Context: an optimization exercise on an open-source flow, tuned for small area, a short achievable clock period and few clock cycles. The choices shown serve that exercise and are no tape-out recipe.
Where RTL was checked, it was by simulation tests only, not by an equivalence proof against the original.
Some runs may be left out. An edit can pass the tests and still lose a function that they never use.
Function not checked in runs 2 to 4: the RTL went through the layout flow alone.

--- flow/config.mk ---
export PLATFORM = sky130hd
export DESIGN_NAME = MultiCycleCPU
export DESIGN_NICKNAME = MultiCycleCPU
export VERILOG_FILES = /design/flow/design.v
export SDC_FILE = /design/flow/constraint.sdc
export NUM_CORES = 8
export LEC_CHECK = 0
export CAP_MARGIN = 20
export CORE_MARGIN = 2
export CORE_UTILIZATION = 40
export SLEW_MARGIN = 20
--- flow/run.sh ---
#!/bin/bash
# synth_recipe.tcl (not shown) runs the flow's synth.tcl, then flattens the netlist and writes it again
# the make line also repeats each setting of config.mk as NAME=value (left out here)
make -C /OpenROAD-flow-scripts/flow DESIGN_CONFIG=/design/flow/config.mk WORK_HOME=/design/flow/orfs CLKGATE_MAP_FILE= SYNTH_SCRIPT=/design/flow/synth_recipe.tcl finish
--- flow/constraint.sdc ---
create_clock -name core_clock -period 9.5 [get_ports {clk}]
set_input_delay 1.9000 -clock core_clock [delete_from_list [all_inputs] [get_ports {clk}]]
set_output_delay 1.9000 -clock core_clock [all_outputs]
set_load 0.01 [all_outputs]
--- flow/design.v ---
`timescale 1ns / 1ps
module PC(reset, clk, PCWrite, PC_i, PC_o);
    input reset;             
    input clk;
    input PCWrite;
    input [31:0] PC_i;
    output reg [31:0] PC_o; 
    always@(posedge reset or posedge clk)
    begin
        if(reset) begin
            PC_o <= 0;
        end else if (PCWrite) begin
            PC_o <= PC_i;
        end else begin
            PC_o <= PC_o;
        end
    end
endmodule
`timescale 1ns / 1ps
module RegTemp(reset, clk, Data_i, Data_o);
    input reset;
    input clk;
    input [31:0] Data_i;
    output reg [31:0] Data_o;
    always@(posedge reset or posedge clk) begin
        if (reset) begin
            Data_o <= 32'h00000000;
        end else begin
            Data_o <= Data_i;
        end
    end
endmodule
`timescale 1ns / 1ps
module InstReg(reset, clk, IRWrite, Instruction, OpCode, rs, rt, rd, Shamt, Funct);
    input reset;
    input clk;
    input IRWrite;
    input [31:0] Instruction;
    output reg [5:0]  OpCode;
    output reg [4:0]  rs;
    output reg [4:0]  rt;
    output reg [4:0]  rd;
    output reg [4:0]  Shamt;
    output reg [5:0]  Funct;
    reg [31:0] instruction;
    always @(posedge reset or posedge clk) begin
        if (reset) begin
            OpCode <= 6'b000000;
            rs <= 5'b00000;
            rt <= 5'b00000;
            rd <= 5'b00000;
            Shamt <= 5'b00000;
            Funct <= 6'b000000;
            instruction <= 32'b0;
        end
        else if (IRWrite) begin
            OpCode <= Instruction[31:26];
            rs <= Instruction[25:21];
            rt <= Instruction[20:16];
            rd <= Instruction[15:11];
            Shamt <= Instruction[10:6];
            Funct <= Instruction[5:0];
            instruction <= Instruction;
        end
        else begin
            OpCode <= OpCode;
            rs <= rs;
            rt <= rt;
            rd <= rd;
            Shamt <= Shamt;
            Funct <= Funct;
            instruction <= instruction;
        end
    end
endmodule
`timescale 1ns / 1ps
module RegisterFile(reset, clk, RegWrite, Read_register1, Read_register2, Write_register, Write_data, Read_data1, Read_data2);
	input reset;
	input clk;
	input RegWrite;
	input [4:0] Read_register1;
	input [4:0] Read_register2; 
	input [4:0] Write_register;
	input [31:0] Write_data;
	output [31:0] Read_data1;
	output [31:0] Read_data2;
	reg [31:0] RF_data[31:0];
	assign Read_data1 = (Read_register1 == 5'b00000)? 32'h00000000: RF_data[Read_register1];
	assign Read_data2 = (Read_register2 == 5'b00000)? 32'h00000000: RF_data[Read_register2];
	integer i;
	always @(posedge reset or posedge clk) begin
		if (reset) begin
			for (i = 1; i < 32; i = i + 1) begin
				RF_data[i] <= 32'h00000000;
			end
		end else if (RegWrite && (Write_register != 5'b00000)) begin
			RF_data[Write_register] <= Write_data;
		end
	end
endmodule
`timescale 1ns / 1ps
module ImmProcess(ExtOp, LuiOp, Immediate, ImmExtOut, ImmExtShift); 
    input ExtOp;  
    input LuiOp;  
    input [15:0] Immediate;
    output [31:0] ImmExtOut;
    output [31:0] ImmExtShift;
    wire [31:0] ImmExt;
    assign ImmExt = {ExtOp? {16{Immediate[15]}}: 16'h0000, Immediate};
    assign ImmExtShift = ImmExt << 2;
    assign ImmExtOut = LuiOp? {Immediate, 16'h0000}: ImmExt;
endmodule
module ALU (
    ALUCtrl,
    Sign,
    in1,
    in2,
    out,
    zero
);
parameter ADD = 0;
parameter SUB = 1;
parameter AND = 2;
parameter OR = 3;
parameter XOR = 4;
parameter NOR = 5;
parameter SLL = 6;
parameter SRL = 7;
parameter SRA = 8;
parameter SLT = 9;
input [4:0] ALUCtrl;
input Sign;
input [31:0] in1;
input [31:0] in2;
output [31:0] out;
output zero;
reg [31:0] out;
assign zero = (out == 0);
wire lt_low31;
wire lt_sign;
assign lt_low31 = (in1[30:0] < in2[30:0]);
assign lt_sign = (
    (in1[31] ^ in2[31]) ? 
    (in1[31] > in2[31] ? 1 : 0)
    : lt_low31
);
always @(*) begin
    case(ALUCtrl)
    ADD: out <= in1 + in2;
    SUB: out <= in1 - in2;
    AND: out <= in1 & in2;
    OR: out <= in1 | in2;
    XOR: out <= in1 ^ in2;
    NOR: out <= ~(in1 | in2);
    SLL: out <= in2 << in1[4:0];
    SRL: out <= in2 >> in1[4:0];
    SRA: out <= {{32{in2[31]}}, in2} >> in1[4:0];
    SLT: out <= {31'h00000000, Sign ? lt_sign : in1 < in2};
    default: out <= 0;
    endcase
end
endmodule
module ALUControl (
    ALUOp,
    Funct,
    ALUCtrl,
    Sign
);
parameter ADD = 0;
parameter SUB = 1;
parameter AND = 2;
parameter OR = 3;
parameter XOR = 4;
parameter NOR = 5;
parameter SLL = 6;
parameter SRL = 7;
parameter SRA = 8;
parameter SLT = 9;
parameter ALUOp_ADD = 3'b000;
parameter ALUOp_NULL = 3'b001;
parameter ALUOp_SLT = 3'b010;
parameter ALUOp_SUB = 3'b011;
parameter ALUOp_AND = 3'b100;
input [3:0] ALUOp;
input [5:0] Funct;
output [4:0] ALUCtrl;
output Sign;
reg [4:0] ALUCtrl;
wire Sign;
assign Sign = (ALUOp[2:0] == ALUOp_NULL)? ~Funct[0]: ~ALUOp[3];   
reg [4:0] ALUConf;
always @(*) begin
    case(ALUOp[2:0]) 
        ALUOp_ADD: ALUCtrl <= ADD; 
        ALUOp_SUB: ALUCtrl <= SUB;  
        ALUOp_AND: ALUCtrl <= AND; 
        ALUOp_SLT: ALUCtrl <= SLT;  
        ALUOp_NULL: ALUCtrl <= ALUConf;
        default: ALUCtrl <= ADD;         
    endcase
end
always @(*) begin
    case(Funct)
        6'h20: ALUConf <= ADD;
        6'h21: ALUConf <= ADD;
        6'h22: ALUConf <= SUB;
        6'h23: ALUConf <= SUB;
        6'h24: ALUConf <= AND;
        6'h25: ALUConf <= OR;
        6'h26: ALUConf <= XOR;
        6'h27: ALUConf <= NOR;
        6'h00: ALUConf <= SLL;
        6'h02: ALUConf <= SRL;
        6'h03: ALUConf <= SRA;
        6'h2a: ALUConf <= SLT;
        6'h2b: ALUConf <= SLT;
        6'h08: ALUConf <= ADD;   
        6'h09: ALUConf <= ADD;   
        default: ALUConf <= ADD;
    endcase
end
endmodule
`timescale 1ns / 1ps
module Controller(reset, clk, OpCode, Funct, 
                PCWrite, PCWriteCond, IorD, MemWrite, MemRead,
                IRWrite, MemtoReg, RegDst, RegWrite, ExtOp, LuiOp,
                ALUSrcA, ALUSrcB, ALUOp, PCSource);
    input reset;
    input clk;
    input  [5:0] OpCode;
    input  [5:0] Funct;
    output reg PCWrite;
    output reg PCWriteCond;
    output reg IorD;
    output reg MemWrite;
    output reg MemRead;
    output reg IRWrite;
    output reg [1:0] MemtoReg;
    output reg [1:0] RegDst;
    output reg RegWrite;
    output reg ExtOp;
    output reg LuiOp;
    output reg [1:0] ALUSrcA;
    output reg [1:0] ALUSrcB;
    output reg [3:0] ALUOp;
    output reg [1:0] PCSource;
     reg [2:0] state;  
     reg [2:0] next_state;  
     parameter sIF = 3'b0 ,sID = 3'b1; 
    always @(posedge reset or posedge clk) 
    begin
        if (reset) 
            begin
                state <= 3'b0;
                next_state <=3'b0;
                PCWrite <= 1'b0;
                PCWriteCond <= 1'b0;
                IorD <= 1'b0;
                MemWrite <= 1'b0;
                MemRead <= 1'b0;
                IRWrite <= 1'b0;
                MemtoReg <= 2'b00;
                RegDst <= 2'b0;
                RegWrite <= 1'b0;
                ExtOp <= 1'b0;
                LuiOp <= 1'b0;
                ALUSrcA <= 2'b0;
                ALUSrcB <= 2'b0;
                PCSource <=2'b0;
            end
        else
        begin
            if (next_state == sIF) 
                begin
                    state <= next_state;
                    next_state <= next_state + 3'b1;
                    MemRead <= 1'b1;
                    IRWrite <= 1'b1;
                    PCWrite <= 1'b1;
                    PCSource <= 2'b00;
                    ALUSrcA <= 2'b00;
                    IorD <= 1'b0;
                    ALUSrcB <= 2'b01;
                    PCWriteCond <= 1'b0;
                    MemWrite <= 1'b0;
                    MemtoReg <= 2'b00;
                    RegDst <= 2'b0;
                    RegWrite <= 1'b0;
                    ExtOp <= 1'b0;
                    LuiOp <= 1'b0;
                end
            else if (next_state == sID) 
                begin
                    state <= next_state;
                    next_state <= next_state + 3'b1;
                    ALUSrcA <= 2'b00;
                    ALUSrcB <= 2'b11;    
                    ExtOp <= 1'b1;
                    PCWrite <= 1'b0;
                    PCWriteCond <= 1'b0;
                    IorD <= 1'b0;
                    MemWrite <= 1'b0;
                    MemRead <= 1'b0;
                    IRWrite <= 1'b0;
                    MemtoReg <= 2'b00;
                    RegDst <= 2'b0;
                    RegWrite <= 1'b0;
                    LuiOp <= 1'b0;
                    PCSource <=2'b0;
                end
            else if (next_state == 3'd2) 
                begin
                    state <= next_state;
                    case(OpCode)
                        6'h00: 
                            begin
                                ALUSrcA <= (Funct==6'h00 || Funct==6'h02 || Funct==6'h03 ) ? 2'b10 : 2'b01; 
                                ALUSrcB <= 2'b00;                       
                                case(Funct)
                                    6'h08:      
                                        begin
                                            PCSource <= 2'b11;
                                            PCWrite  <= 1'b1;
                                            next_state <= sIF;
                                        end
                                    6'h09:        
                                        begin
                                            PCSource <= 2'b11;
                                            PCWrite  <= 1'b1;
                                            next_state <= sIF;
                                            RegDst <= 2'b01;   
                                            MemtoReg <= 2'b10;
                                            RegWrite <= 1'b1;
                                        end
                                    default:
                                        begin
                                            next_state <= next_state + 3'b1;
                                        end
                                endcase
                            end
                        6'h23,6'h2b,6'h0f,6'h08,6'h09,6'h0c,6'h0b,6'h0a:      
                            begin
                                ALUSrcA <= 2'b01;   
                                ALUSrcB <= 2'b10;   
                                ExtOp <=((OpCode==6'h0c)? 0 : 1);      
                                LuiOp <=((OpCode==6'h0f)? 1 : 0);      
                                next_state <= next_state +3'b1;
                            end
                        6'h04: 
                            begin
                                PCWriteCond <= 1'b1;
                                ALUSrcA <= 2'b01;
                                ALUSrcB <= 2'b00;
                                PCSource <= 2'b01;
                                next_state <= sIF;
                            end
                        6'h02: 
                            begin
                                PCWrite <= 1'b1;
                                PCSource <= 2'b10;
                                next_state <= sIF;
                            end
                        6'h03: 
                            begin
                                PCWrite <= 1'b1;
                                PCSource <= 2'b10;
                                RegDst <=  2'b10;   
                                MemtoReg <= 2'b10;
                                RegWrite <= 1'b1;
                                next_state <= sIF;
                            end 
                        default: 
                            begin
                                next_state <= sIF;
                            end
                    endcase
                end
            else if (next_state == 3'd3) 
                begin
                    state<=next_state;
                    case(OpCode)
                        6'h00: 
                            begin
                                RegWrite <= 1'b1;
                                RegDst <= 2'b01;
                                MemtoReg <= 2'b01;
                                next_state <= sIF;
                            end
                        6'h2b:      
                            begin
                                MemWrite<=1'b1;
                                IorD <=1'b1;
                                next_state <= sIF;
                            end
                        6'h08,6'h09,6'h0c,6'h0b,6'h0a,6'h0f:      
                            begin
                                RegWrite <= 1'b1;
                                RegDst <= 2'b00;
                                MemtoReg <= 2'b01;
                                next_state <= sIF;
                            end
                        6'h23:      
                            begin
                                MemRead <= 1'b1;
                                IorD <= 1'b1;
                                IRWrite <=1'b0;
                                next_state <= next_state +3'b001;
                            end
                        default: 
                            begin
                                next_state <= sIF;
                            end
                    endcase
                end
            else if (next_state == 3'd4) 
                begin
                    state<=next_state;
                    case(OpCode)
                        6'h23: 
                            begin
                                RegWrite <= 1'b1;
                                RegDst <= 2'b00;
                                MemtoReg <= 2'b00;
                                next_state <= sIF;
                            end
                        default: 
                            begin
                                next_state <= sIF;
                            end
                    endcase
                end
         end
    end
    parameter ALUOp_ADD = 3'b000;
    parameter ALUOp_NULL = 3'b001;
    parameter ALUOp_SLT = 3'b010;
    parameter ALUOp_SUB = 3'b011;
    parameter ALUOp_AND = 3'b100;
    always @(*) begin
        ALUOp[3] = OpCode[0];           
        if (state == sIF || state == sID)    
            ALUOp[2:0] = ALUOp_ADD;
        else if (OpCode == 6'h00)    
            ALUOp[2:0] = ALUOp_NULL;
        else if (OpCode == 6'h0a || OpCode == 6'h0b)   
            ALUOp[2:0] = ALUOp_SLT;
        else if (OpCode == 6'h04)    
            ALUOp[2:0] = ALUOp_SUB;
        else if (OpCode == 6'h0c)    
            ALUOp[2:0] = ALUOp_AND;
        else 
            ALUOp[2:0] = ALUOp_ADD;     
    end
endmodule
`timescale 1ns / 1ps
module MultiCycleCPU (reset, clk, mem_addr, mem_wdata, mem_we, mem_rdata);
    input reset;
    input clk;
    output [31:0] mem_addr;
    output [31:0] mem_wdata;
    output mem_we;
    input [31:0] mem_rdata;
    wire reset;
    wire clk;
    wire  [5:0] OpCode;
    wire [4:0] rs;
    wire [4:0] rt;
    wire [4:0] rd;
    wire [4:0] Shamt;
    wire  [5:0] Funct;
    wire PCWrite;
    wire PCWriteCond;
    wire IorD;
    wire MemWrite;
    wire MemRead;
    wire IRWrite;
    wire [1:0] MemtoReg;
    wire [1:0] RegDst;
    wire RegWrite;
    wire ExtOp;
    wire LuiOp;
    wire [1:0] ALUSrcA;
    wire [1:0] ALUSrcB;
    wire [3:0] ALUOp;
    wire [1:0] PCSource;
    wire [31:0] Instruction;
    wire [31:0] Address;
    wire [31:0] MemData;
    wire [31:0] PC_now;
    wire [31:0] PC_new;
    wire [31:0] dataB;
    wire [31:0] dataA;
    assign Address = IorD ? ALUOutbeq : PC_now;
    assign mem_addr = Address;
    assign mem_wdata = dataB;
    assign mem_we = MemWrite;
    assign MemData = MemRead ? mem_rdata : 32'h00000000;
    assign Instruction = MemData;
    wire [31:0] MDRout;
    RegTemp MDR(reset, clk, MemData, MDRout);
    InstReg Decoder(reset, clk, IRWrite, Instruction, OpCode, 
                        rs, rt, rd, Shamt, Funct);
    Controller Ctrl1(reset, clk, OpCode, Funct, PCWrite, 
                        PCWriteCond, IorD, MemWrite, MemRead, IRWrite, 
                            MemtoReg, RegDst, RegWrite, ExtOp, LuiOp,
                                ALUSrcA, ALUSrcB, ALUOp, PCSource);
    wire [31:0] ImmExtOut;
    wire [31:0] ImmExtShift;
    ImmProcess Imm1(ExtOp, LuiOp, {rd, Shamt, Funct}, ImmExtOut, ImmExtShift);
    wire [4:0] Rw;     
    assign Rw = RegDst == 2'b00 ? rt : 
                    RegDst == 2'b01 ? rd : 31;
    wire [31:0] Write_data;
    assign Write_data = MemtoReg == 2'b10 ? PC_now:       
                           MemtoReg == 2'b00 ? MDRout : ALUOutput;
    RegisterFile RF1(reset, clk, RegWrite, rs, rt, 
                        Rw, Write_data, dataA, dataB);
    wire [31:0] dataA_out;
    wire [31:0] dataB_out;
    RegTemp dataAReg(reset, clk, dataA, dataA_out);
    RegTemp dataBReg(reset, clk, dataB, dataB_out);
    wire Sign;
    wire [4:0] ALUCtrl;
    ALUControl ALUController(ALUOp, Funct, ALUCtrl, Sign);
    wire [31:0] ALUinA;
    wire [31:0] ALUinB;
    assign ALUinA = ALUSrcA == 2'b10 ? {27'h0000000, Shamt} :
                        ALUSrcA == 2'b00 ? PC_now : dataA_out;
    assign ALUinB = ALUSrcB == 2'b11 ? ImmExtShift :
                        ALUSrcB == 2'b10 ? ImmExtOut :
                            ALUSrcB == 2'b01 ? 32'd04 : dataB_out;
    wire [31:0] ALUOutput;
    wire Zero;
    ALU ALU1(ALUCtrl, Sign, ALUinA, ALUinB, ALUOutput, Zero);
    wire [31:0] ALUOutbeq;
    RegTemp ALUOut1(reset, clk, ALUOutput, ALUOutbeq);
    assign PC_new = PCSource == 2'b10 ? {PC_now[31:28], rs, rt, rd, Shamt, Funct, 2'b00} : 
                        PCSource == 2'b01 ? ALUOutbeq : 
                            PCSource == 2'b11 ? dataA_out : ALUOutput;
    wire PCWrite_hat;
    assign PCWrite_hat = PCWrite | (Zero & PCWriteCond);
    PC PCController(reset, clk, PCWrite_hat, PC_new, PC_now);
endmodule
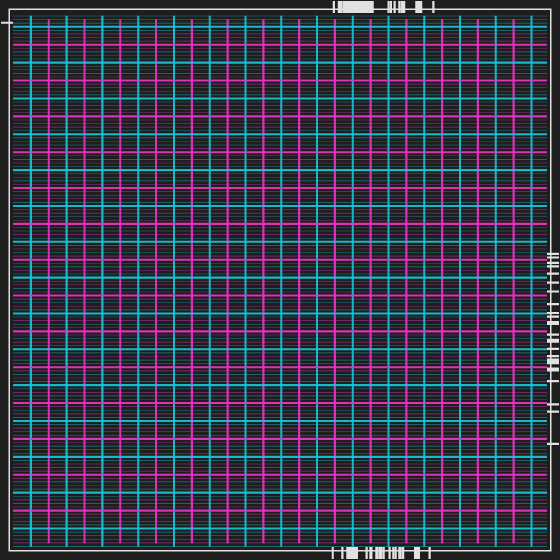
Figure 1: run 1, floorplan with the power grid.
Pins as bars on the die edge.
legend:
  magenta:
    net: VDD
  cyan:
    net: VSS
met1 rails: 149
signal pins: 99
met4 straps: 29
Die Y-Extent: 409.9 um
Core Box Area: 0.1631 mm^2

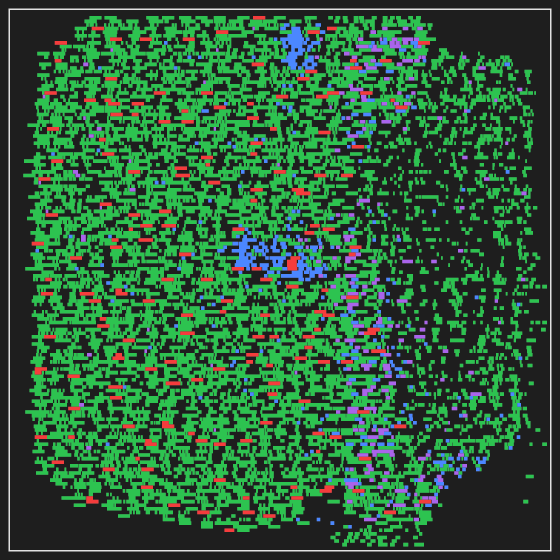
Figure 2: run 1, sizing map.
legend:
  blue:
    size: _3 and _4 cells
    cells: 384
  purple:
    size: _2 cells
    cells: 225
  green:
    size: _0 and _1 cells
    cells: 6478
  red:
    size: _6 and larger
    cells: 180
Final Instance Area: 0.07415 mm^2
setup ws final: 1.333 ns
Area growth syn-to-layout: 12.55%
bufs w/o clock: 351

==> reports/metrics.csv, run 1 <==
metric;value;unit
Syn Nets;7502;
Area-dominant class;multi-input combinational cells;
Post-CTS Setup Bufs;0;
gr ovfl total;0;
Post-Synth XOR/XNOR Area;0.2925;%
maximum clock frequency;122.5;MHz
initial core utilization;40.39;%
row cnt;148;
Netlist cell types;106;
hpwl dp;228.5;mm
Worst-Margin Slew;1.361;ns
Post-CTS Resized;0;
die area;0.1680;mm^2
status;complete, no violations;
Max Clock Skew;0.05629;ns
Layout Cells excl Fill;9459;
DR vias/cell;6.991;
Longest Clk Path Bufs;3;
gr busiest metal;met2;
Critical Path AT;8.80;ns
Clock Sinks;1208;
Synth Area in Simple Gates;15.27;%
Synth Area in Compound Gates;27.80;%
Final nets;7306;
Seq/total area;40.78;%
Testbench counts for the RTL of run 1, summed over its fixed seeds: cycles 405,921.
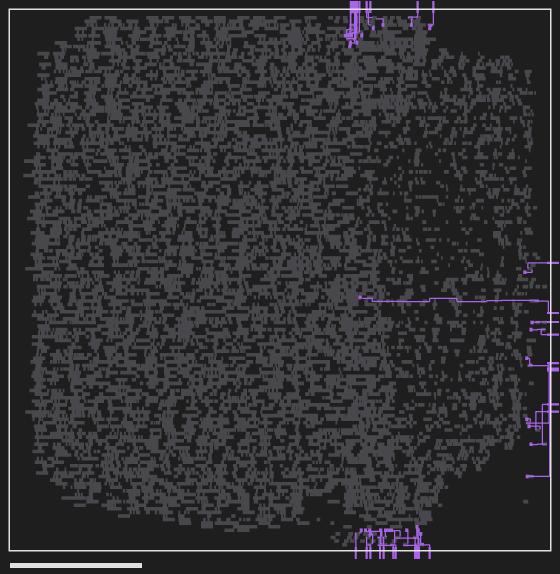
Figure 3: run 1, wires at chosen ports, followed through buffers.
Bar = 100 um.
legend:
  purple:
    port: mem_rdata
    bits: 32
    direction: input
    end_cells: 32
    buffers: 32
    wire: 1030 um

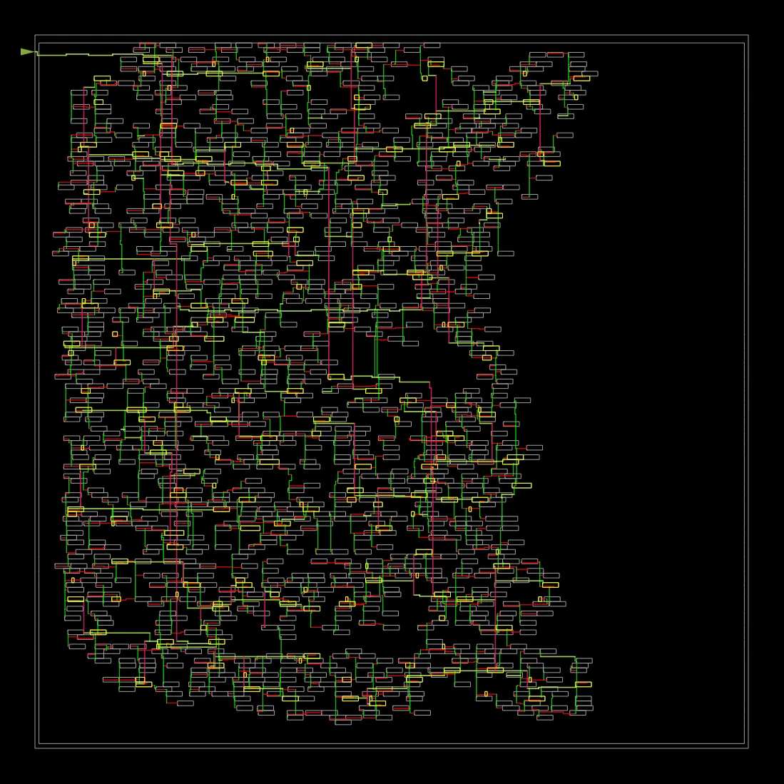
Figure 4: run 1, clock wiring as the flow saved it.
total CTS buffers: 121
clock latency (worst-skew pair): 0.80 ns

Figure 5. Met4 routing (run 1).
Supply wires on this layer in gray. Cells faint in the background.
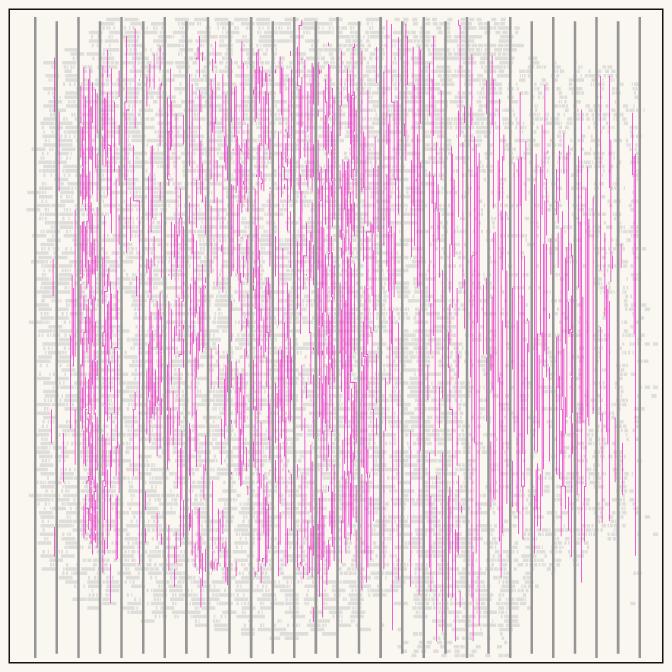

==> run 2: a larger rewrite; changed files in full <==
==> flow/design.v <==
`timescale 1ns / 1ps
module RegisterFile(reset, clk, we, wa, wd, nra1, nra2, rd1, rd2);
    input reset;
    input clk;
    input we;
    input [4:0] wa;
    input [31:0] wd;
    input [4:0] nra1;        
    input [4:0] nra2;
    output [31:0] rd1;
    output [31:0] rd2;
    reg [31:0] data [1:31];
    reg [31:1] valid;
    integer i;
    always @(posedge clk) begin
        for (i = 1; i < 32; i = i + 1)
            if (we && wa == i) data[i] <= wd;
    end
    always @(posedge clk or posedge reset) begin
        if (reset)
            valid <= 31'b0;
        else
            for (i = 1; i < 32; i = i + 1)
                if (we && wa == i) valid[i] <= 1'b1;
    end
    reg [31:1] s1, s2;
    always @(posedge clk) begin
        for (i = 1; i < 32; i = i + 1) begin
            s1[i] <= (nra1 == i) & (valid[i] | (we && wa == i));
            s2[i] <= (nra2 == i) & (valid[i] | (we && wa == i));
        end
    end
    genvar b, g;
    generate
        for (b = 0; b < 32; b = b + 1) begin : BIT
            wire [9:0] n1, n2;
            for (g = 0; g < 10; g = g + 1) begin : GRP
                wire [2:0] d = {data[3*g+3][b], data[3*g+2][b], data[3*g+1][b]};
                RdSel3 u1(.s(s1[3*g+3:3*g+1]), .d(d), .yn(n1[g]));
                RdSel3 u2(.s(s2[3*g+3:3*g+1]), .d(d), .yn(n2[g]));
            end
            assign rd1[b] = ~&n1 | (s1[31] & data[31][b]);
            assign rd2[b] = ~&n2 | (s2[31] & data[31][b]);
        end
    endgenerate
endmodule
module RdSel3(s, d, yn);
    input [2:0] s;
    input [2:0] d;
    output yn;
    assign yn = ~|(s & d);
endmodule
`timescale 1ns / 1ps
module ALU(a, b, sub, sltu, sel_slt, sel_logic, lop, sel_shift, shamt, sfn, y, sum);
    input [31:0] a;
    input [31:0] b;
    input sub;
    input sltu;
    input sel_slt;
    input sel_logic;
    input [1:0] lop;         
    input sel_shift;
    input [4:0] shamt;
    input [1:0] sfn;         
    output [31:0] y;
    output [31:0] sum;
    wire [31:0] bx = b ^ {32{sub}};
    wire [33:0] s = {1'b0, a, 1'b1} + {1'b0, bx, sub};
    assign sum = s[32:1];
    wire lt = sltu ? ~s[33] : ((a[31] ^ b[31]) ? a[31] : s[32]);
    reg [31:0] lg;
    always @(*) begin
        case (lop)
            2'b00: lg = a & b;
            2'b01: lg = a | b;
            2'b10: lg = a ^ b;
            default: lg = ~(a | b);
        endcase
    end
    wire [31:0] sh;
    Shifter SH1(.x(b), .n(shamt), .left(~sfn[1]), .arith(sfn[0]), .y(sh));
    assign y = sel_slt ? {31'h0, lt} : sel_logic ? lg : sel_shift ? sh : sum;
endmodule
module Shifter(x, n, left, arith, y);
    input [31:0] x;
    input [4:0] n;
    input left;
    input arith;
    output [31:0] y;
    function [31:0] rev(input [31:0] v);
        integer k;
        for (k = 0; k < 32; k = k + 1) rev[k] = v[31 - k];
    endfunction
    wire [31:0] xi = left ? rev(x) : x;
    wire fill = arith & x[31];
    wire [63:0] ext = {{32{fill}}, xi};
    wire [31:0] r = ext >> n;
    assign y = left ? rev(r) : r;
endmodule
`timescale 1ns / 1ps
module MultiCycleCPU (reset, clk, mem_addr, mem_wdata, mem_we, mem_rdata);
    input reset;
    input clk;
    output [31:0] mem_addr;
    output [31:0] mem_wdata;
    output mem_we;
    input [31:0] mem_rdata;
    reg  [29:0] fpc;          
    reg  [31:0] ir;           
    reg         dv;           
    reg  [29:0] dpc4;         
    reg  [31:0] ir2;          
    reg         dv2;
    reg  [29:0] dpc4_2;
    reg         ev;           
    reg  [31:0] e_a, e_b;     
    reg  [31:0] e_sd;         
    reg  [29:0] e_bt;         
    reg  [4:0]  e_wa;         
    reg         e_lw, e_sw, e_beq;
    reg         e_sub, e_sltu, e_slt, e_logic, e_shift;
    reg  [1:0]  e_lop, e_sfn;
    reg  [4:0]  e_sh;
    reg         ld_cyc;       
    reg         st_cyc;       
    reg  [31:0] ea_q;         
    reg  [31:0] sd_q;         
    reg  [4:0]  ldrt_q;       
    wire        m_cyc = ld_cyc | st_cyc;
    wire [5:0] op = ir[31:26];
    wire [4:0] rs = ir[25:21];
    wire [4:0] rt = ir[20:16];
    wire [4:0] rd = ir[15:11];
    wire [5:0] fn = ir[5:0];
    wire d_rtype = ~op[5] & ~op[3] & ~op[2] & ~op[1];       
    wire d_jump  = ~op[5] & ~op[3] & op[1];                 
    wire d_jal   = d_jump & op[0];                          
    wire d_beq   = ~op[5] & ~op[3] & op[2];                 
    wire d_itype = ~op[5] & op[3];                          
    wire d_lw    = op[5] & ~op[3];                          
    wire d_sw    = op[5] & op[3];                           
    wire d_jr    = d_rtype & ~fn[5] & fn[3];                
    wire d_fe    = rs == rt;                                
    wire r_alu   = d_rtype & fn[5];
    wire i_lui   = d_itype & op[2] & op[1];
    wire i_andi  = d_itype & op[2] & ~op[1];
    wire i_slt   = d_itype & ~op[2] & op[1];
    wire [4:0] d_wa = d_rtype ? rd : d_jal ? 5'd31 : (d_itype | d_lw) ? rt : 5'd0;
    wire [31:0] ra, rb;
    wire [31:0] e_y;
    wire        rf_we = ld_cyc | (ev & ~e_lw);
    wire [4:0]  rf_wa = ld_cyc ? ldrt_q : e_wa;
    wire [31:0] rf_wd = ld_cyc ? mem_rdata : e_y;
    wire e_taken    = ev & e_beq & (e_a == e_b);              
    wire e_mem      = ev & (e_lw | e_sw);                     
    wire d_adv      = dv & ~e_taken & ~e_mem;
    wire d_redirect = d_adv & (d_jr | (d_beq & d_fe));
    wire fetch_ok   = ~m_cyc & ~e_taken & ~d_redirect;        
    wire f_jump     = mem_rdata[31:27] == 5'b00001;           
    wire [31:0] nir = (d_adv | ~dv) ? (dv2 ? ir2 : mem_rdata) : ir;
    RegisterFile RF1(.reset(reset), .clk(clk), .we(rf_we), .wa(rf_wa), .wd(rf_wd),
                     .nra1(nir[25:21]), .nra2(nir[20:16]), .rd1(ra), .rd2(rb));
    wire fe_a = ev & ~e_lw & (e_wa == rs) & (rs != 5'd0);
    wire fe_b = ev & ~e_lw & (e_wa == rt) & (rt != 5'd0);
    wire fm_a = ld_cyc & (ldrt_q == rs) & (rs != 5'd0);
    wire fm_b = ld_cyc & (ldrt_q == rt) & (rt != 5'd0);
    wire [31:0] a_fwd = fe_a ? e_y : fm_a ? mem_rdata : ra;
    wire [31:0] b_fwd = fe_b ? e_y : fm_b ? mem_rdata : rb;
    wire [31:0] simm = {{16{ir[15]}}, ir[15:0]};
    wire [31:0] imm  = i_lui ? {ir[15:0], 16'h0000} : i_andi ? {16'h0000, ir[15:0]} : simm;
    wire [29:0] d_bt = dpc4 + simm[29:0];
    wire [29:0] fpc1 = fpc + 30'h1;
    always @(posedge clk or posedge reset) begin
        if (reset)
            fpc <= 30'h0;
        else if (e_taken)
            fpc <= e_bt;
        else if (d_redirect)
            fpc <= d_jr ? a_fwd[31:2] : d_bt;
        else if (fetch_ok)
            fpc <= f_jump ? {fpc[29:26], mem_rdata[25:0]} : fpc1;
    end
    always @(posedge clk or posedge reset) begin
        if (reset) begin
            dv  <= 1'b0;
            dv2 <= 1'b0;
        end else if (e_taken | d_redirect) begin
            dv  <= 1'b0;
            dv2 <= 1'b0;
        end else if (d_adv) begin
            dv  <= dv2 | fetch_ok;
            dv2 <= 1'b0;
        end else if (dv) begin
            dv2 <= dv2 | fetch_ok;
        end else begin
            dv  <= fetch_ok;
        end
    end
    always @(posedge clk) begin
        if (d_adv | ~dv) begin
            ir   <= dv2 ? ir2 : mem_rdata;
            dpc4 <= dv2 ? dpc4_2 : fpc1;
        end
        if (~dv2) begin
            ir2    <= mem_rdata;
            dpc4_2 <= fpc1;
        end
    end
    always @(posedge clk or posedge reset) begin
        if (reset)
            ev <= 1'b0;
        else
            ev <= d_adv;
    end
    always @(posedge clk) begin
        e_a     <= (d_jal | d_jr) ? 32'h0 : a_fwd;
        e_b     <= (d_rtype & ~d_jr) | d_beq ? b_fwd :
                   (d_jal | d_jr) ? {dpc4, 2'b00} : imm;
        e_sd    <= b_fwd;
        e_bt    <= d_bt;
        e_wa    <= d_wa;
        e_lw    <= d_lw;
        e_sw    <= d_sw;
        e_beq   <= d_beq & ~d_fe;
        e_sub   <= (r_alu & fn[1] & ~fn[2]) | (r_alu & fn[3]) | i_slt;
        e_sltu  <= d_rtype ? fn[0] : op[0];
        e_slt   <= (r_alu & fn[3]) | i_slt;
        e_logic <= (r_alu & fn[2] & ~fn[3]) | i_andi;
        e_lop   <= d_rtype ? fn[1:0] : 2'b00;
        e_shift <= d_rtype & ~fn[5] & ~fn[3];
        e_sfn   <= fn[1:0];
        e_sh    <= ir[10:6];
    end
    wire [31:0] e_sum;
    ALU ALU1(.a(e_a), .b(e_b), .sub(e_sub), .sltu(e_sltu),
             .sel_slt(e_slt), .sel_logic(e_logic), .lop(e_lop),
             .sel_shift(e_shift), .shamt(e_sh), .sfn(e_sfn),
             .y(e_y), .sum(e_sum));
    always @(posedge clk or posedge reset) begin
        if (reset) begin
            ld_cyc <= 1'b0;
            st_cyc <= 1'b0;
        end else begin
            ld_cyc <= ev & e_lw;
            st_cyc <= ev & e_sw;
        end
    end
    always @(posedge clk) begin
        ea_q   <= e_sum;
        sd_q   <= e_sd;
        ldrt_q <= e_wa;
    end
    assign mem_addr  = m_cyc ? ea_q : {fpc, 2'b00};
    assign mem_wdata = sd_q;
    assign mem_we    = st_cyc;
endmodule
==> flow/config.mk <==
export PLATFORM = sky130hd
export DESIGN_NAME = MultiCycleCPU
export DESIGN_NICKNAME = MultiCycleCPU
export VERILOG_FILES = /design/flow/design.v
export SDC_FILE = /design/flow/constraint.sdc
export NUM_CORES = 8
export LEC_CHECK = 0
export CAP_MARGIN = 20
export CORE_MARGIN = 2
export CORE_UTILIZATION = 40
export SETUP_SLACK_MARGIN = 5
export SLEW_MARGIN = 20
export SYNTH_HIERARCHICAL = 1
export SYNTH_MINIMUM_KEEP_SIZE = 0
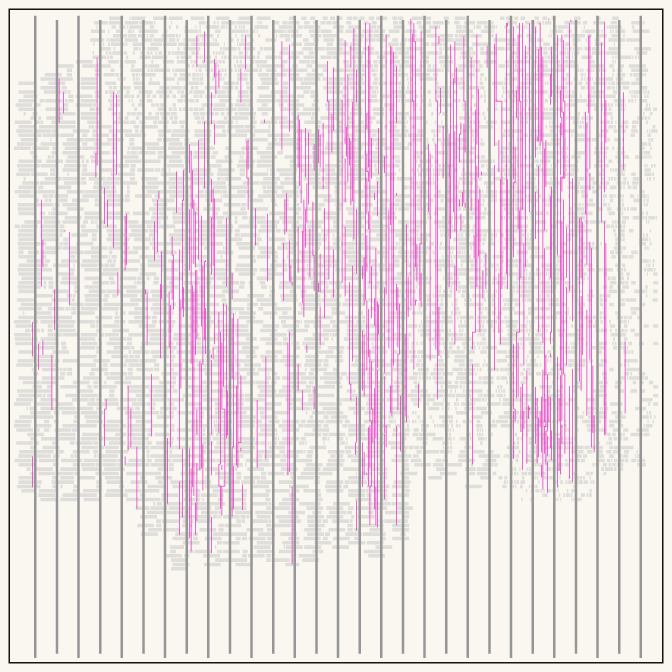
Figure 6: run 2, met4 routing.
Supply wires on this layer in gray. Cells faint in the background.
wire length on this layer: 18900 um
longest straight run: 231 um
share of all routed wire: 6.9%
routed wire length: 274.9 mm
number of vias in the routed layout: 52540

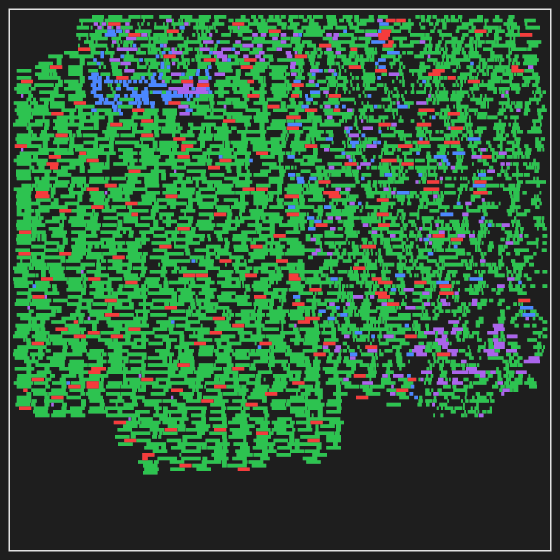
Figure 7: run 2, sizing map.
legend:
  blue:
    size: _3 and _4 cells
    cells: 225
  red:
    size: _6 and larger
    cells: 196
  green:
    size: _0 and _1 cells
    cells: 4741
  purple:
    size: _2 cells
    cells: 239

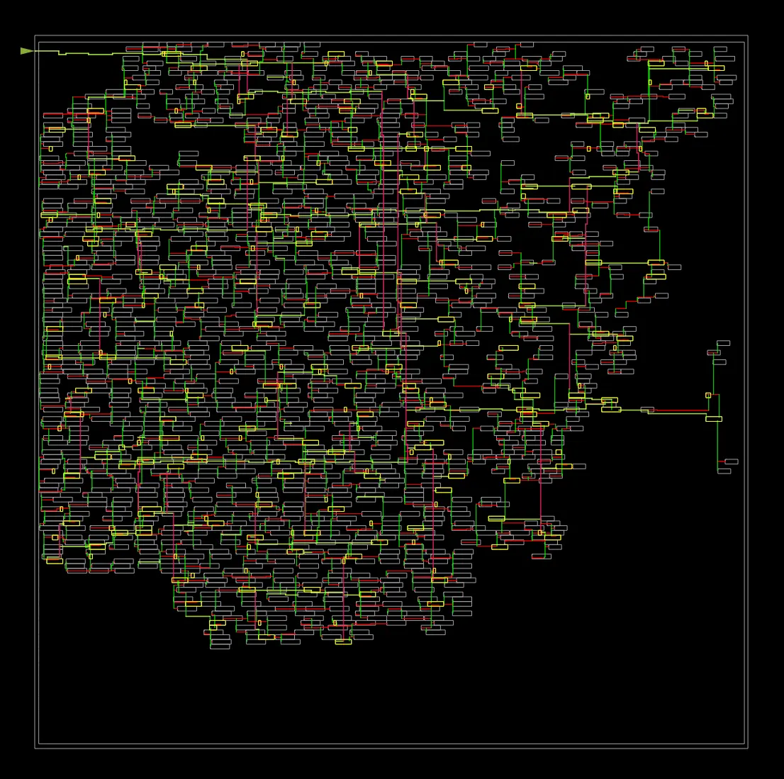
Figure 8: run 2, clock wiring as the flow saved it.
Seq Cell Count: 1459
Clock Sinks: 1459
Max Clock Skew: 0.04722 ns
total CTS buffers: 149
clock buffer count: 201

==> run 2 against run 1 <==
Worst setup slack better by 3.6 ns. Final cell count shrank 20%. Clock skew fell by 0.0091 ns. Routed wire length down 24%. Worst hold slack worse by 0.18 ns.
==> reports/metrics.csv, run 2 <==
metric;value;unit
hold_buf cts;0;
Final Instance Area;0.07536;mm^2
Die Y-Extent;409.1;um
initial core utilization;40.29;%
1st-iter DRT viols;10810;
status;complete, no violations;
Area-dominant class;sequential cells;
Core Box Area;0.1630;mm^2
Post-CTS Resized;70;
Final nets;5446;
Post-CTS Setup Bufs;3;
post-synthesis sequential area ratio;60.89;%
Place WS;4.410;ns
gr busiest metal;met2;
Syn Nets;5255;
number of synthesized flops with an enable pin;1043;
Synth Area in Compound Gates;18.29;%
hpwl dp;171.9;mm
Longest Clk Path Bufs;3;
Netlist cell types;103;
setup ws final;4.977;ns
final setup violation count;0;
Area growth syn-to-layout;14.78;%
Critical Path AT;5.00;ns
# Taps;2175;
share of cells above drive strength 1;12.22;%
maximum clock frequency;221.1;MHz
Post-Synth XOR/XNOR Area;2.375;%
die area;0.1674;mm^2
Seq/total area;53.12;%
commonest non-fill, non-tap cell in the layout;edfxtp_1;
H-Tree Depth;4;
commonest cells in the synthesized netlist;edfxtp_1 (1043), a222oi_1 (640), nand2_1 (467);
row cnt;148;
gr ovfl total;0;
DR vias/cell;6.932;
Synth Area in Simple Gates;8.574;%
Worst-Margin Slew;1.242;ns
bufs w/o clock;247;
Figure 9. Floorplan with the power grid (run 2).
Pins as bars on the die edge.
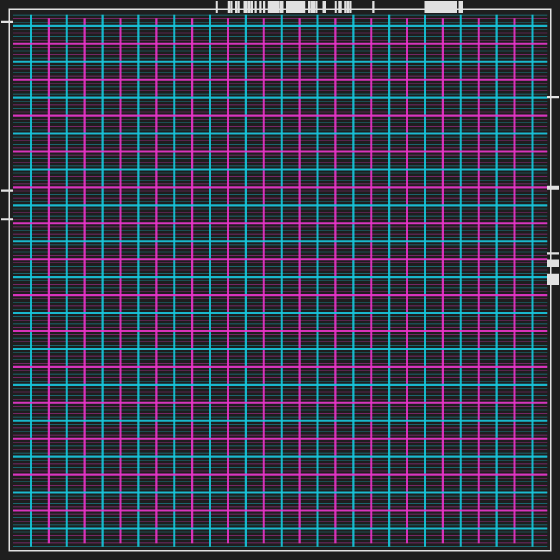

--- run 3 (diff from run 2) ---
--- a/flow/design.v
+++ b/flow/design.v
@@ -53,3 +53,3 @@
 `timescale 1ns / 1ps
-module ALU(a, b, sub, sltu, sel_slt, sel_logic, lop, sel_shift, shamt, sfn, y, sum);
+module ALU(a, b, sub, sltu, sel_slt, sel_logic, lop, sel_shift, shamt, sfn, oth, sum);
     input [31:0] a;
@@ -64,8 +64,7 @@
     input [1:0] sfn;         
-    output [31:0] y;
+    output [31:0] oth;
     output [31:0] sum;
-    wire [31:0] bx = b ^ {32{sub}};
-    wire [33:0] s = {1'b0, a, 1'b1} + {1'b0, bx, sub};
+    wire [33:0] s = {1'b0, a, 1'b1} + {1'b0, b, sub};
     assign sum = s[32:1];
-    wire lt = sltu ? ~s[33] : ((a[31] ^ b[31]) ? a[31] : s[32]);
+    wire lt = sltu ? ~s[33] : ((a[31] == b[31]) ? a[31] : s[32]);
     reg [31:0] lg;
@@ -81,3 +80,3 @@
     Shifter SH1(.x(b), .n(shamt), .left(~sfn[1]), .arith(sfn[0]), .y(sh));
-    assign y = sel_slt ? {31'h0, lt} : sel_logic ? lg : sel_shift ? sh : sum;
+    assign oth = sel_slt ? {31'h0, lt} : sel_logic ? lg : sh;
 endmodule
@@ -113,3 +112,3 @@
     reg         dv2;
-    reg  [29:0] dpc4_2;
+    reg         d_jpend;      
     reg         ev;           
@@ -125,4 +124,3 @@
     reg         st_cyc;       
-    reg  [31:0] ea_q;         
-    reg  [31:0] sd_q;         
+    reg  [31:0] addr_q;       
     reg  [4:0]  ldrt_q;       
@@ -149,11 +147,14 @@
     wire [31:0] ra, rb;
-    wire [31:0] e_y;
+    wire [31:0] e_sum, e_oth;
+    reg         e_is_sum;
     wire        rf_we = ld_cyc | (ev & ~e_lw);
     wire [4:0]  rf_wa = ld_cyc ? ldrt_q : e_wa;
-    wire [31:0] rf_wd = ld_cyc ? mem_rdata : e_y;
+    wire [31:0] rf_wd = (~ld_cyc & e_is_sum) ? e_sum : (ld_cyc ? mem_rdata : e_oth);
     wire e_taken    = ev & e_beq & (e_a == e_b);              
     wire e_mem      = ev & (e_lw | e_sw);                     
-    wire d_adv      = dv & ~e_taken & ~e_mem;
-    wire d_redirect = d_adv & (d_jr | (d_beq & d_fe));
-    wire fetch_ok   = ~m_cyc & ~e_taken & ~d_redirect;        
+    wire fe_a, fm_a;
+    wire jr_wait    = d_jr & fe_a;
+    wire d_adv      = dv & ~e_taken & ~e_mem & ~jr_wait;
+    wire d_redirect = d_adv & (d_jr | (d_beq & d_fe) | (d_jump & d_jpend));
+    wire fetch_ok   = ~m_cyc & ~e_taken & ~d_redirect & ~(dv & jr_wait);
     wire f_jump     = mem_rdata[31:27] == 5'b00001;           
@@ -162,8 +163,9 @@
                      .nra1(nir[25:21]), .nra2(nir[20:16]), .rd1(ra), .rd2(rb));
-    wire fe_a = ev & ~e_lw & (e_wa == rs) & (rs != 5'd0);
-    wire fe_b = ev & ~e_lw & (e_wa == rt) & (rt != 5'd0);
-    wire fm_a = ld_cyc & (ldrt_q == rs) & (rs != 5'd0);
+    assign fe_a = ev & ~e_lw & (e_wa == rs) & (rs != 5'd0);
+    wire   fe_b = ev & ~e_lw & (e_wa == rt) & (rt != 5'd0);
+    assign fm_a = ld_cyc & (ldrt_q == rs) & (rs != 5'd0);
     wire fm_b = ld_cyc & (ldrt_q == rt) & (rt != 5'd0);
-    wire [31:0] a_fwd = fe_a ? e_y : fm_a ? mem_rdata : ra;
-    wire [31:0] b_fwd = fe_b ? e_y : fm_b ? mem_rdata : rb;
+    wire [31:0] a_fwd = (fe_a & e_is_sum) ? e_sum : fe_a ? e_oth : fm_a ? mem_rdata : ra;
+    wire [31:0] b_fwd = (fe_b & e_is_sum) ? e_sum : fe_b ? e_oth : fm_b ? mem_rdata : rb;
+    wire        d_sub = (r_alu & fn[1] & ~fn[2]) | (r_alu & fn[3]) | i_slt;
     wire [31:0] simm = {{16{ir[15]}}, ir[15:0]};
@@ -172,11 +174,23 @@
     wire [29:0] fpc1 = fpc + 30'h1;
-    always @(posedge clk or posedge reset) begin
-        if (reset)
-            fpc <= 30'h0;
-        else if (e_taken)
-            fpc <= e_bt;
+    wire [31:0] jr_t = fm_a ? mem_rdata : ra;
+    wire        f_jmp_now = fetch_ok & f_jump & (d_adv | ~dv);
+    reg  [29:0] fpc_n;
+    always @(*) begin
+        if (e_taken)
+            fpc_n = e_bt;
         else if (d_redirect)
-            fpc <= d_jr ? a_fwd[31:2] : d_bt;
+            fpc_n = d_jr ? jr_t[31:2] : d_jump ? {dpc4[29:26], ir[25:0]} : d_bt;
         else if (fetch_ok)
-            fpc <= f_jump ? {fpc[29:26], mem_rdata[25:0]} : fpc1;
+            fpc_n = f_jmp_now ? {fpc[29:26], mem_rdata[25:0]} : fpc1;
+        else
+            fpc_n = fpc;
+    end
+    always @(posedge clk or posedge reset) begin
+        if (reset) begin
+            fpc    <= 30'h0;
+            addr_q <= 32'h0;
+        end else begin
+            fpc    <= fpc_n;
+            addr_q <= e_mem ? e_sum : {fpc_n, 2'b00};
+        end
     end
@@ -200,9 +214,8 @@
         if (d_adv | ~dv) begin
-            ir   <= dv2 ? ir2 : mem_rdata;
-            dpc4 <= dv2 ? dpc4_2 : fpc1;
-        end
-        if (~dv2) begin
-            ir2    <= mem_rdata;
-            dpc4_2 <= fpc1;
-        end
+            ir      <= dv2 ? ir2 : mem_rdata;
+            dpc4    <= dv2 ? fpc : fpc1;
+            d_jpend <= dv2;
+        end
+        if (~dv2)
+            ir2 <= mem_rdata;
     end
@@ -215,6 +228,9 @@
     always @(posedge clk) begin
+        if (d_adv)
+            e_sd <= b_fwd;
+    end
+    always @(posedge clk) begin
         e_a     <= (d_jal | d_jr) ? 32'h0 : a_fwd;
-        e_b     <= (d_rtype & ~d_jr) | d_beq ? b_fwd :
-                   (d_jal | d_jr) ? {dpc4, 2'b00} : imm;
-        e_sd    <= b_fwd;
+        e_b     <= ((d_rtype & ~d_jr) | d_beq ? b_fwd :
+                    (d_jal | d_jr) ? {dpc4, 2'b00} : imm) ^ {32{d_sub}};
         e_bt    <= d_bt;
@@ -224,3 +240,5 @@
         e_beq   <= d_beq & ~d_fe;
-        e_sub   <= (r_alu & fn[1] & ~fn[2]) | (r_alu & fn[3]) | i_slt;
+        e_sub   <= d_sub;
+        e_is_sum <= ~((r_alu & fn[3]) | i_slt | (r_alu & fn[2] & ~fn[3]) | i_andi |
+                      (d_rtype & ~fn[5] & ~fn[3]));
         e_sltu  <= d_rtype ? fn[0] : op[0];
@@ -233,3 +251,2 @@
     end
-    wire [31:0] e_sum;
     ALU ALU1(.a(e_a), .b(e_b), .sub(e_sub), .sltu(e_sltu),
@@ -237,3 +254,3 @@
              .sel_shift(e_shift), .shamt(e_sh), .sfn(e_sfn),
-             .y(e_y), .sum(e_sum));
+             .oth(e_oth), .sum(e_sum));
     always @(posedge clk or posedge reset) begin
@@ -248,8 +265,6 @@
     always @(posedge clk) begin
-        ea_q   <= e_sum;
-        sd_q   <= e_sd;
         ldrt_q <= e_wa;
     end
-    assign mem_addr  = m_cyc ? ea_q : {fpc, 2'b00};
-    assign mem_wdata = sd_q;
+    assign mem_addr  = addr_q;
+    assign mem_wdata = e_sd;
     assign mem_we    = st_cyc;
--- a/flow/config.mk
+++ b/flow/config.mk
@@ -14 +14,2 @@
 export SYNTH_MINIMUM_KEEP_SIZE = 0
+export TNS_END_PERCENT = 5
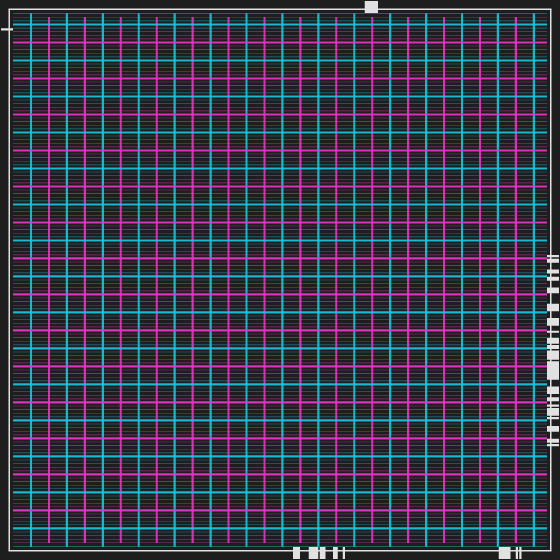
Figure 10: run 3, floorplan with the power grid.
Pins as bars on the die edge.
legend:
  magenta:
    net: VDD
  cyan:
    net: VSS
rows: 148
met1 rails: 149
met4 straps: 29
met5 straps: 29
signal pins: 99
Core Box Area: 0.1624 mm^2
Die X: 408.0 um
Die Y-Extent: 408.0 um

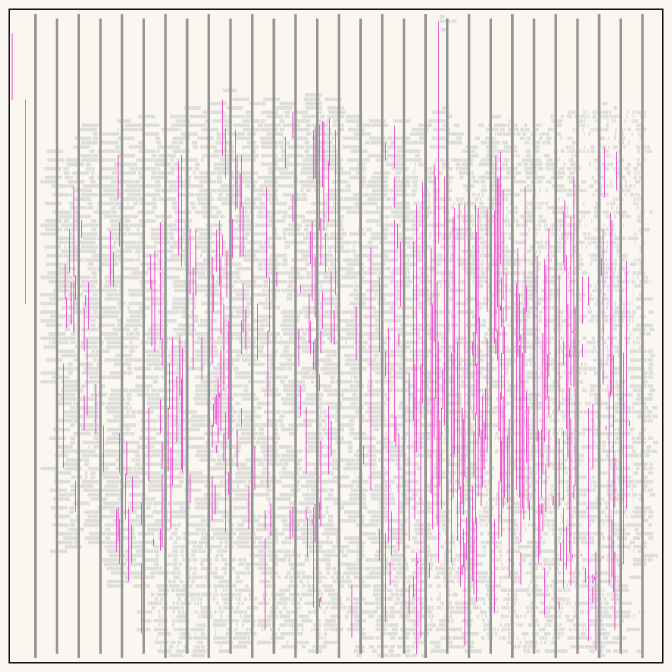
Figure 11: run 3, met4 routing.
Supply wires on this layer in gray. Cells faint in the background.
longest straight run: 179 um
main direction: vertical
share of all routed wire: 5.9%
wire length on this layer: 15700 um

==> run 3 against run 2 <==
Still clean. Register-to-register slack got worse by 0.05 ns. Routed wire length decreased by 3.6%. Core utilization decreased by 0.54 points.
==> reports/metrics.csv, run 3 <==
metric;value;unit
Critical Path AT;5.24;ns
bufs w/o clock;242;
Area growth syn-to-layout;13.66;%
Post-CTS Resized;6;
die area;0.1665;mm^2
1st-iter DRT viols;11320;
setup ws final;4.922;ns
maximum clock frequency;218.5;MHz
total CTS buffers;148;
gr busiest metal;met2;
number of vias in the routed layout;52170;
final setup violation count;0;
clock buffer count;201;
Seq/total area;52.90;%
Max Clock Skew;0.07602;ns
DR vias/cell;6.944;
status;complete, no violations;
Post-CTS Setup Bufs;0;
# Taps;2175;
row cnt;148;
routed wire length;265.1;mm
commonest non-fill, non-tap cell in the layout;edfxtp_1;
Longest Clk Path Bufs;3;
Final nets;5346;
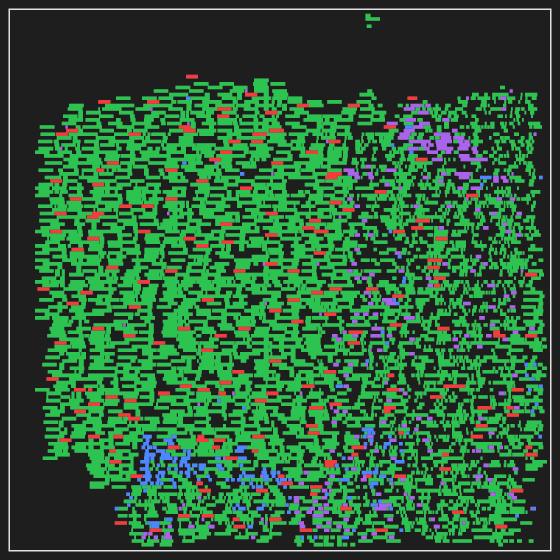
Figure 12: run 3, sizing map.
legend:
  purple:
    size: _2 cells
    cells: 272
  red:
    size: _6 and larger
    cells: 185
  blue:
    size: _3 and _4 cells
    cells: 195
  green:
    size: _0 and _1 cells
    cells: 4680

Figure 13. Wires at chosen ports, followed through buffers (run 3).
Bar = 100 um.
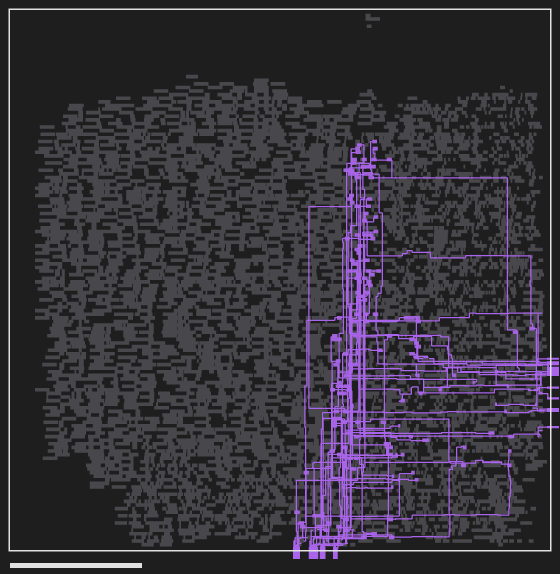

--- run 4 (diff from run 3) ---
==> flow/flow/run.sh (new file) <==
#!/bin/bash
# Standard synthesis, then the standard layout steps with a larger setup
# margin for the timing repair (the constraints are unchanged).
set -euo pipefail
bash standard.sh synth > synth.log 2>&1
bash standard.sh SETUP_SLACK_MARGIN=7 finish > layout.log 2>&1
==> flow/standard.sh (new file) <==
#!/bin/bash
# synth_recipe.tcl (not shown) runs the flow's synth.tcl, then flattens the netlist and writes it again
# the make line also repeats each setting of config.mk as NAME=value (left out here)
make -C /OpenROAD-flow-scripts/flow DESIGN_CONFIG=/design/flow/config.mk WORK_HOME=/design/flow/orfs CLKGATE_MAP_FILE= SYNTH_SCRIPT=/design/flow/synth_recipe.tcl "${@:-finish}"
removed: flow/run.sh
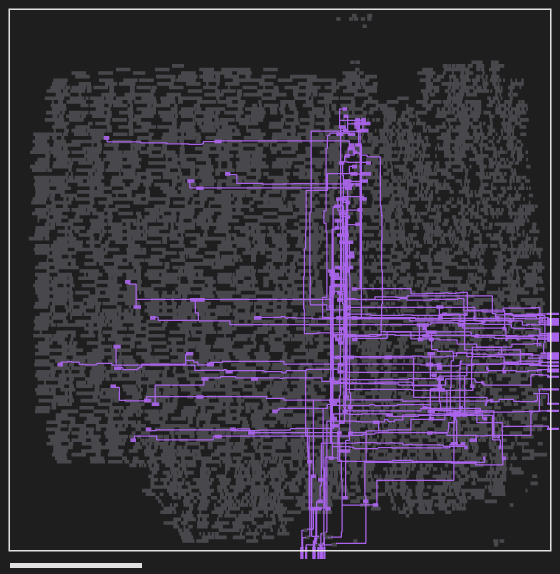
Figure 14: run 4, wires at chosen ports, followed through buffers.
Bar = 100 um.
legend:
  purple:
    port: mem_rdata
    bits: 32
    direction: input
    end_cells: 185
    buffers: 45
    wire: 12100 um
number of port buffers: 98
IO Pins: 99

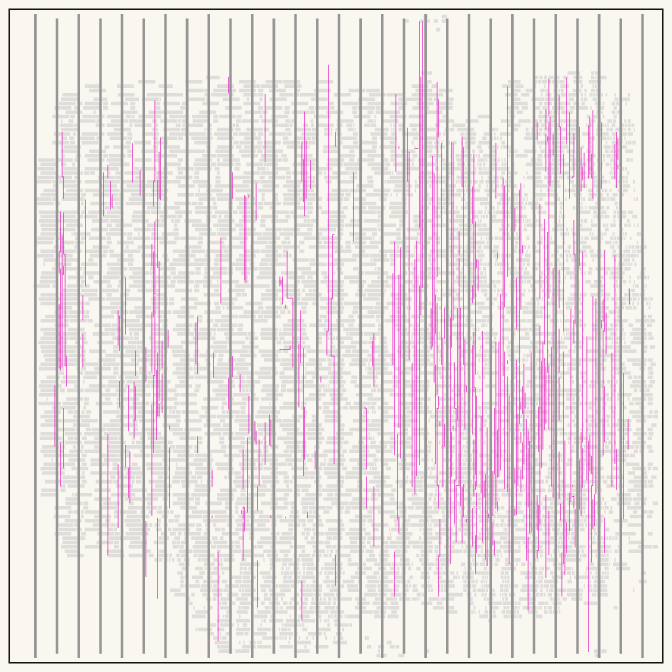
Figure 15: run 4, met4 routing.
Supply wires on this layer in gray. Cells faint in the background.
main direction: vertical
longest straight run: 167 um
wire length on this layer: 14300 um

==> run 4 against run 3 <==
Still clean. Sequential share of layout area decreased by 2.5 points. Sequential cell count unchanged.
==> reports/metrics.csv, run 4 <==
metric;value;unit
status;complete, no violations;
routed wire length;278.8;mm
Hold WS;0.4152;ns
largest net degree at the start of global routing;97;
Post-CTS Setup Bufs;99;
vias in the first global route;50000;
share of cells above drive strength 1;20.15;%
# Taps;2175;
Post-CTS Resized;461;
maximum clock frequency;270.1;MHz
Core Box Area;0.1624;mm^2
Place WS;4.205;ns
Critical Path End;addr_q[19];
Area-dominant class;sequential cells;
gr ovfl total;0;
Die X;408.0;um
Worst-Margin Slew;1.248;ns
Critical Path AT;4.35;ns
Area growth syn-to-layout;19.83;%
Layout Cells excl Fill;7674;
hpwl dp;171.8;mm
hold_buf cts;0;
H-Tree Depth;4;
final RePlAce weighted congestion;1.051;
Longest Clk Path Bufs;3;
total CTS buffers;146;
Syn Nets;5176;
commonest non-fill, non-tap cell in the layout;edfxtp_1;
number of diodes;10;
initial core utilization;40.21;%
Final Instance Area;0.07825;mm^2
number of vias in the routed layout;53710;
Clock Sinks;1398;
max reg flops;992;
setup ws final;5.798;ns
1st-iter DRT viols;11440;
Seq/total area;50.35;%
met2 usage;47.48;%
CP max stage delay;0.74;ns
die area;0.1665;mm^2
DP Area;0.06959;mm^2
final setup violation count;0;
Final nets;5508;
clock latency (worst-skew pair);0.80;ns
Antenna Nets Post-Route;0;
Die Y-Extent;408.0;um
DR vias/cell;6.999;
clock buffer count;205;
bufs w/o clock;371;
critical path capture point type;register;
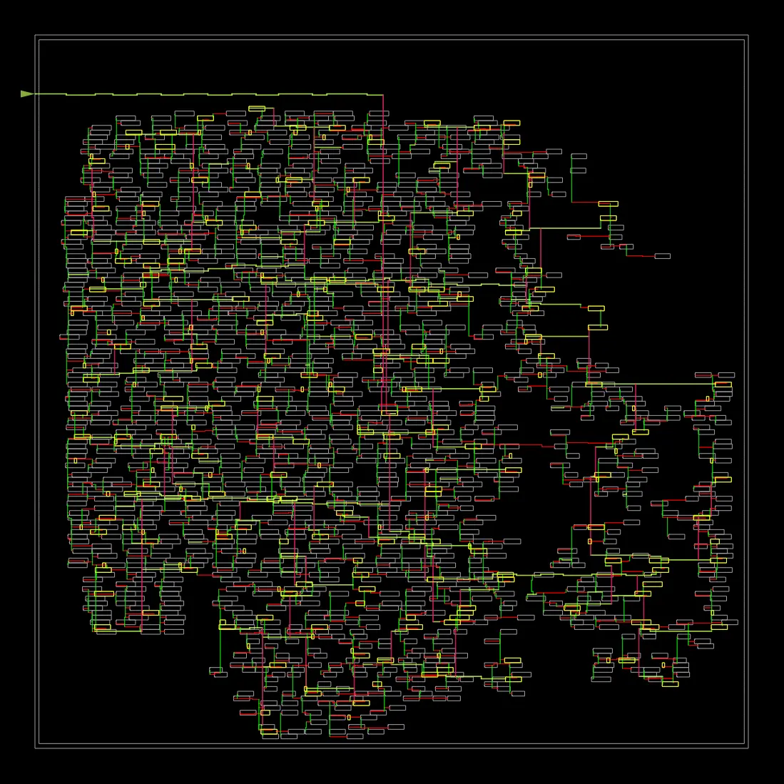
Figure 16: run 4, clock wiring as the flow saved it.
Seq Cell Count: 1398
Max Clock Skew: 0.04680 ns

Figure 17. Sizing map (run 4).
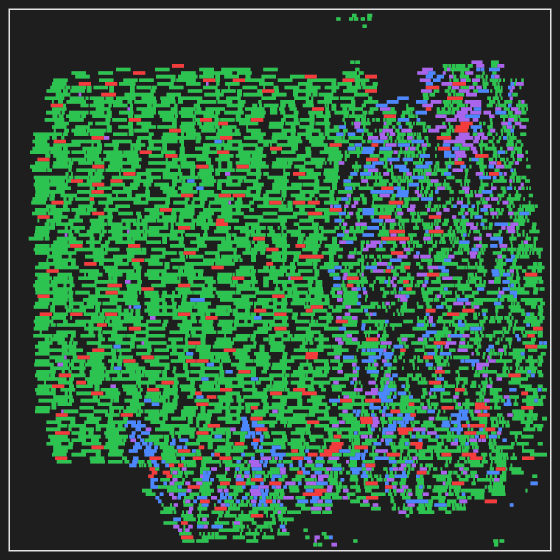

--- run 5 (diff from run 4) ---
--- a/flow/design.v
+++ b/flow/design.v
@@ -151,3 +151,5 @@
     wire [4:0]  rf_wa = ld_cyc ? ldrt_q : e_wa;
-    wire [31:0] rf_wd = (~ld_cyc & e_is_sum) ? e_sum : (ld_cyc ? mem_rdata : e_oth);
+    wire [31:0] rf_wd = ({32{~ld_cyc & e_is_sum}} & e_sum) |
+                        ({32{~ld_cyc & ~e_is_sum}} & e_oth) |
+                        ({32{ld_cyc}} & mem_rdata);
     wire e_taken    = ev & e_beq & (e_a == e_b);              
@@ -167,3 +169,2 @@
     wire fm_b = ld_cyc & (ldrt_q == rt) & (rt != 5'd0);
-    wire [31:0] a_fwd = (fe_a & e_is_sum) ? e_sum : fe_a ? e_oth : fm_a ? mem_rdata : ra;
     wire [31:0] b_fwd = (fe_b & e_is_sum) ? e_sum : fe_b ? e_oth : fm_b ? mem_rdata : rb;
@@ -173,2 +174,14 @@
     wire [29:0] d_bt = dpc4 + simm[29:0];
+    wire        a_zero = d_jal | d_jr;            
+    wire        use_rb = (d_rtype & ~d_jr) | d_beq;
+    wire [31:0] kb     = a_zero ? {dpc4, 2'b00} : imm;
+    wire [31:0] e_a_n  = ({32{~a_zero & fe_a & e_is_sum}} & e_sum) |
+                         ({32{~a_zero & fe_a & ~e_is_sum}} & e_oth) |
+                         ({32{~a_zero & ~fe_a & fm_a}} & mem_rdata) |
+                         ({32{~a_zero & ~fe_a & ~fm_a}} & ra);
+    wire [31:0] e_b_n  = (({32{use_rb & fe_b & e_is_sum}} & e_sum) |
+                          ({32{use_rb & fe_b & ~e_is_sum}} & e_oth) |
+                          ({32{use_rb & ~fe_b & fm_b}} & mem_rdata) |
+                          ({32{use_rb & ~fe_b & ~fm_b}} & rb) |
+                          ({32{~use_rb}} & kb)) ^ {32{d_sub}};
     wire [29:0] fpc1 = fpc + 30'h1;
@@ -176,13 +189,15 @@
     wire        f_jmp_now = fetch_ok & f_jump & (d_adv | ~dv);
-    reg  [29:0] fpc_n;
+    wire [29:0] f_jt = {fpc[29:26], mem_rdata[25:0]};
+    reg  [29:0] fpc_b;
     always @(*) begin
         if (e_taken)
-            fpc_n = e_bt;
+            fpc_b = e_bt;
         else if (d_redirect)
-            fpc_n = d_jr ? jr_t[31:2] : d_jump ? {dpc4[29:26], ir[25:0]} : d_bt;
+            fpc_b = d_jr ? jr_t[31:2] : d_jump ? {dpc4[29:26], ir[25:0]} : d_bt;
         else if (fetch_ok)
-            fpc_n = f_jmp_now ? {fpc[29:26], mem_rdata[25:0]} : fpc1;
+            fpc_b = fpc1;
         else
-            fpc_n = fpc;
-    end
+            fpc_b = fpc;
+    end
+    wire [29:0] fpc_n = f_jmp_now ? f_jt : fpc_b;
     always @(posedge clk or posedge reset) begin
@@ -193,3 +208,4 @@
             fpc    <= fpc_n;
-            addr_q <= e_mem ? e_sum : {fpc_n, 2'b00};
+            addr_q <= (f_jmp_now & ~e_mem) ? {f_jt, 2'b00} :
+                      e_mem ? e_sum : {fpc_b, 2'b00};
         end
@@ -232,5 +248,4 @@
     always @(posedge clk) begin
-        e_a     <= (d_jal | d_jr) ? 32'h0 : a_fwd;
-        e_b     <= ((d_rtype & ~d_jr) | d_beq ? b_fwd :
-                    (d_jal | d_jr) ? {dpc4, 2'b00} : imm) ^ {32{d_sub}};
+        e_a     <= e_a_n;
+        e_b     <= e_b_n;
         e_bt    <= d_bt;
==> flow/flow/run.sh (replaced) <==
#!/bin/bash
# Standard synthesis, then the standard layout steps with a larger setup
# margin for the timing repair, sizing not limited to the cell footprint,
# and buf_4 port buffers. The constraints are unchanged.
set -euo pipefail
bash standard.sh synth > synth.log 2>&1
bash standard.sh SETUP_SLACK_MARGIN=7 "MATCH_CELL_FOOTPRINT=" \
    "BUFFER_PORTS_ARGS=-buffer_cell sky130_fd_sc_hd__buf_4" finish > layout.log 2>&1
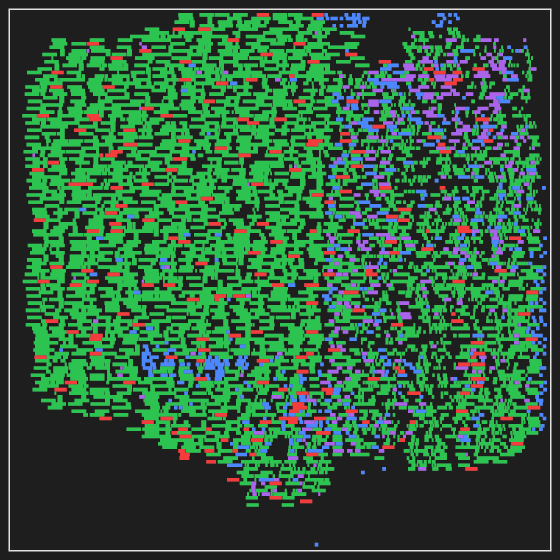
Figure 18: run 5, sizing map.
legend:
  blue:
    size: _3 and _4 cells
    cells: 487
  green:
    size: _0 and _1 cells
    cells: 4350
  red:
    size: _6 and larger
    cells: 222
  purple:
    size: _2 cells
    cells: 354

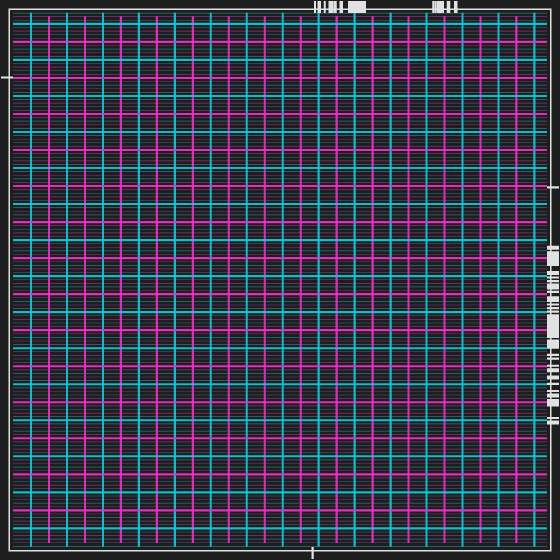
Figure 19: run 5, floorplan with the power grid.
Pins as bars on the die edge.
legend:
  cyan:
    net: VSS
  magenta:
    net: VDD
signal pins: 99
met5 straps: 29
met4 straps: 29
Core Box Area: 0.1622 mm^2
Die X: 407.6 um
Die Y-Extent: 407.6 um

==> run 5 against run 4 <==
Worst hold slack gained 0.013 ns. Global-route usage grew 0.31 points. Highest routed layer unchanged. Sequential share of layout area grew 1.1 points. Largest cell class unchanged. Synthesized area shrank 0.22%. Critical endpoint unchanged.
==> reports/metrics.csv, run 5 <==
metric;value;unit
setup ws final;5.790;ns
gr busiest metal;met2;
Antenna Nets Post-Route;0;
DP Area;0.06914;mm^2
Area growth syn-to-layout;17.58;%
IO Pins;99;
Final Instance Area;0.07661;mm^2
number of port buffers;98;
Worst-Margin Slew;1.229;ns
routed wire length;285.5;mm
Critical Path AT;4.37;ns
final setup violation count;0;
Layout Cells excl Fill;7592;
Longest Clk Path Bufs;3;
Area-dominant class;sequential cells;
hold_buf cts;0;
H-Tree Depth;4;
Hold WS;0.4282;ns
commonest non-fill, non-tap cell in the layout;edfxtp_1;
hpwl dp;175.2;mm
status;complete, no violations;
Clock Sinks;1398;
gr ovfl total;0;
largest net degree at the start of global routing;97;
Max Clock Skew;0.06796;ns
Testbench counts for the RTL of run 5, summed over its fixed seeds: cycles 137,311.
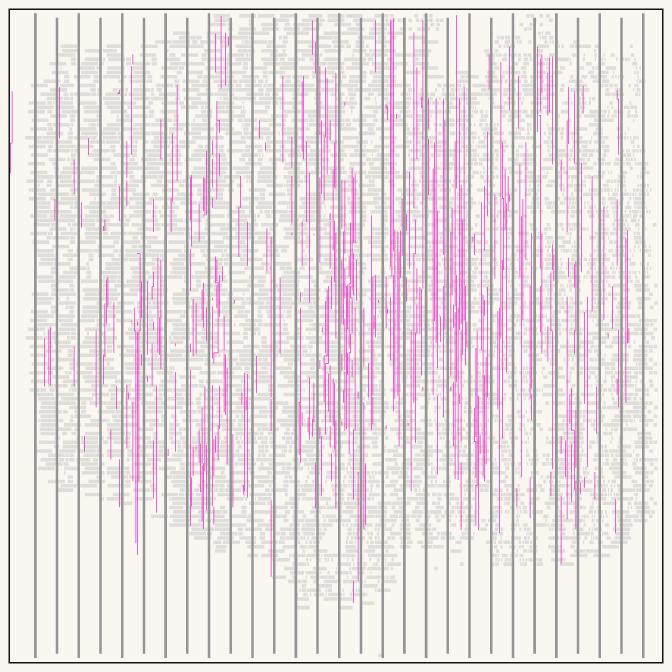
Figure 20: run 5, met4 routing.
Supply wires on this layer in gray. Cells faint in the background.
share of all routed wire: 5.5%
main direction: vertical

Figure 21. Wires at chosen ports, followed through buffers (run 5).
Bar = 100 um.
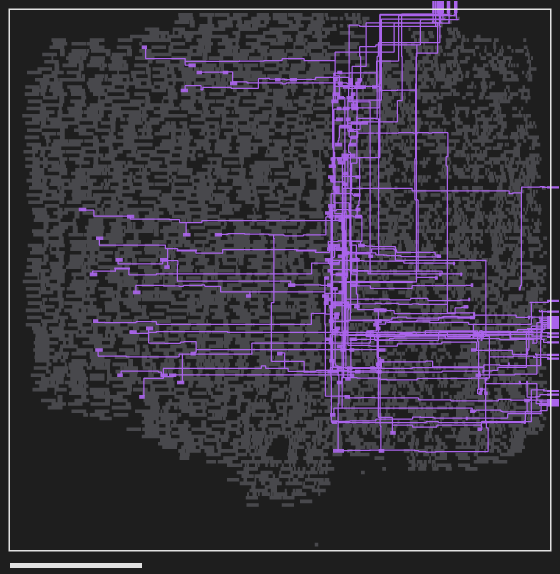

--- run 6 (diff from run 5) ---
--- a/flow/config.mk
+++ b/flow/config.mk
@@ -10,2 +10,4 @@
 export CORE_UTILIZATION = 40
+export CTS_CLUSTER_DIAMETER = 100
+export CTS_CLUSTER_SIZE = 22
 export SETUP_SLACK_MARGIN = 5
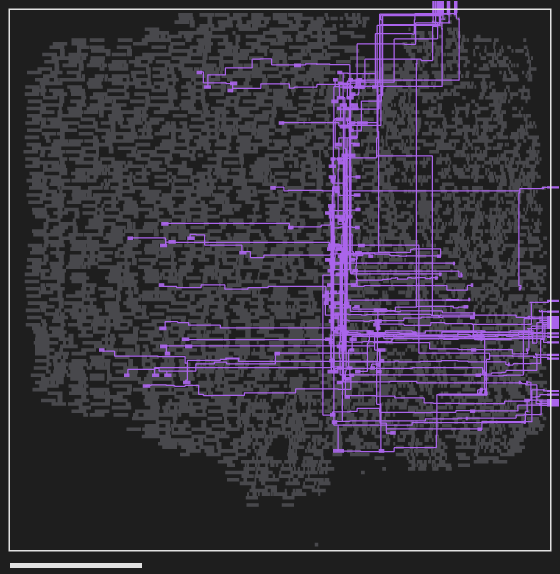
Figure 22: run 6, wires at chosen ports, followed through buffers.
Bar = 100 um.
legend:
  purple:
    port: mem_rdata
    bits: 32
    direction: input
    end_cells: 185
    buffers: 32
    wire: 12600 um

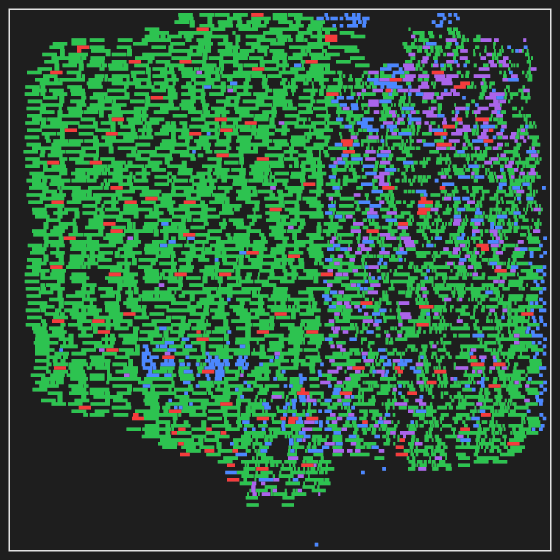
Figure 23: run 6, sizing map.
legend:
  blue:
    size: _3 and _4 cells
    cells: 479
  green:
    size: _0 and _1 cells
    cells: 4309
  purple:
    size: _2 cells
    cells: 344
  red:
    size: _6 and larger
    cells: 128
bufs w/o clock: 308
Final Instance Area: 0.07394 mm^2
setup ws final: 5.704 ns
Area growth syn-to-layout: 13.48%

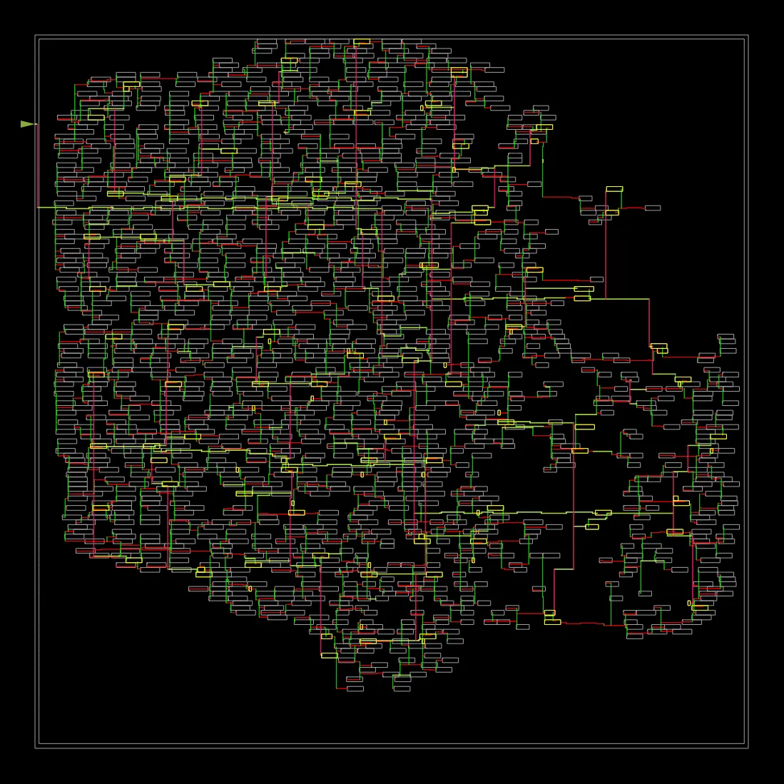
Figure 24: run 6, clock wiring as the flow saved it.
Clock Sinks: 1398
Max Clock Skew: 0.07039 ns

==> run 6 against run 5 <==
Still clean on timing, DRC and antenna. Worst hold slack worse by 0.013 ns. First-iteration DRC count is 2.0% lower. Via count is 1.4% lower. Routed wire length is 1.6% lower. Synthesized cell count stayed put. Sequential share of layout area is 1.9 points higher. Final area is 3.5% lower. Register-to-register slack worse by 0.09 ns. Critical path type unchanged. Largest cell class unchanged.
==> reports/metrics.csv, run 6 <==
metric;value;unit
hpwl dp;175.2;mm
Syn Nets;5151;
vias in the first global route;48890;
IO Pins;99;
Seq/total area;53.28;%
Final nets;5355;
clock latency (worst-skew pair);0.75;ns
Core Box Area;0.1622;mm^2
Area-dominant class;sequential cells;
total CTS buffers;77;
clock buffer count;104;
number of port buffers;98;
Hold Crit Depth;0;
number of diodes;5;
DR vias/cell;7.100;
initial core utilization;40.17;%
met2 usage;48.61;%
final setup violation count;0;
Layout Cells excl Fill;7440;
row cnt;148;
max reg flops;992;
DP Area;0.06914;mm^2
final RePlAce weighted congestion;1.006;
Post-CTS Setup Bufs;49;
crit-path cells;buf_4 > a222oi_1 > nand4_1 > a2111o_1 > mux2i_1 > nand2_1 > a21oi_1 > o21a_1 > nor3_1 > mux2_2;
yosys warns;11;
gr busiest metal;met2;
Worst path slowest cell;mux2i_1;
status;complete, no violations;
Die Y-Extent;407.6;um
Place WS;4.533;ns
worst endpoint required time;10.08;ns
gr ovfl total;0;
Antenna Nets Post-Route;0;
Longest Clk Path Bufs;3;
Routed WL per cell;37.75;um
Post-CTS Resized;231;
number of vias in the routed layout;52820;
die area;0.1661;mm^2
1st-iter DRT viols;10730;
Register Area;0.03940;mm^2
H-Tree Depth;3;
routed wire length;280.8;mm
Seq Cell Count;1398;
Critical Path AT;4.37;ns
Worst-Margin Slew;1.205;ns
CP max stage delay;0.64;ns
share of cells above drive strength 1;18.08;%
largest net degree at the start of global routing;97;
Hold WS;0.4154;ns
critical path capture point type;register;
commonest non-fill, non-tap cell in the layout;edfxtp_1;
Figure 25. Met4 routing (run 6).
Supply wires on this layer in gray. Cells faint in the background.
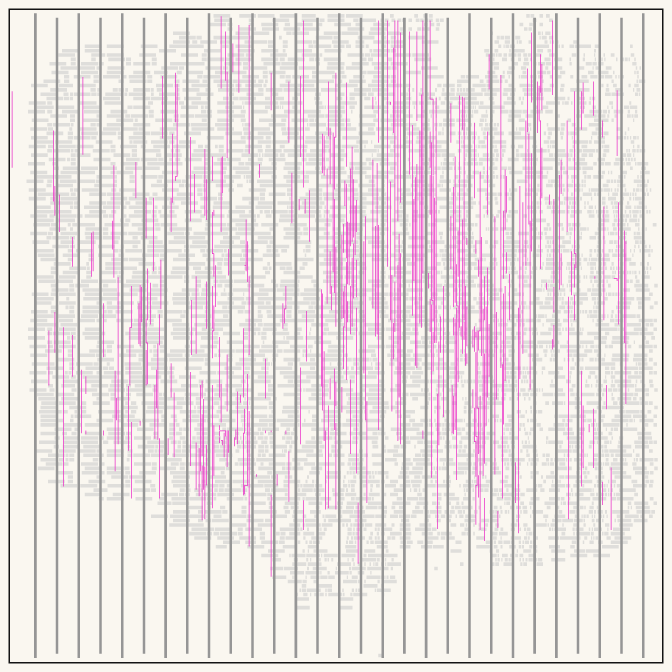

--- run 7 (diff from run 6) ---
--- a/flow/config.mk
+++ b/flow/config.mk
@@ -9,3 +9,3 @@
 export CORE_MARGIN = 2
-export CORE_UTILIZATION = 40
+export CORE_UTILIZATION = 55
 export CTS_CLUSTER_DIAMETER = 100
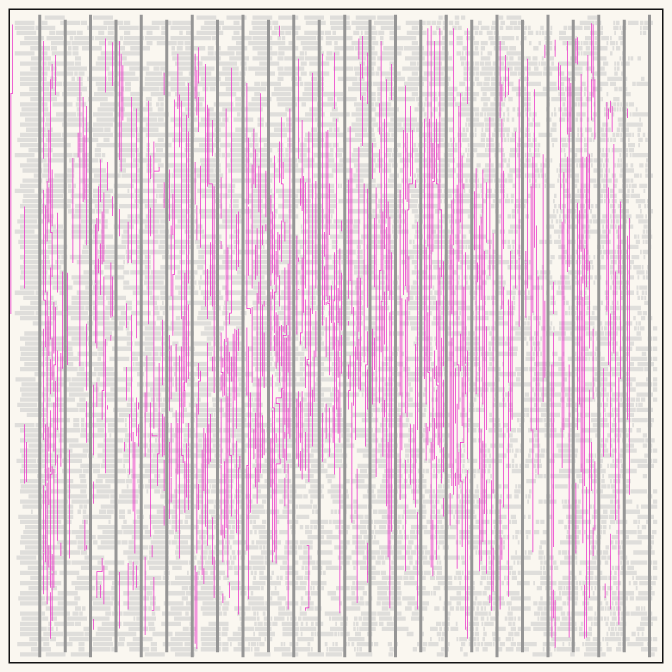
Figure 26: run 7, met4 routing.
Supply wires on this layer in gray. Cells faint in the background.
main direction: vertical
wire length on this layer: 27.0 mm
share of all routed wire: 9.1%
nets with wire on the layer: 330
routed wire length: 297.5 mm
number of vias in the routed layout: 55040

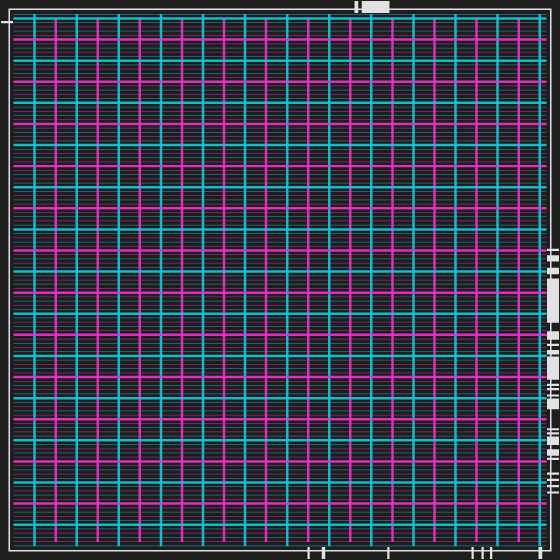
Figure 27: run 7, floorplan with the power grid.
Pins as bars on the die edge.
legend:
  magenta:
    net: VDD
  cyan:
    net: VSS
met4 straps: 25
signal pins: 99
rows: 126

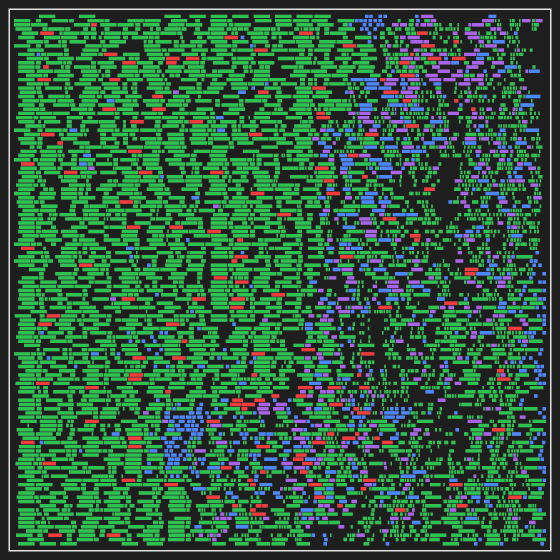
Figure 28: run 7, sizing map.
legend:
  blue:
    size: _3 and _4 cells
    cells: 542
  red:
    size: _6 and larger
    cells: 151
  green:
    size: _0 and _1 cells
    cells: 4274
  purple:
    size: _2 cells
    cells: 354
Final Instance Area: 0.07412 mm^2
bufs w/o clock: 363
Area growth syn-to-layout: 13.75%

==> run 7 against run 6 <==
Critical path type unchanged. Synthesized cell count unchanged. Routed wire length up 5.9%.
==> reports/metrics.csv, run 7 <==
metric;value;unit
status;complete, no violations;
total CTS buffers;75;
gr ovfl total;0;
1st-iter DRT viols;12910;
CP max stage delay;0.55;ns
worst endpoint required time;10.10;ns
Longest Clk Path Bufs;3;
critical path capture point type;register;
Routed WL per cell;43.30;um
Post-CTS Resized;250;
Clock Sinks;1398;
row cnt;126;
final RePlAce weighted congestion;1.028;
share of cells above drive strength 1;19.68;%
IO Pins;99;
Seq Cell Count;1398;
Final nets;5409;
Hold WS;0.4125;ns
Worst path slowest cell;dfxtp_2;
setup ws final;5.713;ns
# Taps;1536;
Seq/total area;53.20;%
hold_buf cts;0;
number of diodes;14;
Critical Path AT;4.38;ns
Register Area;0.03943;mm^2
Figure 29. Clock wiring as the flow saved it (run 7).
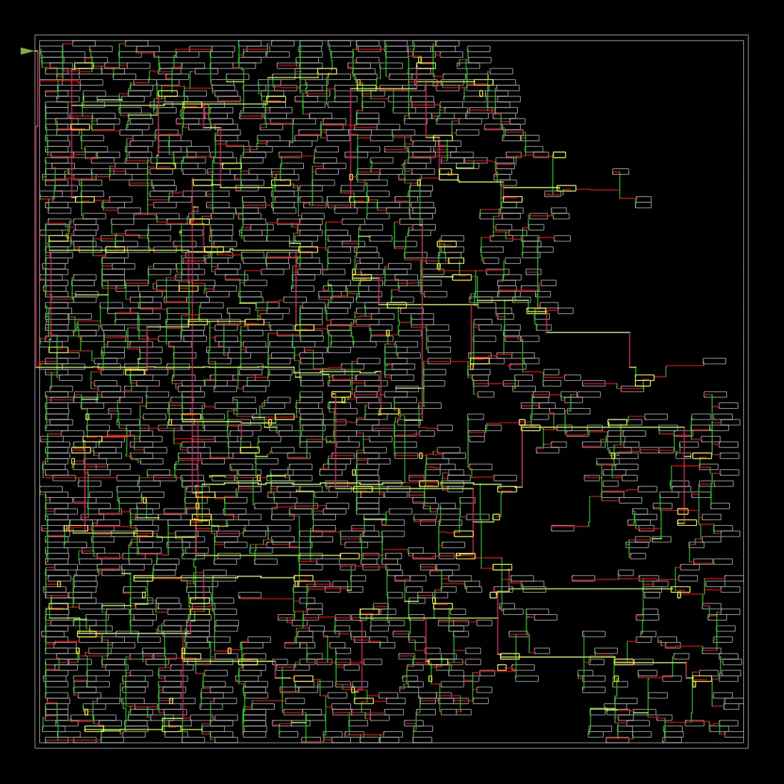

--- run 8 (diff from run 7) ---
==> flow/flow/run.sh (replaced) <==
#!/bin/bash
# Standard synthesis, then the standard layout steps with a larger setup
# margin for the timing repair, sizing not limited to the cell footprint,
# and buf_2 port buffers. The constraints are unchanged.
set -euo pipefail
bash standard.sh synth > synth.log 2>&1
bash standard.sh SETUP_SLACK_MARGIN=7 "MATCH_CELL_FOOTPRINT=" \
    "BUFFER_PORTS_ARGS=-buffer_cell sky130_fd_sc_hd__buf_2" finish > layout.log 2>&1
--- a/flow/config.mk
+++ b/flow/config.mk
@@ -9,5 +9,5 @@
 export CORE_MARGIN = 2
-export CORE_UTILIZATION = 55
-export CTS_CLUSTER_DIAMETER = 100
-export CTS_CLUSTER_SIZE = 22
+export CORE_UTILIZATION = 40
+export CTS_CLUSTER_DIAMETER = 110
+export CTS_CLUSTER_SIZE = 26
 export SETUP_SLACK_MARGIN = 5
@@ -16,2 +16,2 @@
 export SYNTH_MINIMUM_KEEP_SIZE = 0
-export TNS_END_PERCENT = 5
+export TNS_END_PERCENT = 0
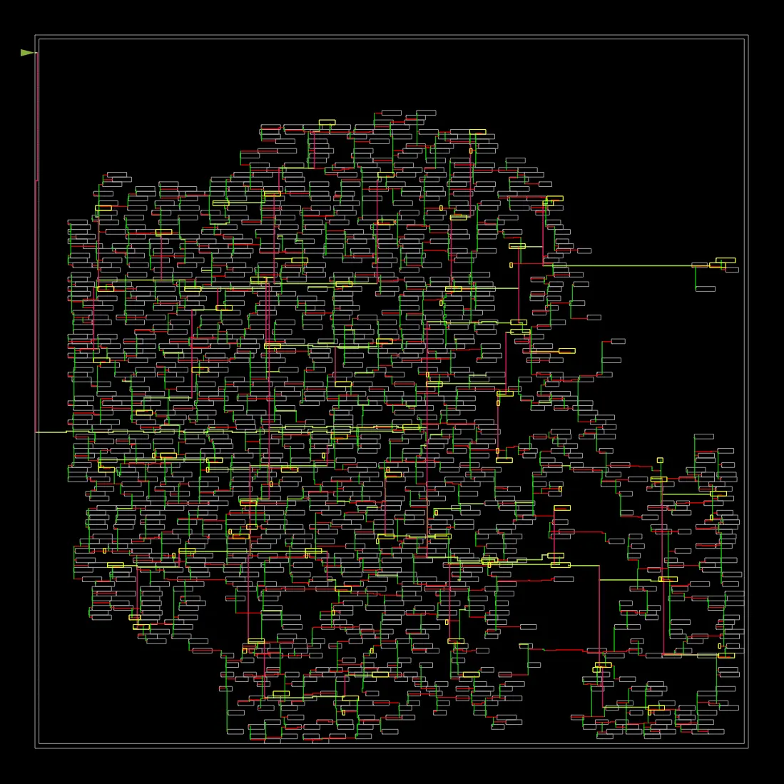
Figure 30: run 8, clock wiring as the flow saved it.
Max Clock Skew: 0.1038 ns
clock latency (worst-skew pair): 0.81 ns
clock buffer count: 90
total CTS buffers: 61

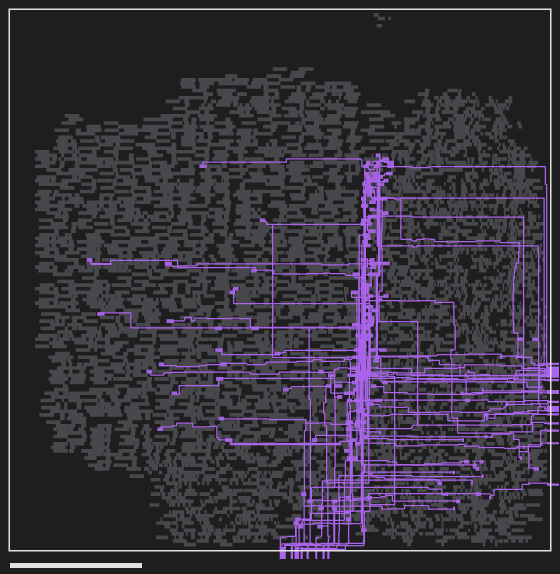
Figure 31: run 8, wires at chosen ports, followed through buffers.
Bar = 100 um.
legend:
  purple:
    port: mem_rdata
    bits: 32
    direction: input
    end_cells: 182
    buffers: 32
    wire: 12100 um

==> run 8 against run 7 <==
Still clean on timing, DRC and antenna. Global-route usage decreased by 15 points.
==> reports/metrics.csv, run 8 <==
metric;value;unit
status;complete, no violations;
Hold Crit Depth;0;
Critical Path AT;4.37;ns
number of vias in the routed layout;52450;
row cnt;148;
vias in the first global route;48700;
DR vias/cell;7.065;
gr ovfl total;0;
worst endpoint required time;10.17;ns
Layout Cells excl Fill;7424;
initial core utilization;40.17;%
CP max stage delay;0.60;ns
routed wire length;277.4;mm
Clock Sinks;1398;
yosys warns;11;
IO Pins;99;
final setup violation count;0;
critical path capture point type;register;
number of port buffers;98;
Critical Path End;addr_q[9];
Area growth syn-to-layout;11.86;%
met2 usage;47.72;%
Die Y-Extent;407.6;um
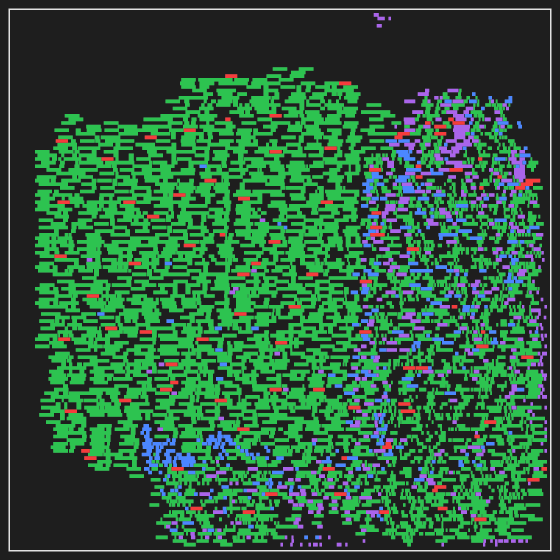
Figure 32: run 8, sizing map.
legend:
  green:
    size: _0 and _1 cells
    cells: 4332
  blue:
    size: _3 and _4 cells
    cells: 357
  purple:
    size: _2 cells
    cells: 455
  red:
    size: _6 and larger
    cells: 94
setup ws final: 5.807 ns
Final Instance Area: 0.07289 mm^2

Figure 33. Met4 routing (run 8).
Supply wires on this layer in gray. Cells faint in the background.
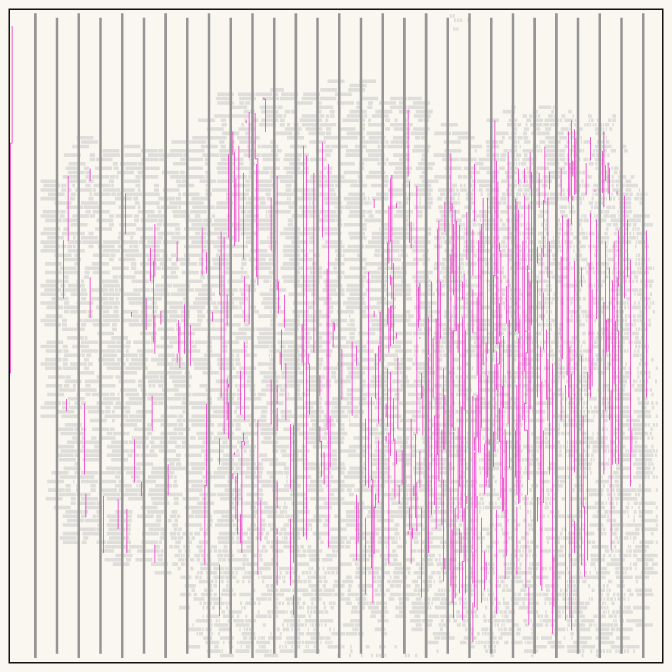

--- run 9 (diff from run 8) ---
--- a/flow/config.mk
+++ b/flow/config.mk
@@ -10,4 +10,5 @@
 export CORE_UTILIZATION = 40
-export CTS_CLUSTER_DIAMETER = 110
-export CTS_CLUSTER_SIZE = 26
+export CTS_CLUSTER_DIAMETER = 100
+export CTS_CLUSTER_SIZE = 22
+export GPL_ROUTABILITY_DRIVEN = 0
 export SETUP_SLACK_MARGIN = 5
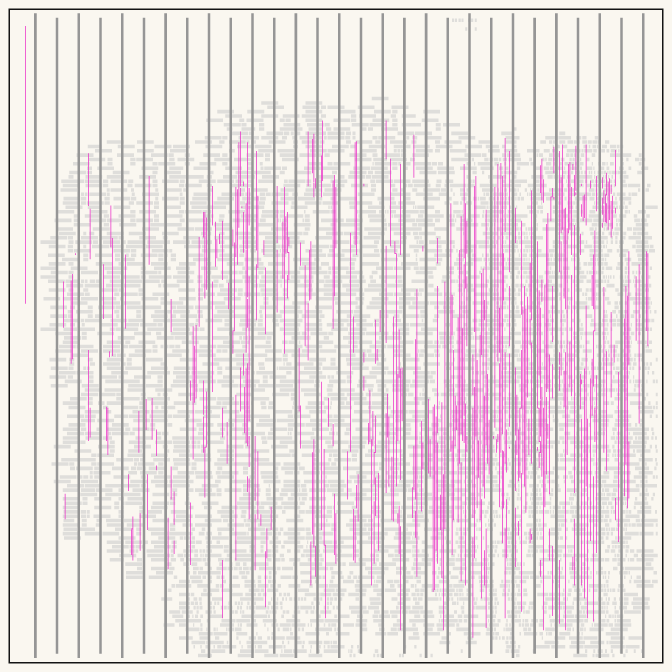
Figure 34: run 9, met4 routing.
Supply wires on this layer in gray. Cells faint in the background.
wire length on this layer: 17600 um
nets with wire on the layer: 250
main direction: vertical

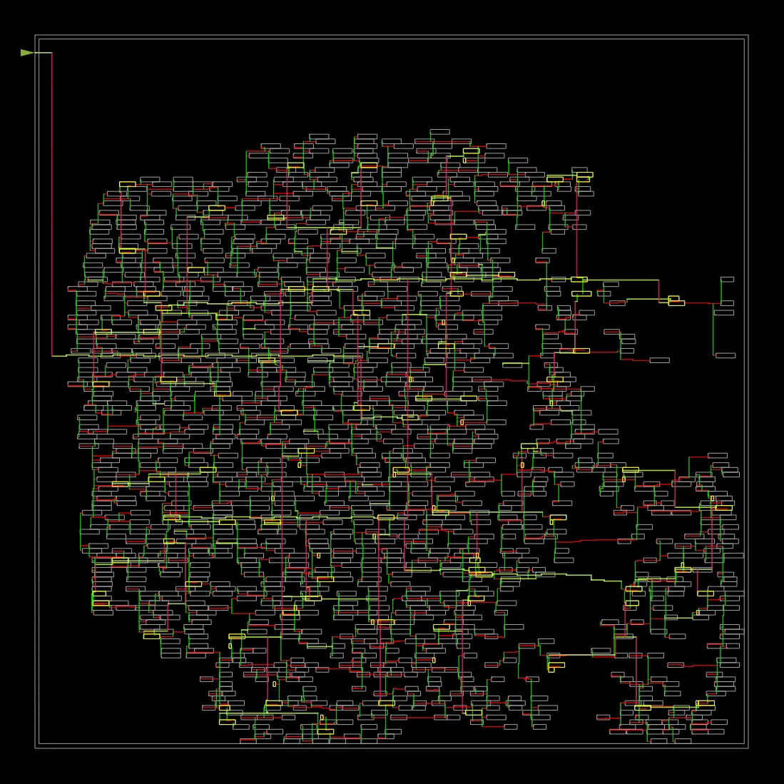
Figure 35: run 9, clock wiring as the flow saved it.
clock latency (worst-skew pair): 0.75 ns
Max Clock Skew: 0.07504 ns
clock buffer count: 106
total CTS buffers: 76

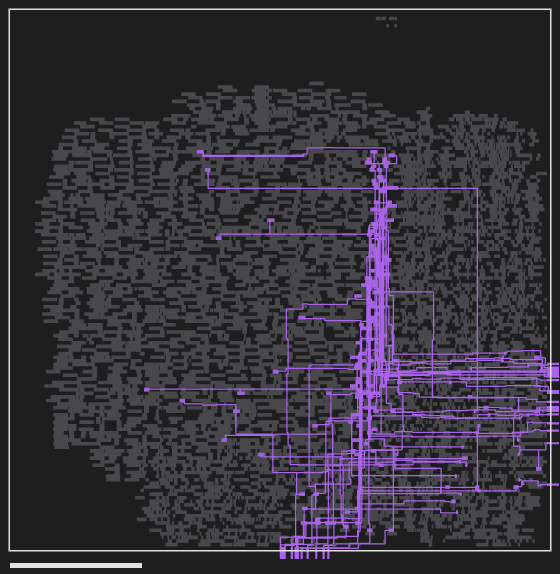
Figure 36: run 9, wires at chosen ports, followed through buffers.
Bar = 100 um.
legend:
  purple:
    port: mem_rdata
    bits: 32
    direction: input
    end_cells: 172
    buffers: 32
    wire: 10400 um

==> run 9 against run 8 <==
Synthesized area unchanged. Final cell count about the same. Still clean on timing, DRC and antenna. Register-to-register slack got worse by 0.04 ns. Routed wire length decreased by 3.4%. Clock skew decreased by 0.029 ns. Worst hold slack improved by 0.0059 ns. Clock-buffer cell count increased by 16. First-iteration DRC count decreased by 6.9%. Critical path depth decreased by 2.
==> reports/metrics.csv, run 9 <==
metric;value;unit
Seq/total area;54.03;%
number of vias in the routed layout;52530;
Layout Cells excl Fill;7419;
commonest non-fill, non-tap cell in the layout;edfxtp_1;
Die X;407.6;um
number of diodes;7;
share of cells above drive strength 1;16.52;%
critical path capture point type;register;
setup ws final;5.766;ns
routed wire length;268.0;mm
die area;0.1661;mm^2
Critical Path End;addr_q[29];
met2 usage;45.33;%
Worst path slowest cell;mux2i_1;
hold_buf cts;0;
gr busiest metal;met2;
Pre-antenna DRT Iters;14;
Post-CTS Setup Bufs;35;
Longest Clk Path Bufs;3;
Critical Path AT;4.34;ns
yosys warns;11;
DR vias/cell;7.081;
status;complete, no violations;
# Taps;2175;
Place WS;4.720;ns
Routed WL per cell;36.12;um
Top cell by count, worst path;o31ai_1;
Die Y-Extent;407.6;um
row cnt;148;
final setup violation count;0;
Syn Nets;5151;
Antenna Nets Post-Route;0;
crit-path cells;buf_4 > a222oi_1 > nand4_1 > a2111o_1 > mux2i_1 > a22oi_1 > o31ai_1 > nor3_1 > a211oi_1 > o31ai_1;
Core Box Area;0.1622;mm^2
gr ovfl total;0;
Hold Crit Depth;0;
1st-iter DRT viols;10960;
H-Tree Depth;3;
IO Pins;99;
worst endpoint required time;10.11;ns
vias in the first global route;48420;
maximum clock frequency;267.8;MHz
Final nets;5333;
max reg flops;992;
Worst-Margin Slew;1.337;ns
number of port buffers;98;
hpwl dp;166.4;mm
DP Area;0.06877;mm^2
Figure 37. Sizing map (run 9).
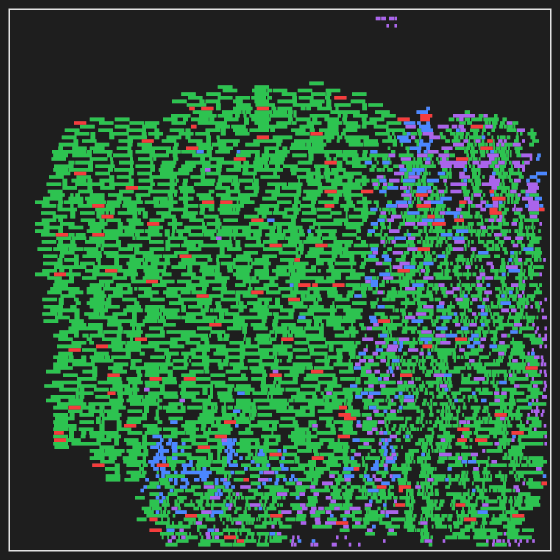

--- run 10 (diff from run 9) ---
--- a/flow/config.mk
+++ b/flow/config.mk
@@ -12,3 +12,2 @@
 export CTS_CLUSTER_SIZE = 22
-export GPL_ROUTABILITY_DRIVEN = 0
 export SETUP_SLACK_MARGIN = 5
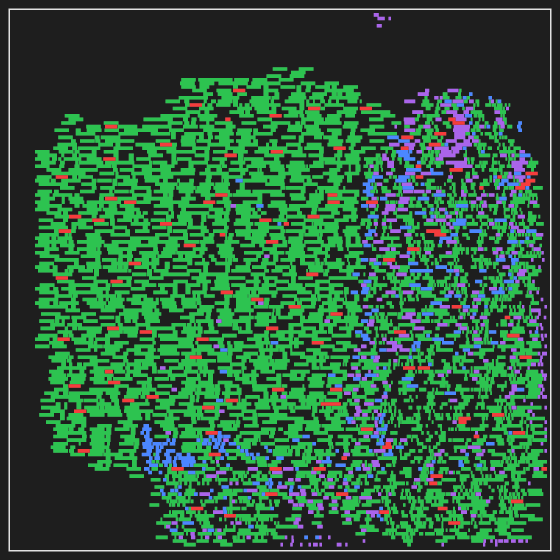
Figure 38: run 10, sizing map.
legend:
  red:
    size: _6 and larger
    cells: 109
  blue:
    size: _3 and _4 cells
    cells: 329
  purple:
    size: _2 cells
    cells: 454
  green:
    size: _0 and _1 cells
    cells: 4344
bufs w/o clock: 291
Final Instance Area: 0.07299 mm^2
setup ws final: 5.789 ns

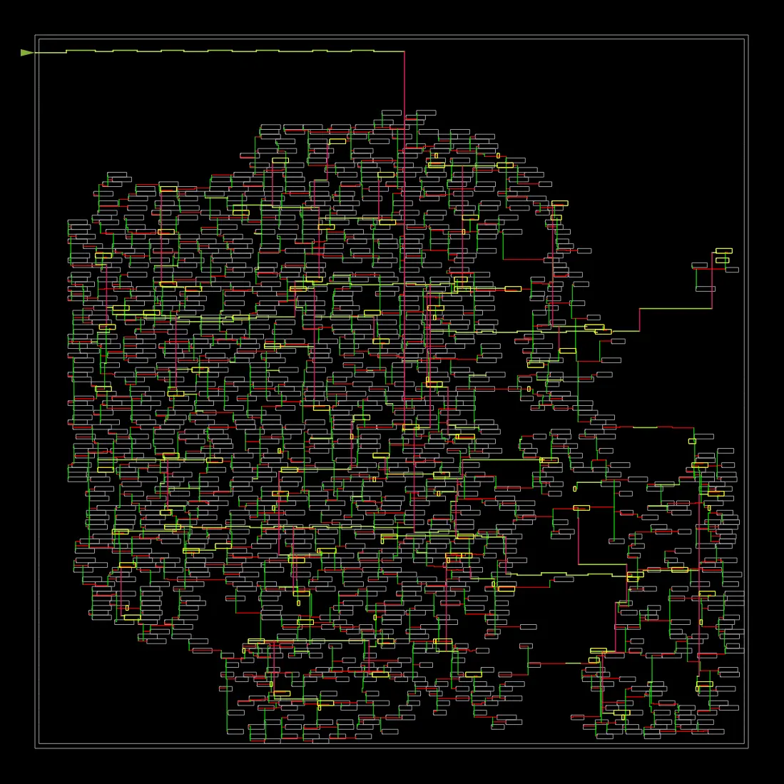
Figure 39: run 10, clock wiring as the flow saved it.
total CTS buffers: 75
Max Clock Skew: 0.06963 ns

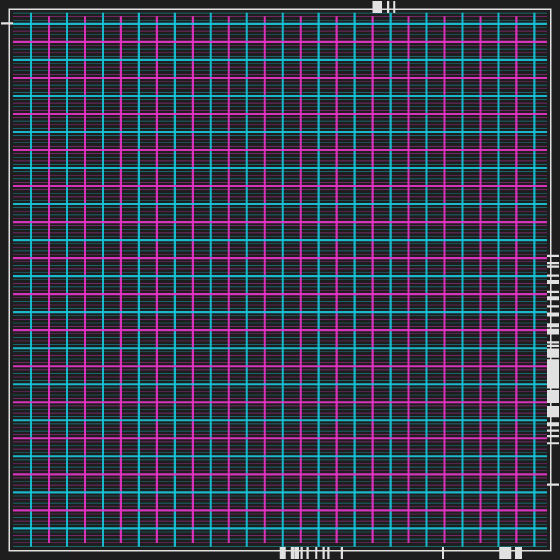
Figure 40: run 10, floorplan with the power grid.
Pins as bars on the die edge.
legend:
  cyan:
    net: VSS
  magenta:
    net: VDD
met1 rails: 149
signal pins: 99
met5 straps: 29

==> run 10 against run 9 <==
Non-clock buffer count is 9 lower. Routed wire length up 3.1%. Final area up 0.14%. Largest cell class unchanged. Clock skew fell by 0.0054 ns. Still clean on timing, DRC and antenna. Worst setup slack improved by 0.024 ns. Clock-buffer cell count unchanged. Worst hold slack got worse by 0.011 ns.
==> reports/metrics.csv, run 10 <==
metric;value;unit
gr ovfl total;0;
Post-CTS Resized;259;
largest net degree at the start of global routing;97;
Core Box Area;0.1622;mm^2
Syn Nets;5151;
Antenna Nets Post-Route;0;
Area-dominant class;sequential cells;
Longest Clk Path Bufs;3;
H-Tree Depth;3;
final setup violation count;0;
1st-iter DRT viols;11490;
Die Y-Extent;407.6;um
max reg flops;992;
clock buffer count;106;
hold_buf cts;0;
Routed WL per cell;37.23;um
DP Area;0.06875;mm^2
Critical Path AT;4.34;ns
Worst path slowest cell;a2111o_1;
status;complete, no violations;
routed wire length;276.2;mm
clock latency (worst-skew pair);0.75;ns
Critical Path End;addr_q[9];
final RePlAce weighted congestion;1.040;
Seq Cell Count;1398;
worst endpoint required time;10.13;ns
Pre-antenna DRT Iters;14;
Clock Sinks;1398;
Hold WS;0.4164;ns
die area;0.1661;mm^2
Hold Crit Depth;0;
critical path capture point type;register;
DR vias/cell;7.089;
number of port buffers;98;
vias in the first global route;49060;
Figure 41. Met4 routing (run 10).
Supply wires on this layer in gray. Cells faint in the background.
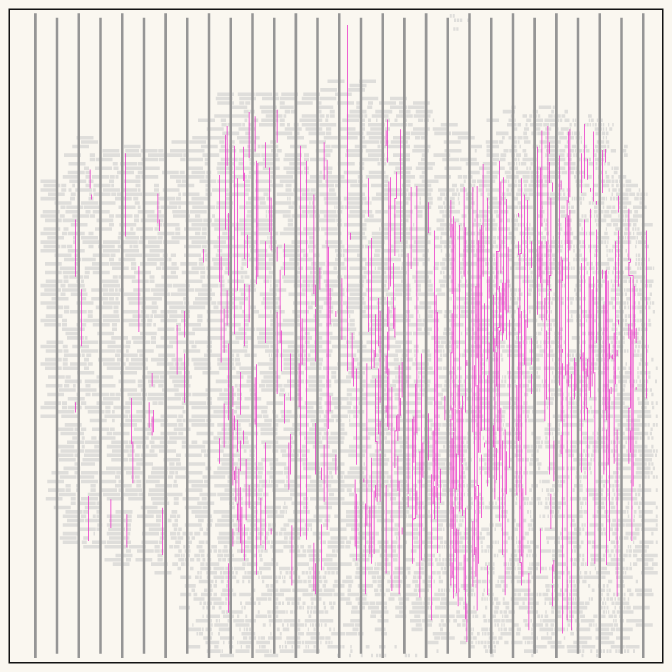

--- run 11 (diff from run 10) ---
--- a/flow/config.mk
+++ b/flow/config.mk
@@ -9,3 +9,3 @@
 export CORE_MARGIN = 2
-export CORE_UTILIZATION = 40
+export CORE_UTILIZATION = 45
 export CTS_CLUSTER_DIAMETER = 100
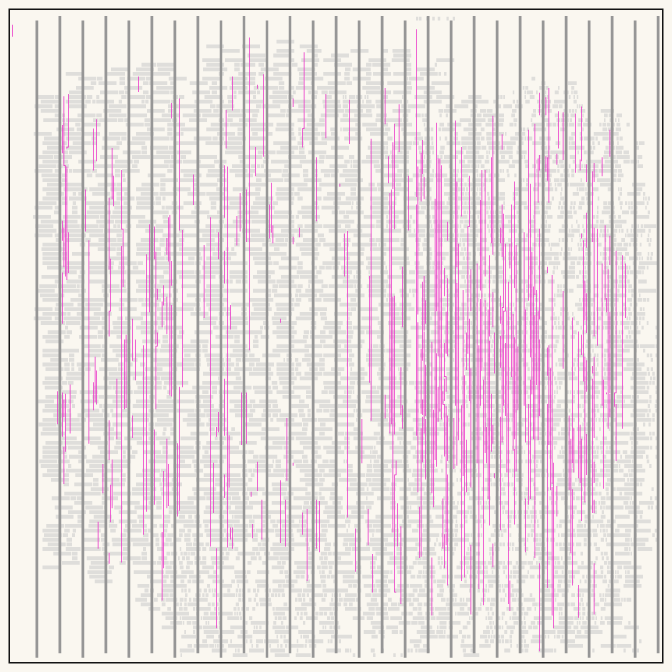
Figure 42: run 11, met4 routing.
Supply wires on this layer in gray. Cells faint in the background.
main direction: vertical
nets with wire on the layer: 223
longest straight run: 224 um

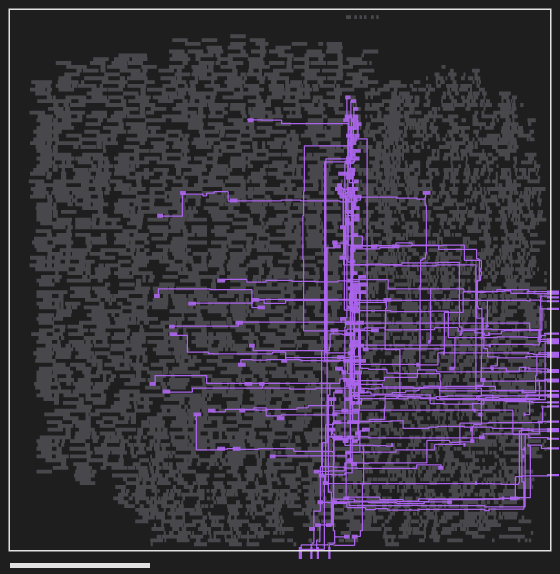
Figure 43: run 11, wires at chosen ports, followed through buffers.
Bar = 100 um.
legend:
  purple:
    port: mem_rdata
    bits: 32
    direction: input
    end_cells: 184
    buffers: 32
    wire: 11500 um

==> run 11 against run 10 <==
Final area hardly changed. Clock-buffer cell count is 1 lower. Routed wire length is 3.2% lower. Final cell count is 3.4% lower. Still clean. Critical path type unchanged. Worst setup slack worse by 0.039 ns. Critical endpoint is now addr_q[25]. Maximum frequency is 1.0% lower. Synthesized cell count stayed put.
==> reports/metrics.csv, run 11 <==
metric;value;unit
maximum clock frequency;266.7;MHz
setup ws final;5.750;ns
Critical Path End;addr_q[25];
Area growth syn-to-layout;12.11;%
Area-dominant class;sequential cells;
row cnt;139;
Antenna Nets Post-Route;0;
number of diodes;7;
Die X;384.5;um
bufs w/o clock;311;
Seq Cell Count;1398;
clock latency (worst-skew pair);0.75;ns
Hold WS;0.4267;ns
Die Y-Extent;384.5;um
gr busiest metal;met2;
# Taps;1903;
CP max stage delay;0.53;ns
Worst-Margin Slew;1.056;ns
Seq/total area;53.93;%
Final nets;5357;
gr ovfl total;0;
status;complete, no violations;
Post-CTS Resized;258;
DR vias/cell;7.314;
Syn Nets;5151;
met2 usage;52.73;%
IO Pins;99;
Hold Crit Depth;0;
Core Box Area;0.1437;mm^2
Longest Clk Path Bufs;3;
Layout Cells excl Fill;7170;
yosys warns;11;
DP Area;0.06853;mm^2
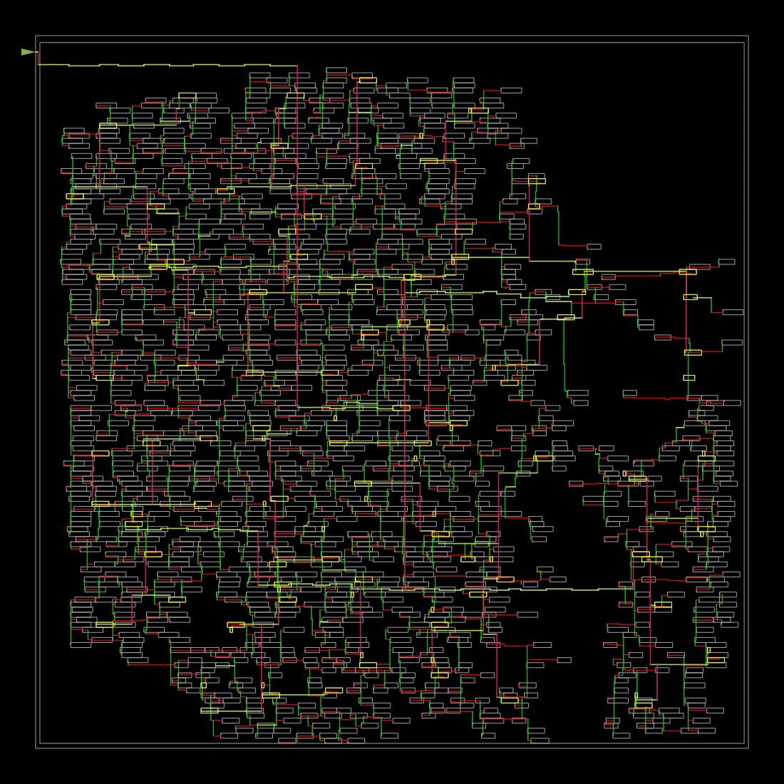
Figure 44: run 11, clock wiring as the flow saved it.
Max Clock Skew: 0.04303 ns
clock buffer count: 105

Figure 45. Sizing map (run 11).
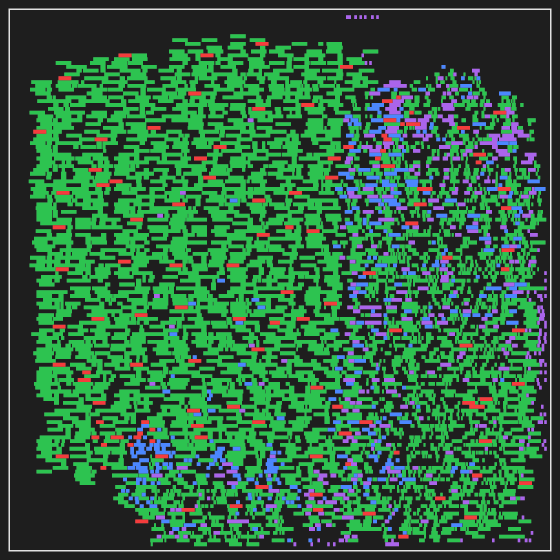

--- run 12 (diff from run 11) ---
--- a/flow/flow/run.sh
+++ b/flow/flow/run.sh
@@ -6,3 +6,3 @@
 bash standard.sh synth > synth.log 2>&1
-bash standard.sh SETUP_SLACK_MARGIN=7 "MATCH_CELL_FOOTPRINT=" \
+bash standard.sh SETUP_SLACK_MARGIN=6.5 "MATCH_CELL_FOOTPRINT=" \
     "BUFFER_PORTS_ARGS=-buffer_cell sky130_fd_sc_hd__buf_2" finish > layout.log 2>&1
--- a/flow/config.mk
+++ b/flow/config.mk
@@ -9,3 +9,3 @@
 export CORE_MARGIN = 2
-export CORE_UTILIZATION = 45
+export CORE_UTILIZATION = 40
 export CTS_CLUSTER_DIAMETER = 100
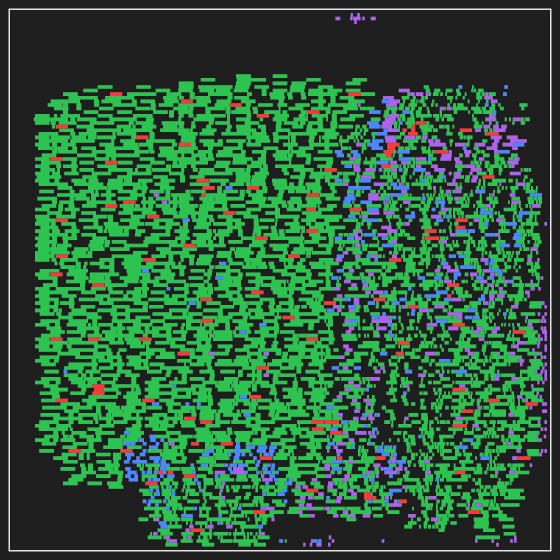
Figure 46: run 12, sizing map.
legend:
  green:
    size: _0 and _1 cells
    cells: 4378
  red:
    size: _6 and larger
    cells: 107
  blue:
    size: _3 and _4 cells
    cells: 319
  purple:
    size: _2 cells
    cells: 412
Area growth syn-to-layout: 11.69%
Final Instance Area: 0.07278 mm^2

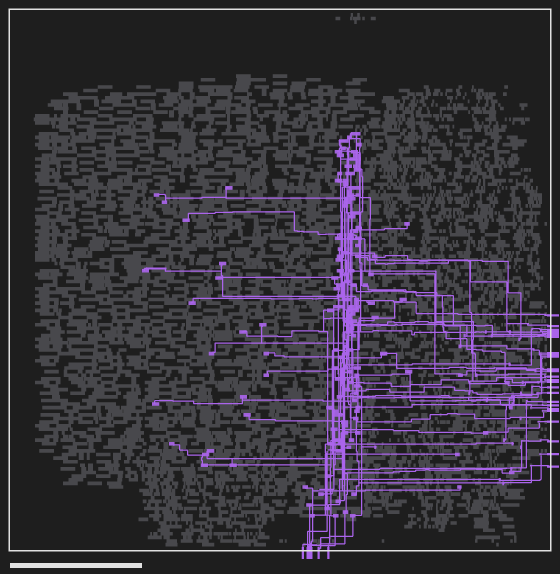
Figure 47: run 12, wires at chosen ports, followed through buffers.
Bar = 100 um.
legend:
  purple:
    port: mem_rdata
    bits: 32
    direction: input
    end_cells: 179
    buffers: 32
    wire: 10800 um

==> run 12 against run 11 <==
Global-route usage decreased by 3.9 points. Worst hold slack worse by 0.010 ns. Still clean on timing, DRC and antenna. Clock-buffer cell count is 4 lower.
==> reports/metrics.csv, run 12 <==
metric;value;unit
die area;0.1661;mm^2
Post-CTS Resized;258;
bufs w/o clock;273;
hpwl dp;171.0;mm
Seq Cell Count;1398;
gr ovfl total;0;
met2 usage;46.29;%
Longest Clk Path Bufs;3;
Hold WS;0.4165;ns
Syn Nets;5151;
share of cells above drive strength 1;16.07;%
maximum clock frequency;266.4;MHz
Post-CTS Setup Bufs;27;
gr busiest metal;met2;
initial core utilization;40.17;%
critical path capture point type;register;
Die Y-Extent;407.6;um
DR vias/cell;7.001;
Max Clock Skew;0.07501;ns
Place WS;4.660;ns
Routed WL per cell;36.27;um
row cnt;148;
vias in the first global route;48360;
Antenna Nets Post-Route;0;
number of diodes;5;
Seq/total area;54.09;%
clock latency (worst-skew pair);0.75;ns
Clock Sinks;1398;
status;complete, no violations;
worst endpoint required time;10.10;ns
Final nets;5314;
H-Tree Depth;3;
setup ws final;5.747;ns
Worst-Margin Slew;1.234;ns
number of vias in the routed layout;51780;
# Taps;2175;
routed wire length;268.3;mm
Die X;407.6;um
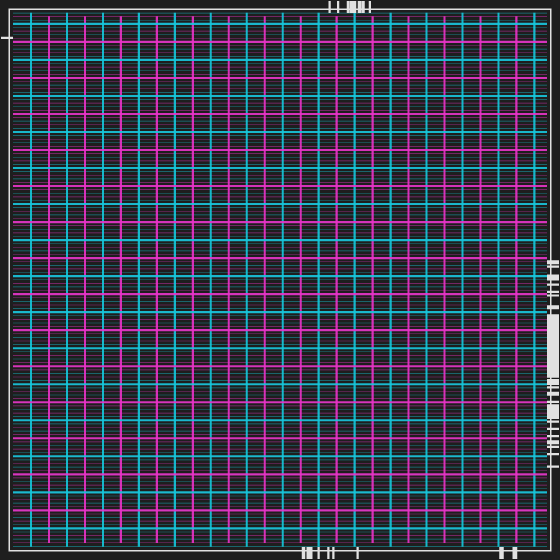
Figure 48: run 12, floorplan with the power grid.
Pins as bars on the die edge.
legend:
  magenta:
    net: VDD
  cyan:
    net: VSS
signal pins: 99
met1 rails: 149
met4 straps: 29


==> screenshots <==
Wires at chosen ports, followed through buffers.
Bar = 100 um.
Plate I
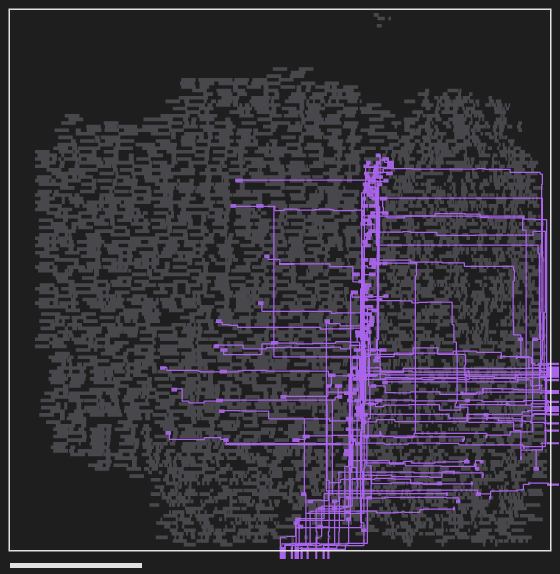
Plate II
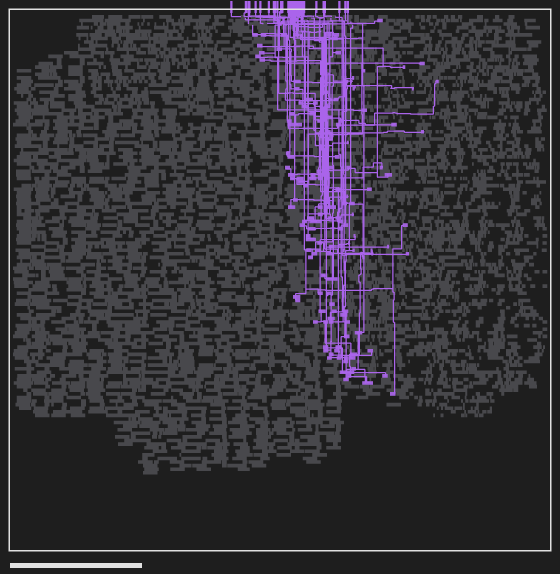
Plate III
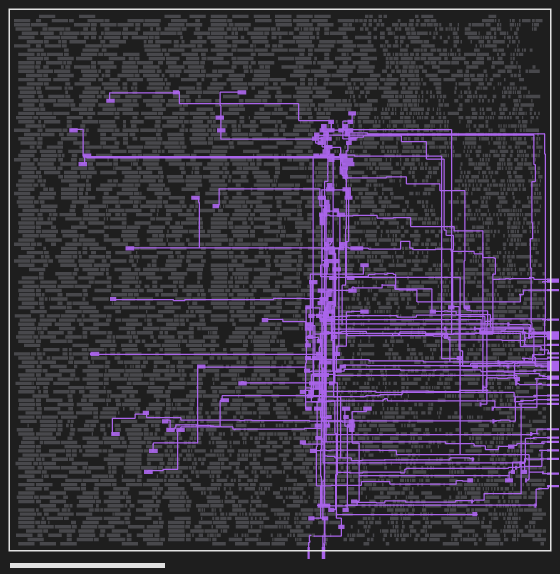
Plate I: run 10
Plate II: run 2
Plate III: run 7
Of these, smallest die: Plate III

Key to Plate II:
legend:
  purple:
    port: mem_rdata
    bits: 32
    direction: input
    end_cells: 156
    buffers: 33
    wire: 8570 um

-- re-timing with driven ports --
No port has a modelled driver above. Below, the same layouts with a new extraction and two added sets of constraints. Step 1: set_driving_cell puts a clkbuf_16 on clk and a buf_2 on each other input, an assumption about the parent block. Step 2, shift: input delay + t, output delay - t, t = (earliest + latest rising clock arrival at the registers) / 2. This alone moves slack from input paths to output paths. Slacks: ideal ports / drivers / drivers and shift; pairs: ideal ports / drivers.
run | t (ns) | setup slack, ns | worst setup path at the end | worst data-port slew with drivers (ns)
run 1 | 0.855 | 1.333 / 1.333 / 1.333 | register to register | 0.07
run 2 | 0.878 | 4.977 / 4.936 / 4.732 | input to register | 0.06
run 3 | 0.867 | 4.922 / 4.922 / 4.243 | input to register | 0.13
run 4 | 0.859 | 5.798 / 5.810 / 4.993 | input to register | 0.09
run 5 | 0.853 | 5.790 / 5.790 / 5.364 | input to register | 0.04
run 6 | 0.795 | 5.704 / 5.704 / 5.396 | input to register | 0.04
run 7 | 0.766 | 5.713 / 5.713 / 5.404 | input to register | 0.09
run 8 | 0.838 | 5.807 / 5.807 / 5.060 | input to register | 0.17
run 9 | 0.797 | 5.766 / 5.766 / 5.132 | input to register | 0.17
run 10 | 0.806 | 5.789 / 5.789 / 5.073 | input to register | 0.17
run 11 | 0.814 | 5.750 / 5.750 / 5.085 | input to register | 0.16
run 12 | 0.794 | 5.747 / 5.747 / 5.140 | input to register | 0.07
After both steps every run listed still meets setup and hold. The setup slack of run 4, which loses most, moves by +0.012 ns with the drivers and by -0.805 ns with both steps.
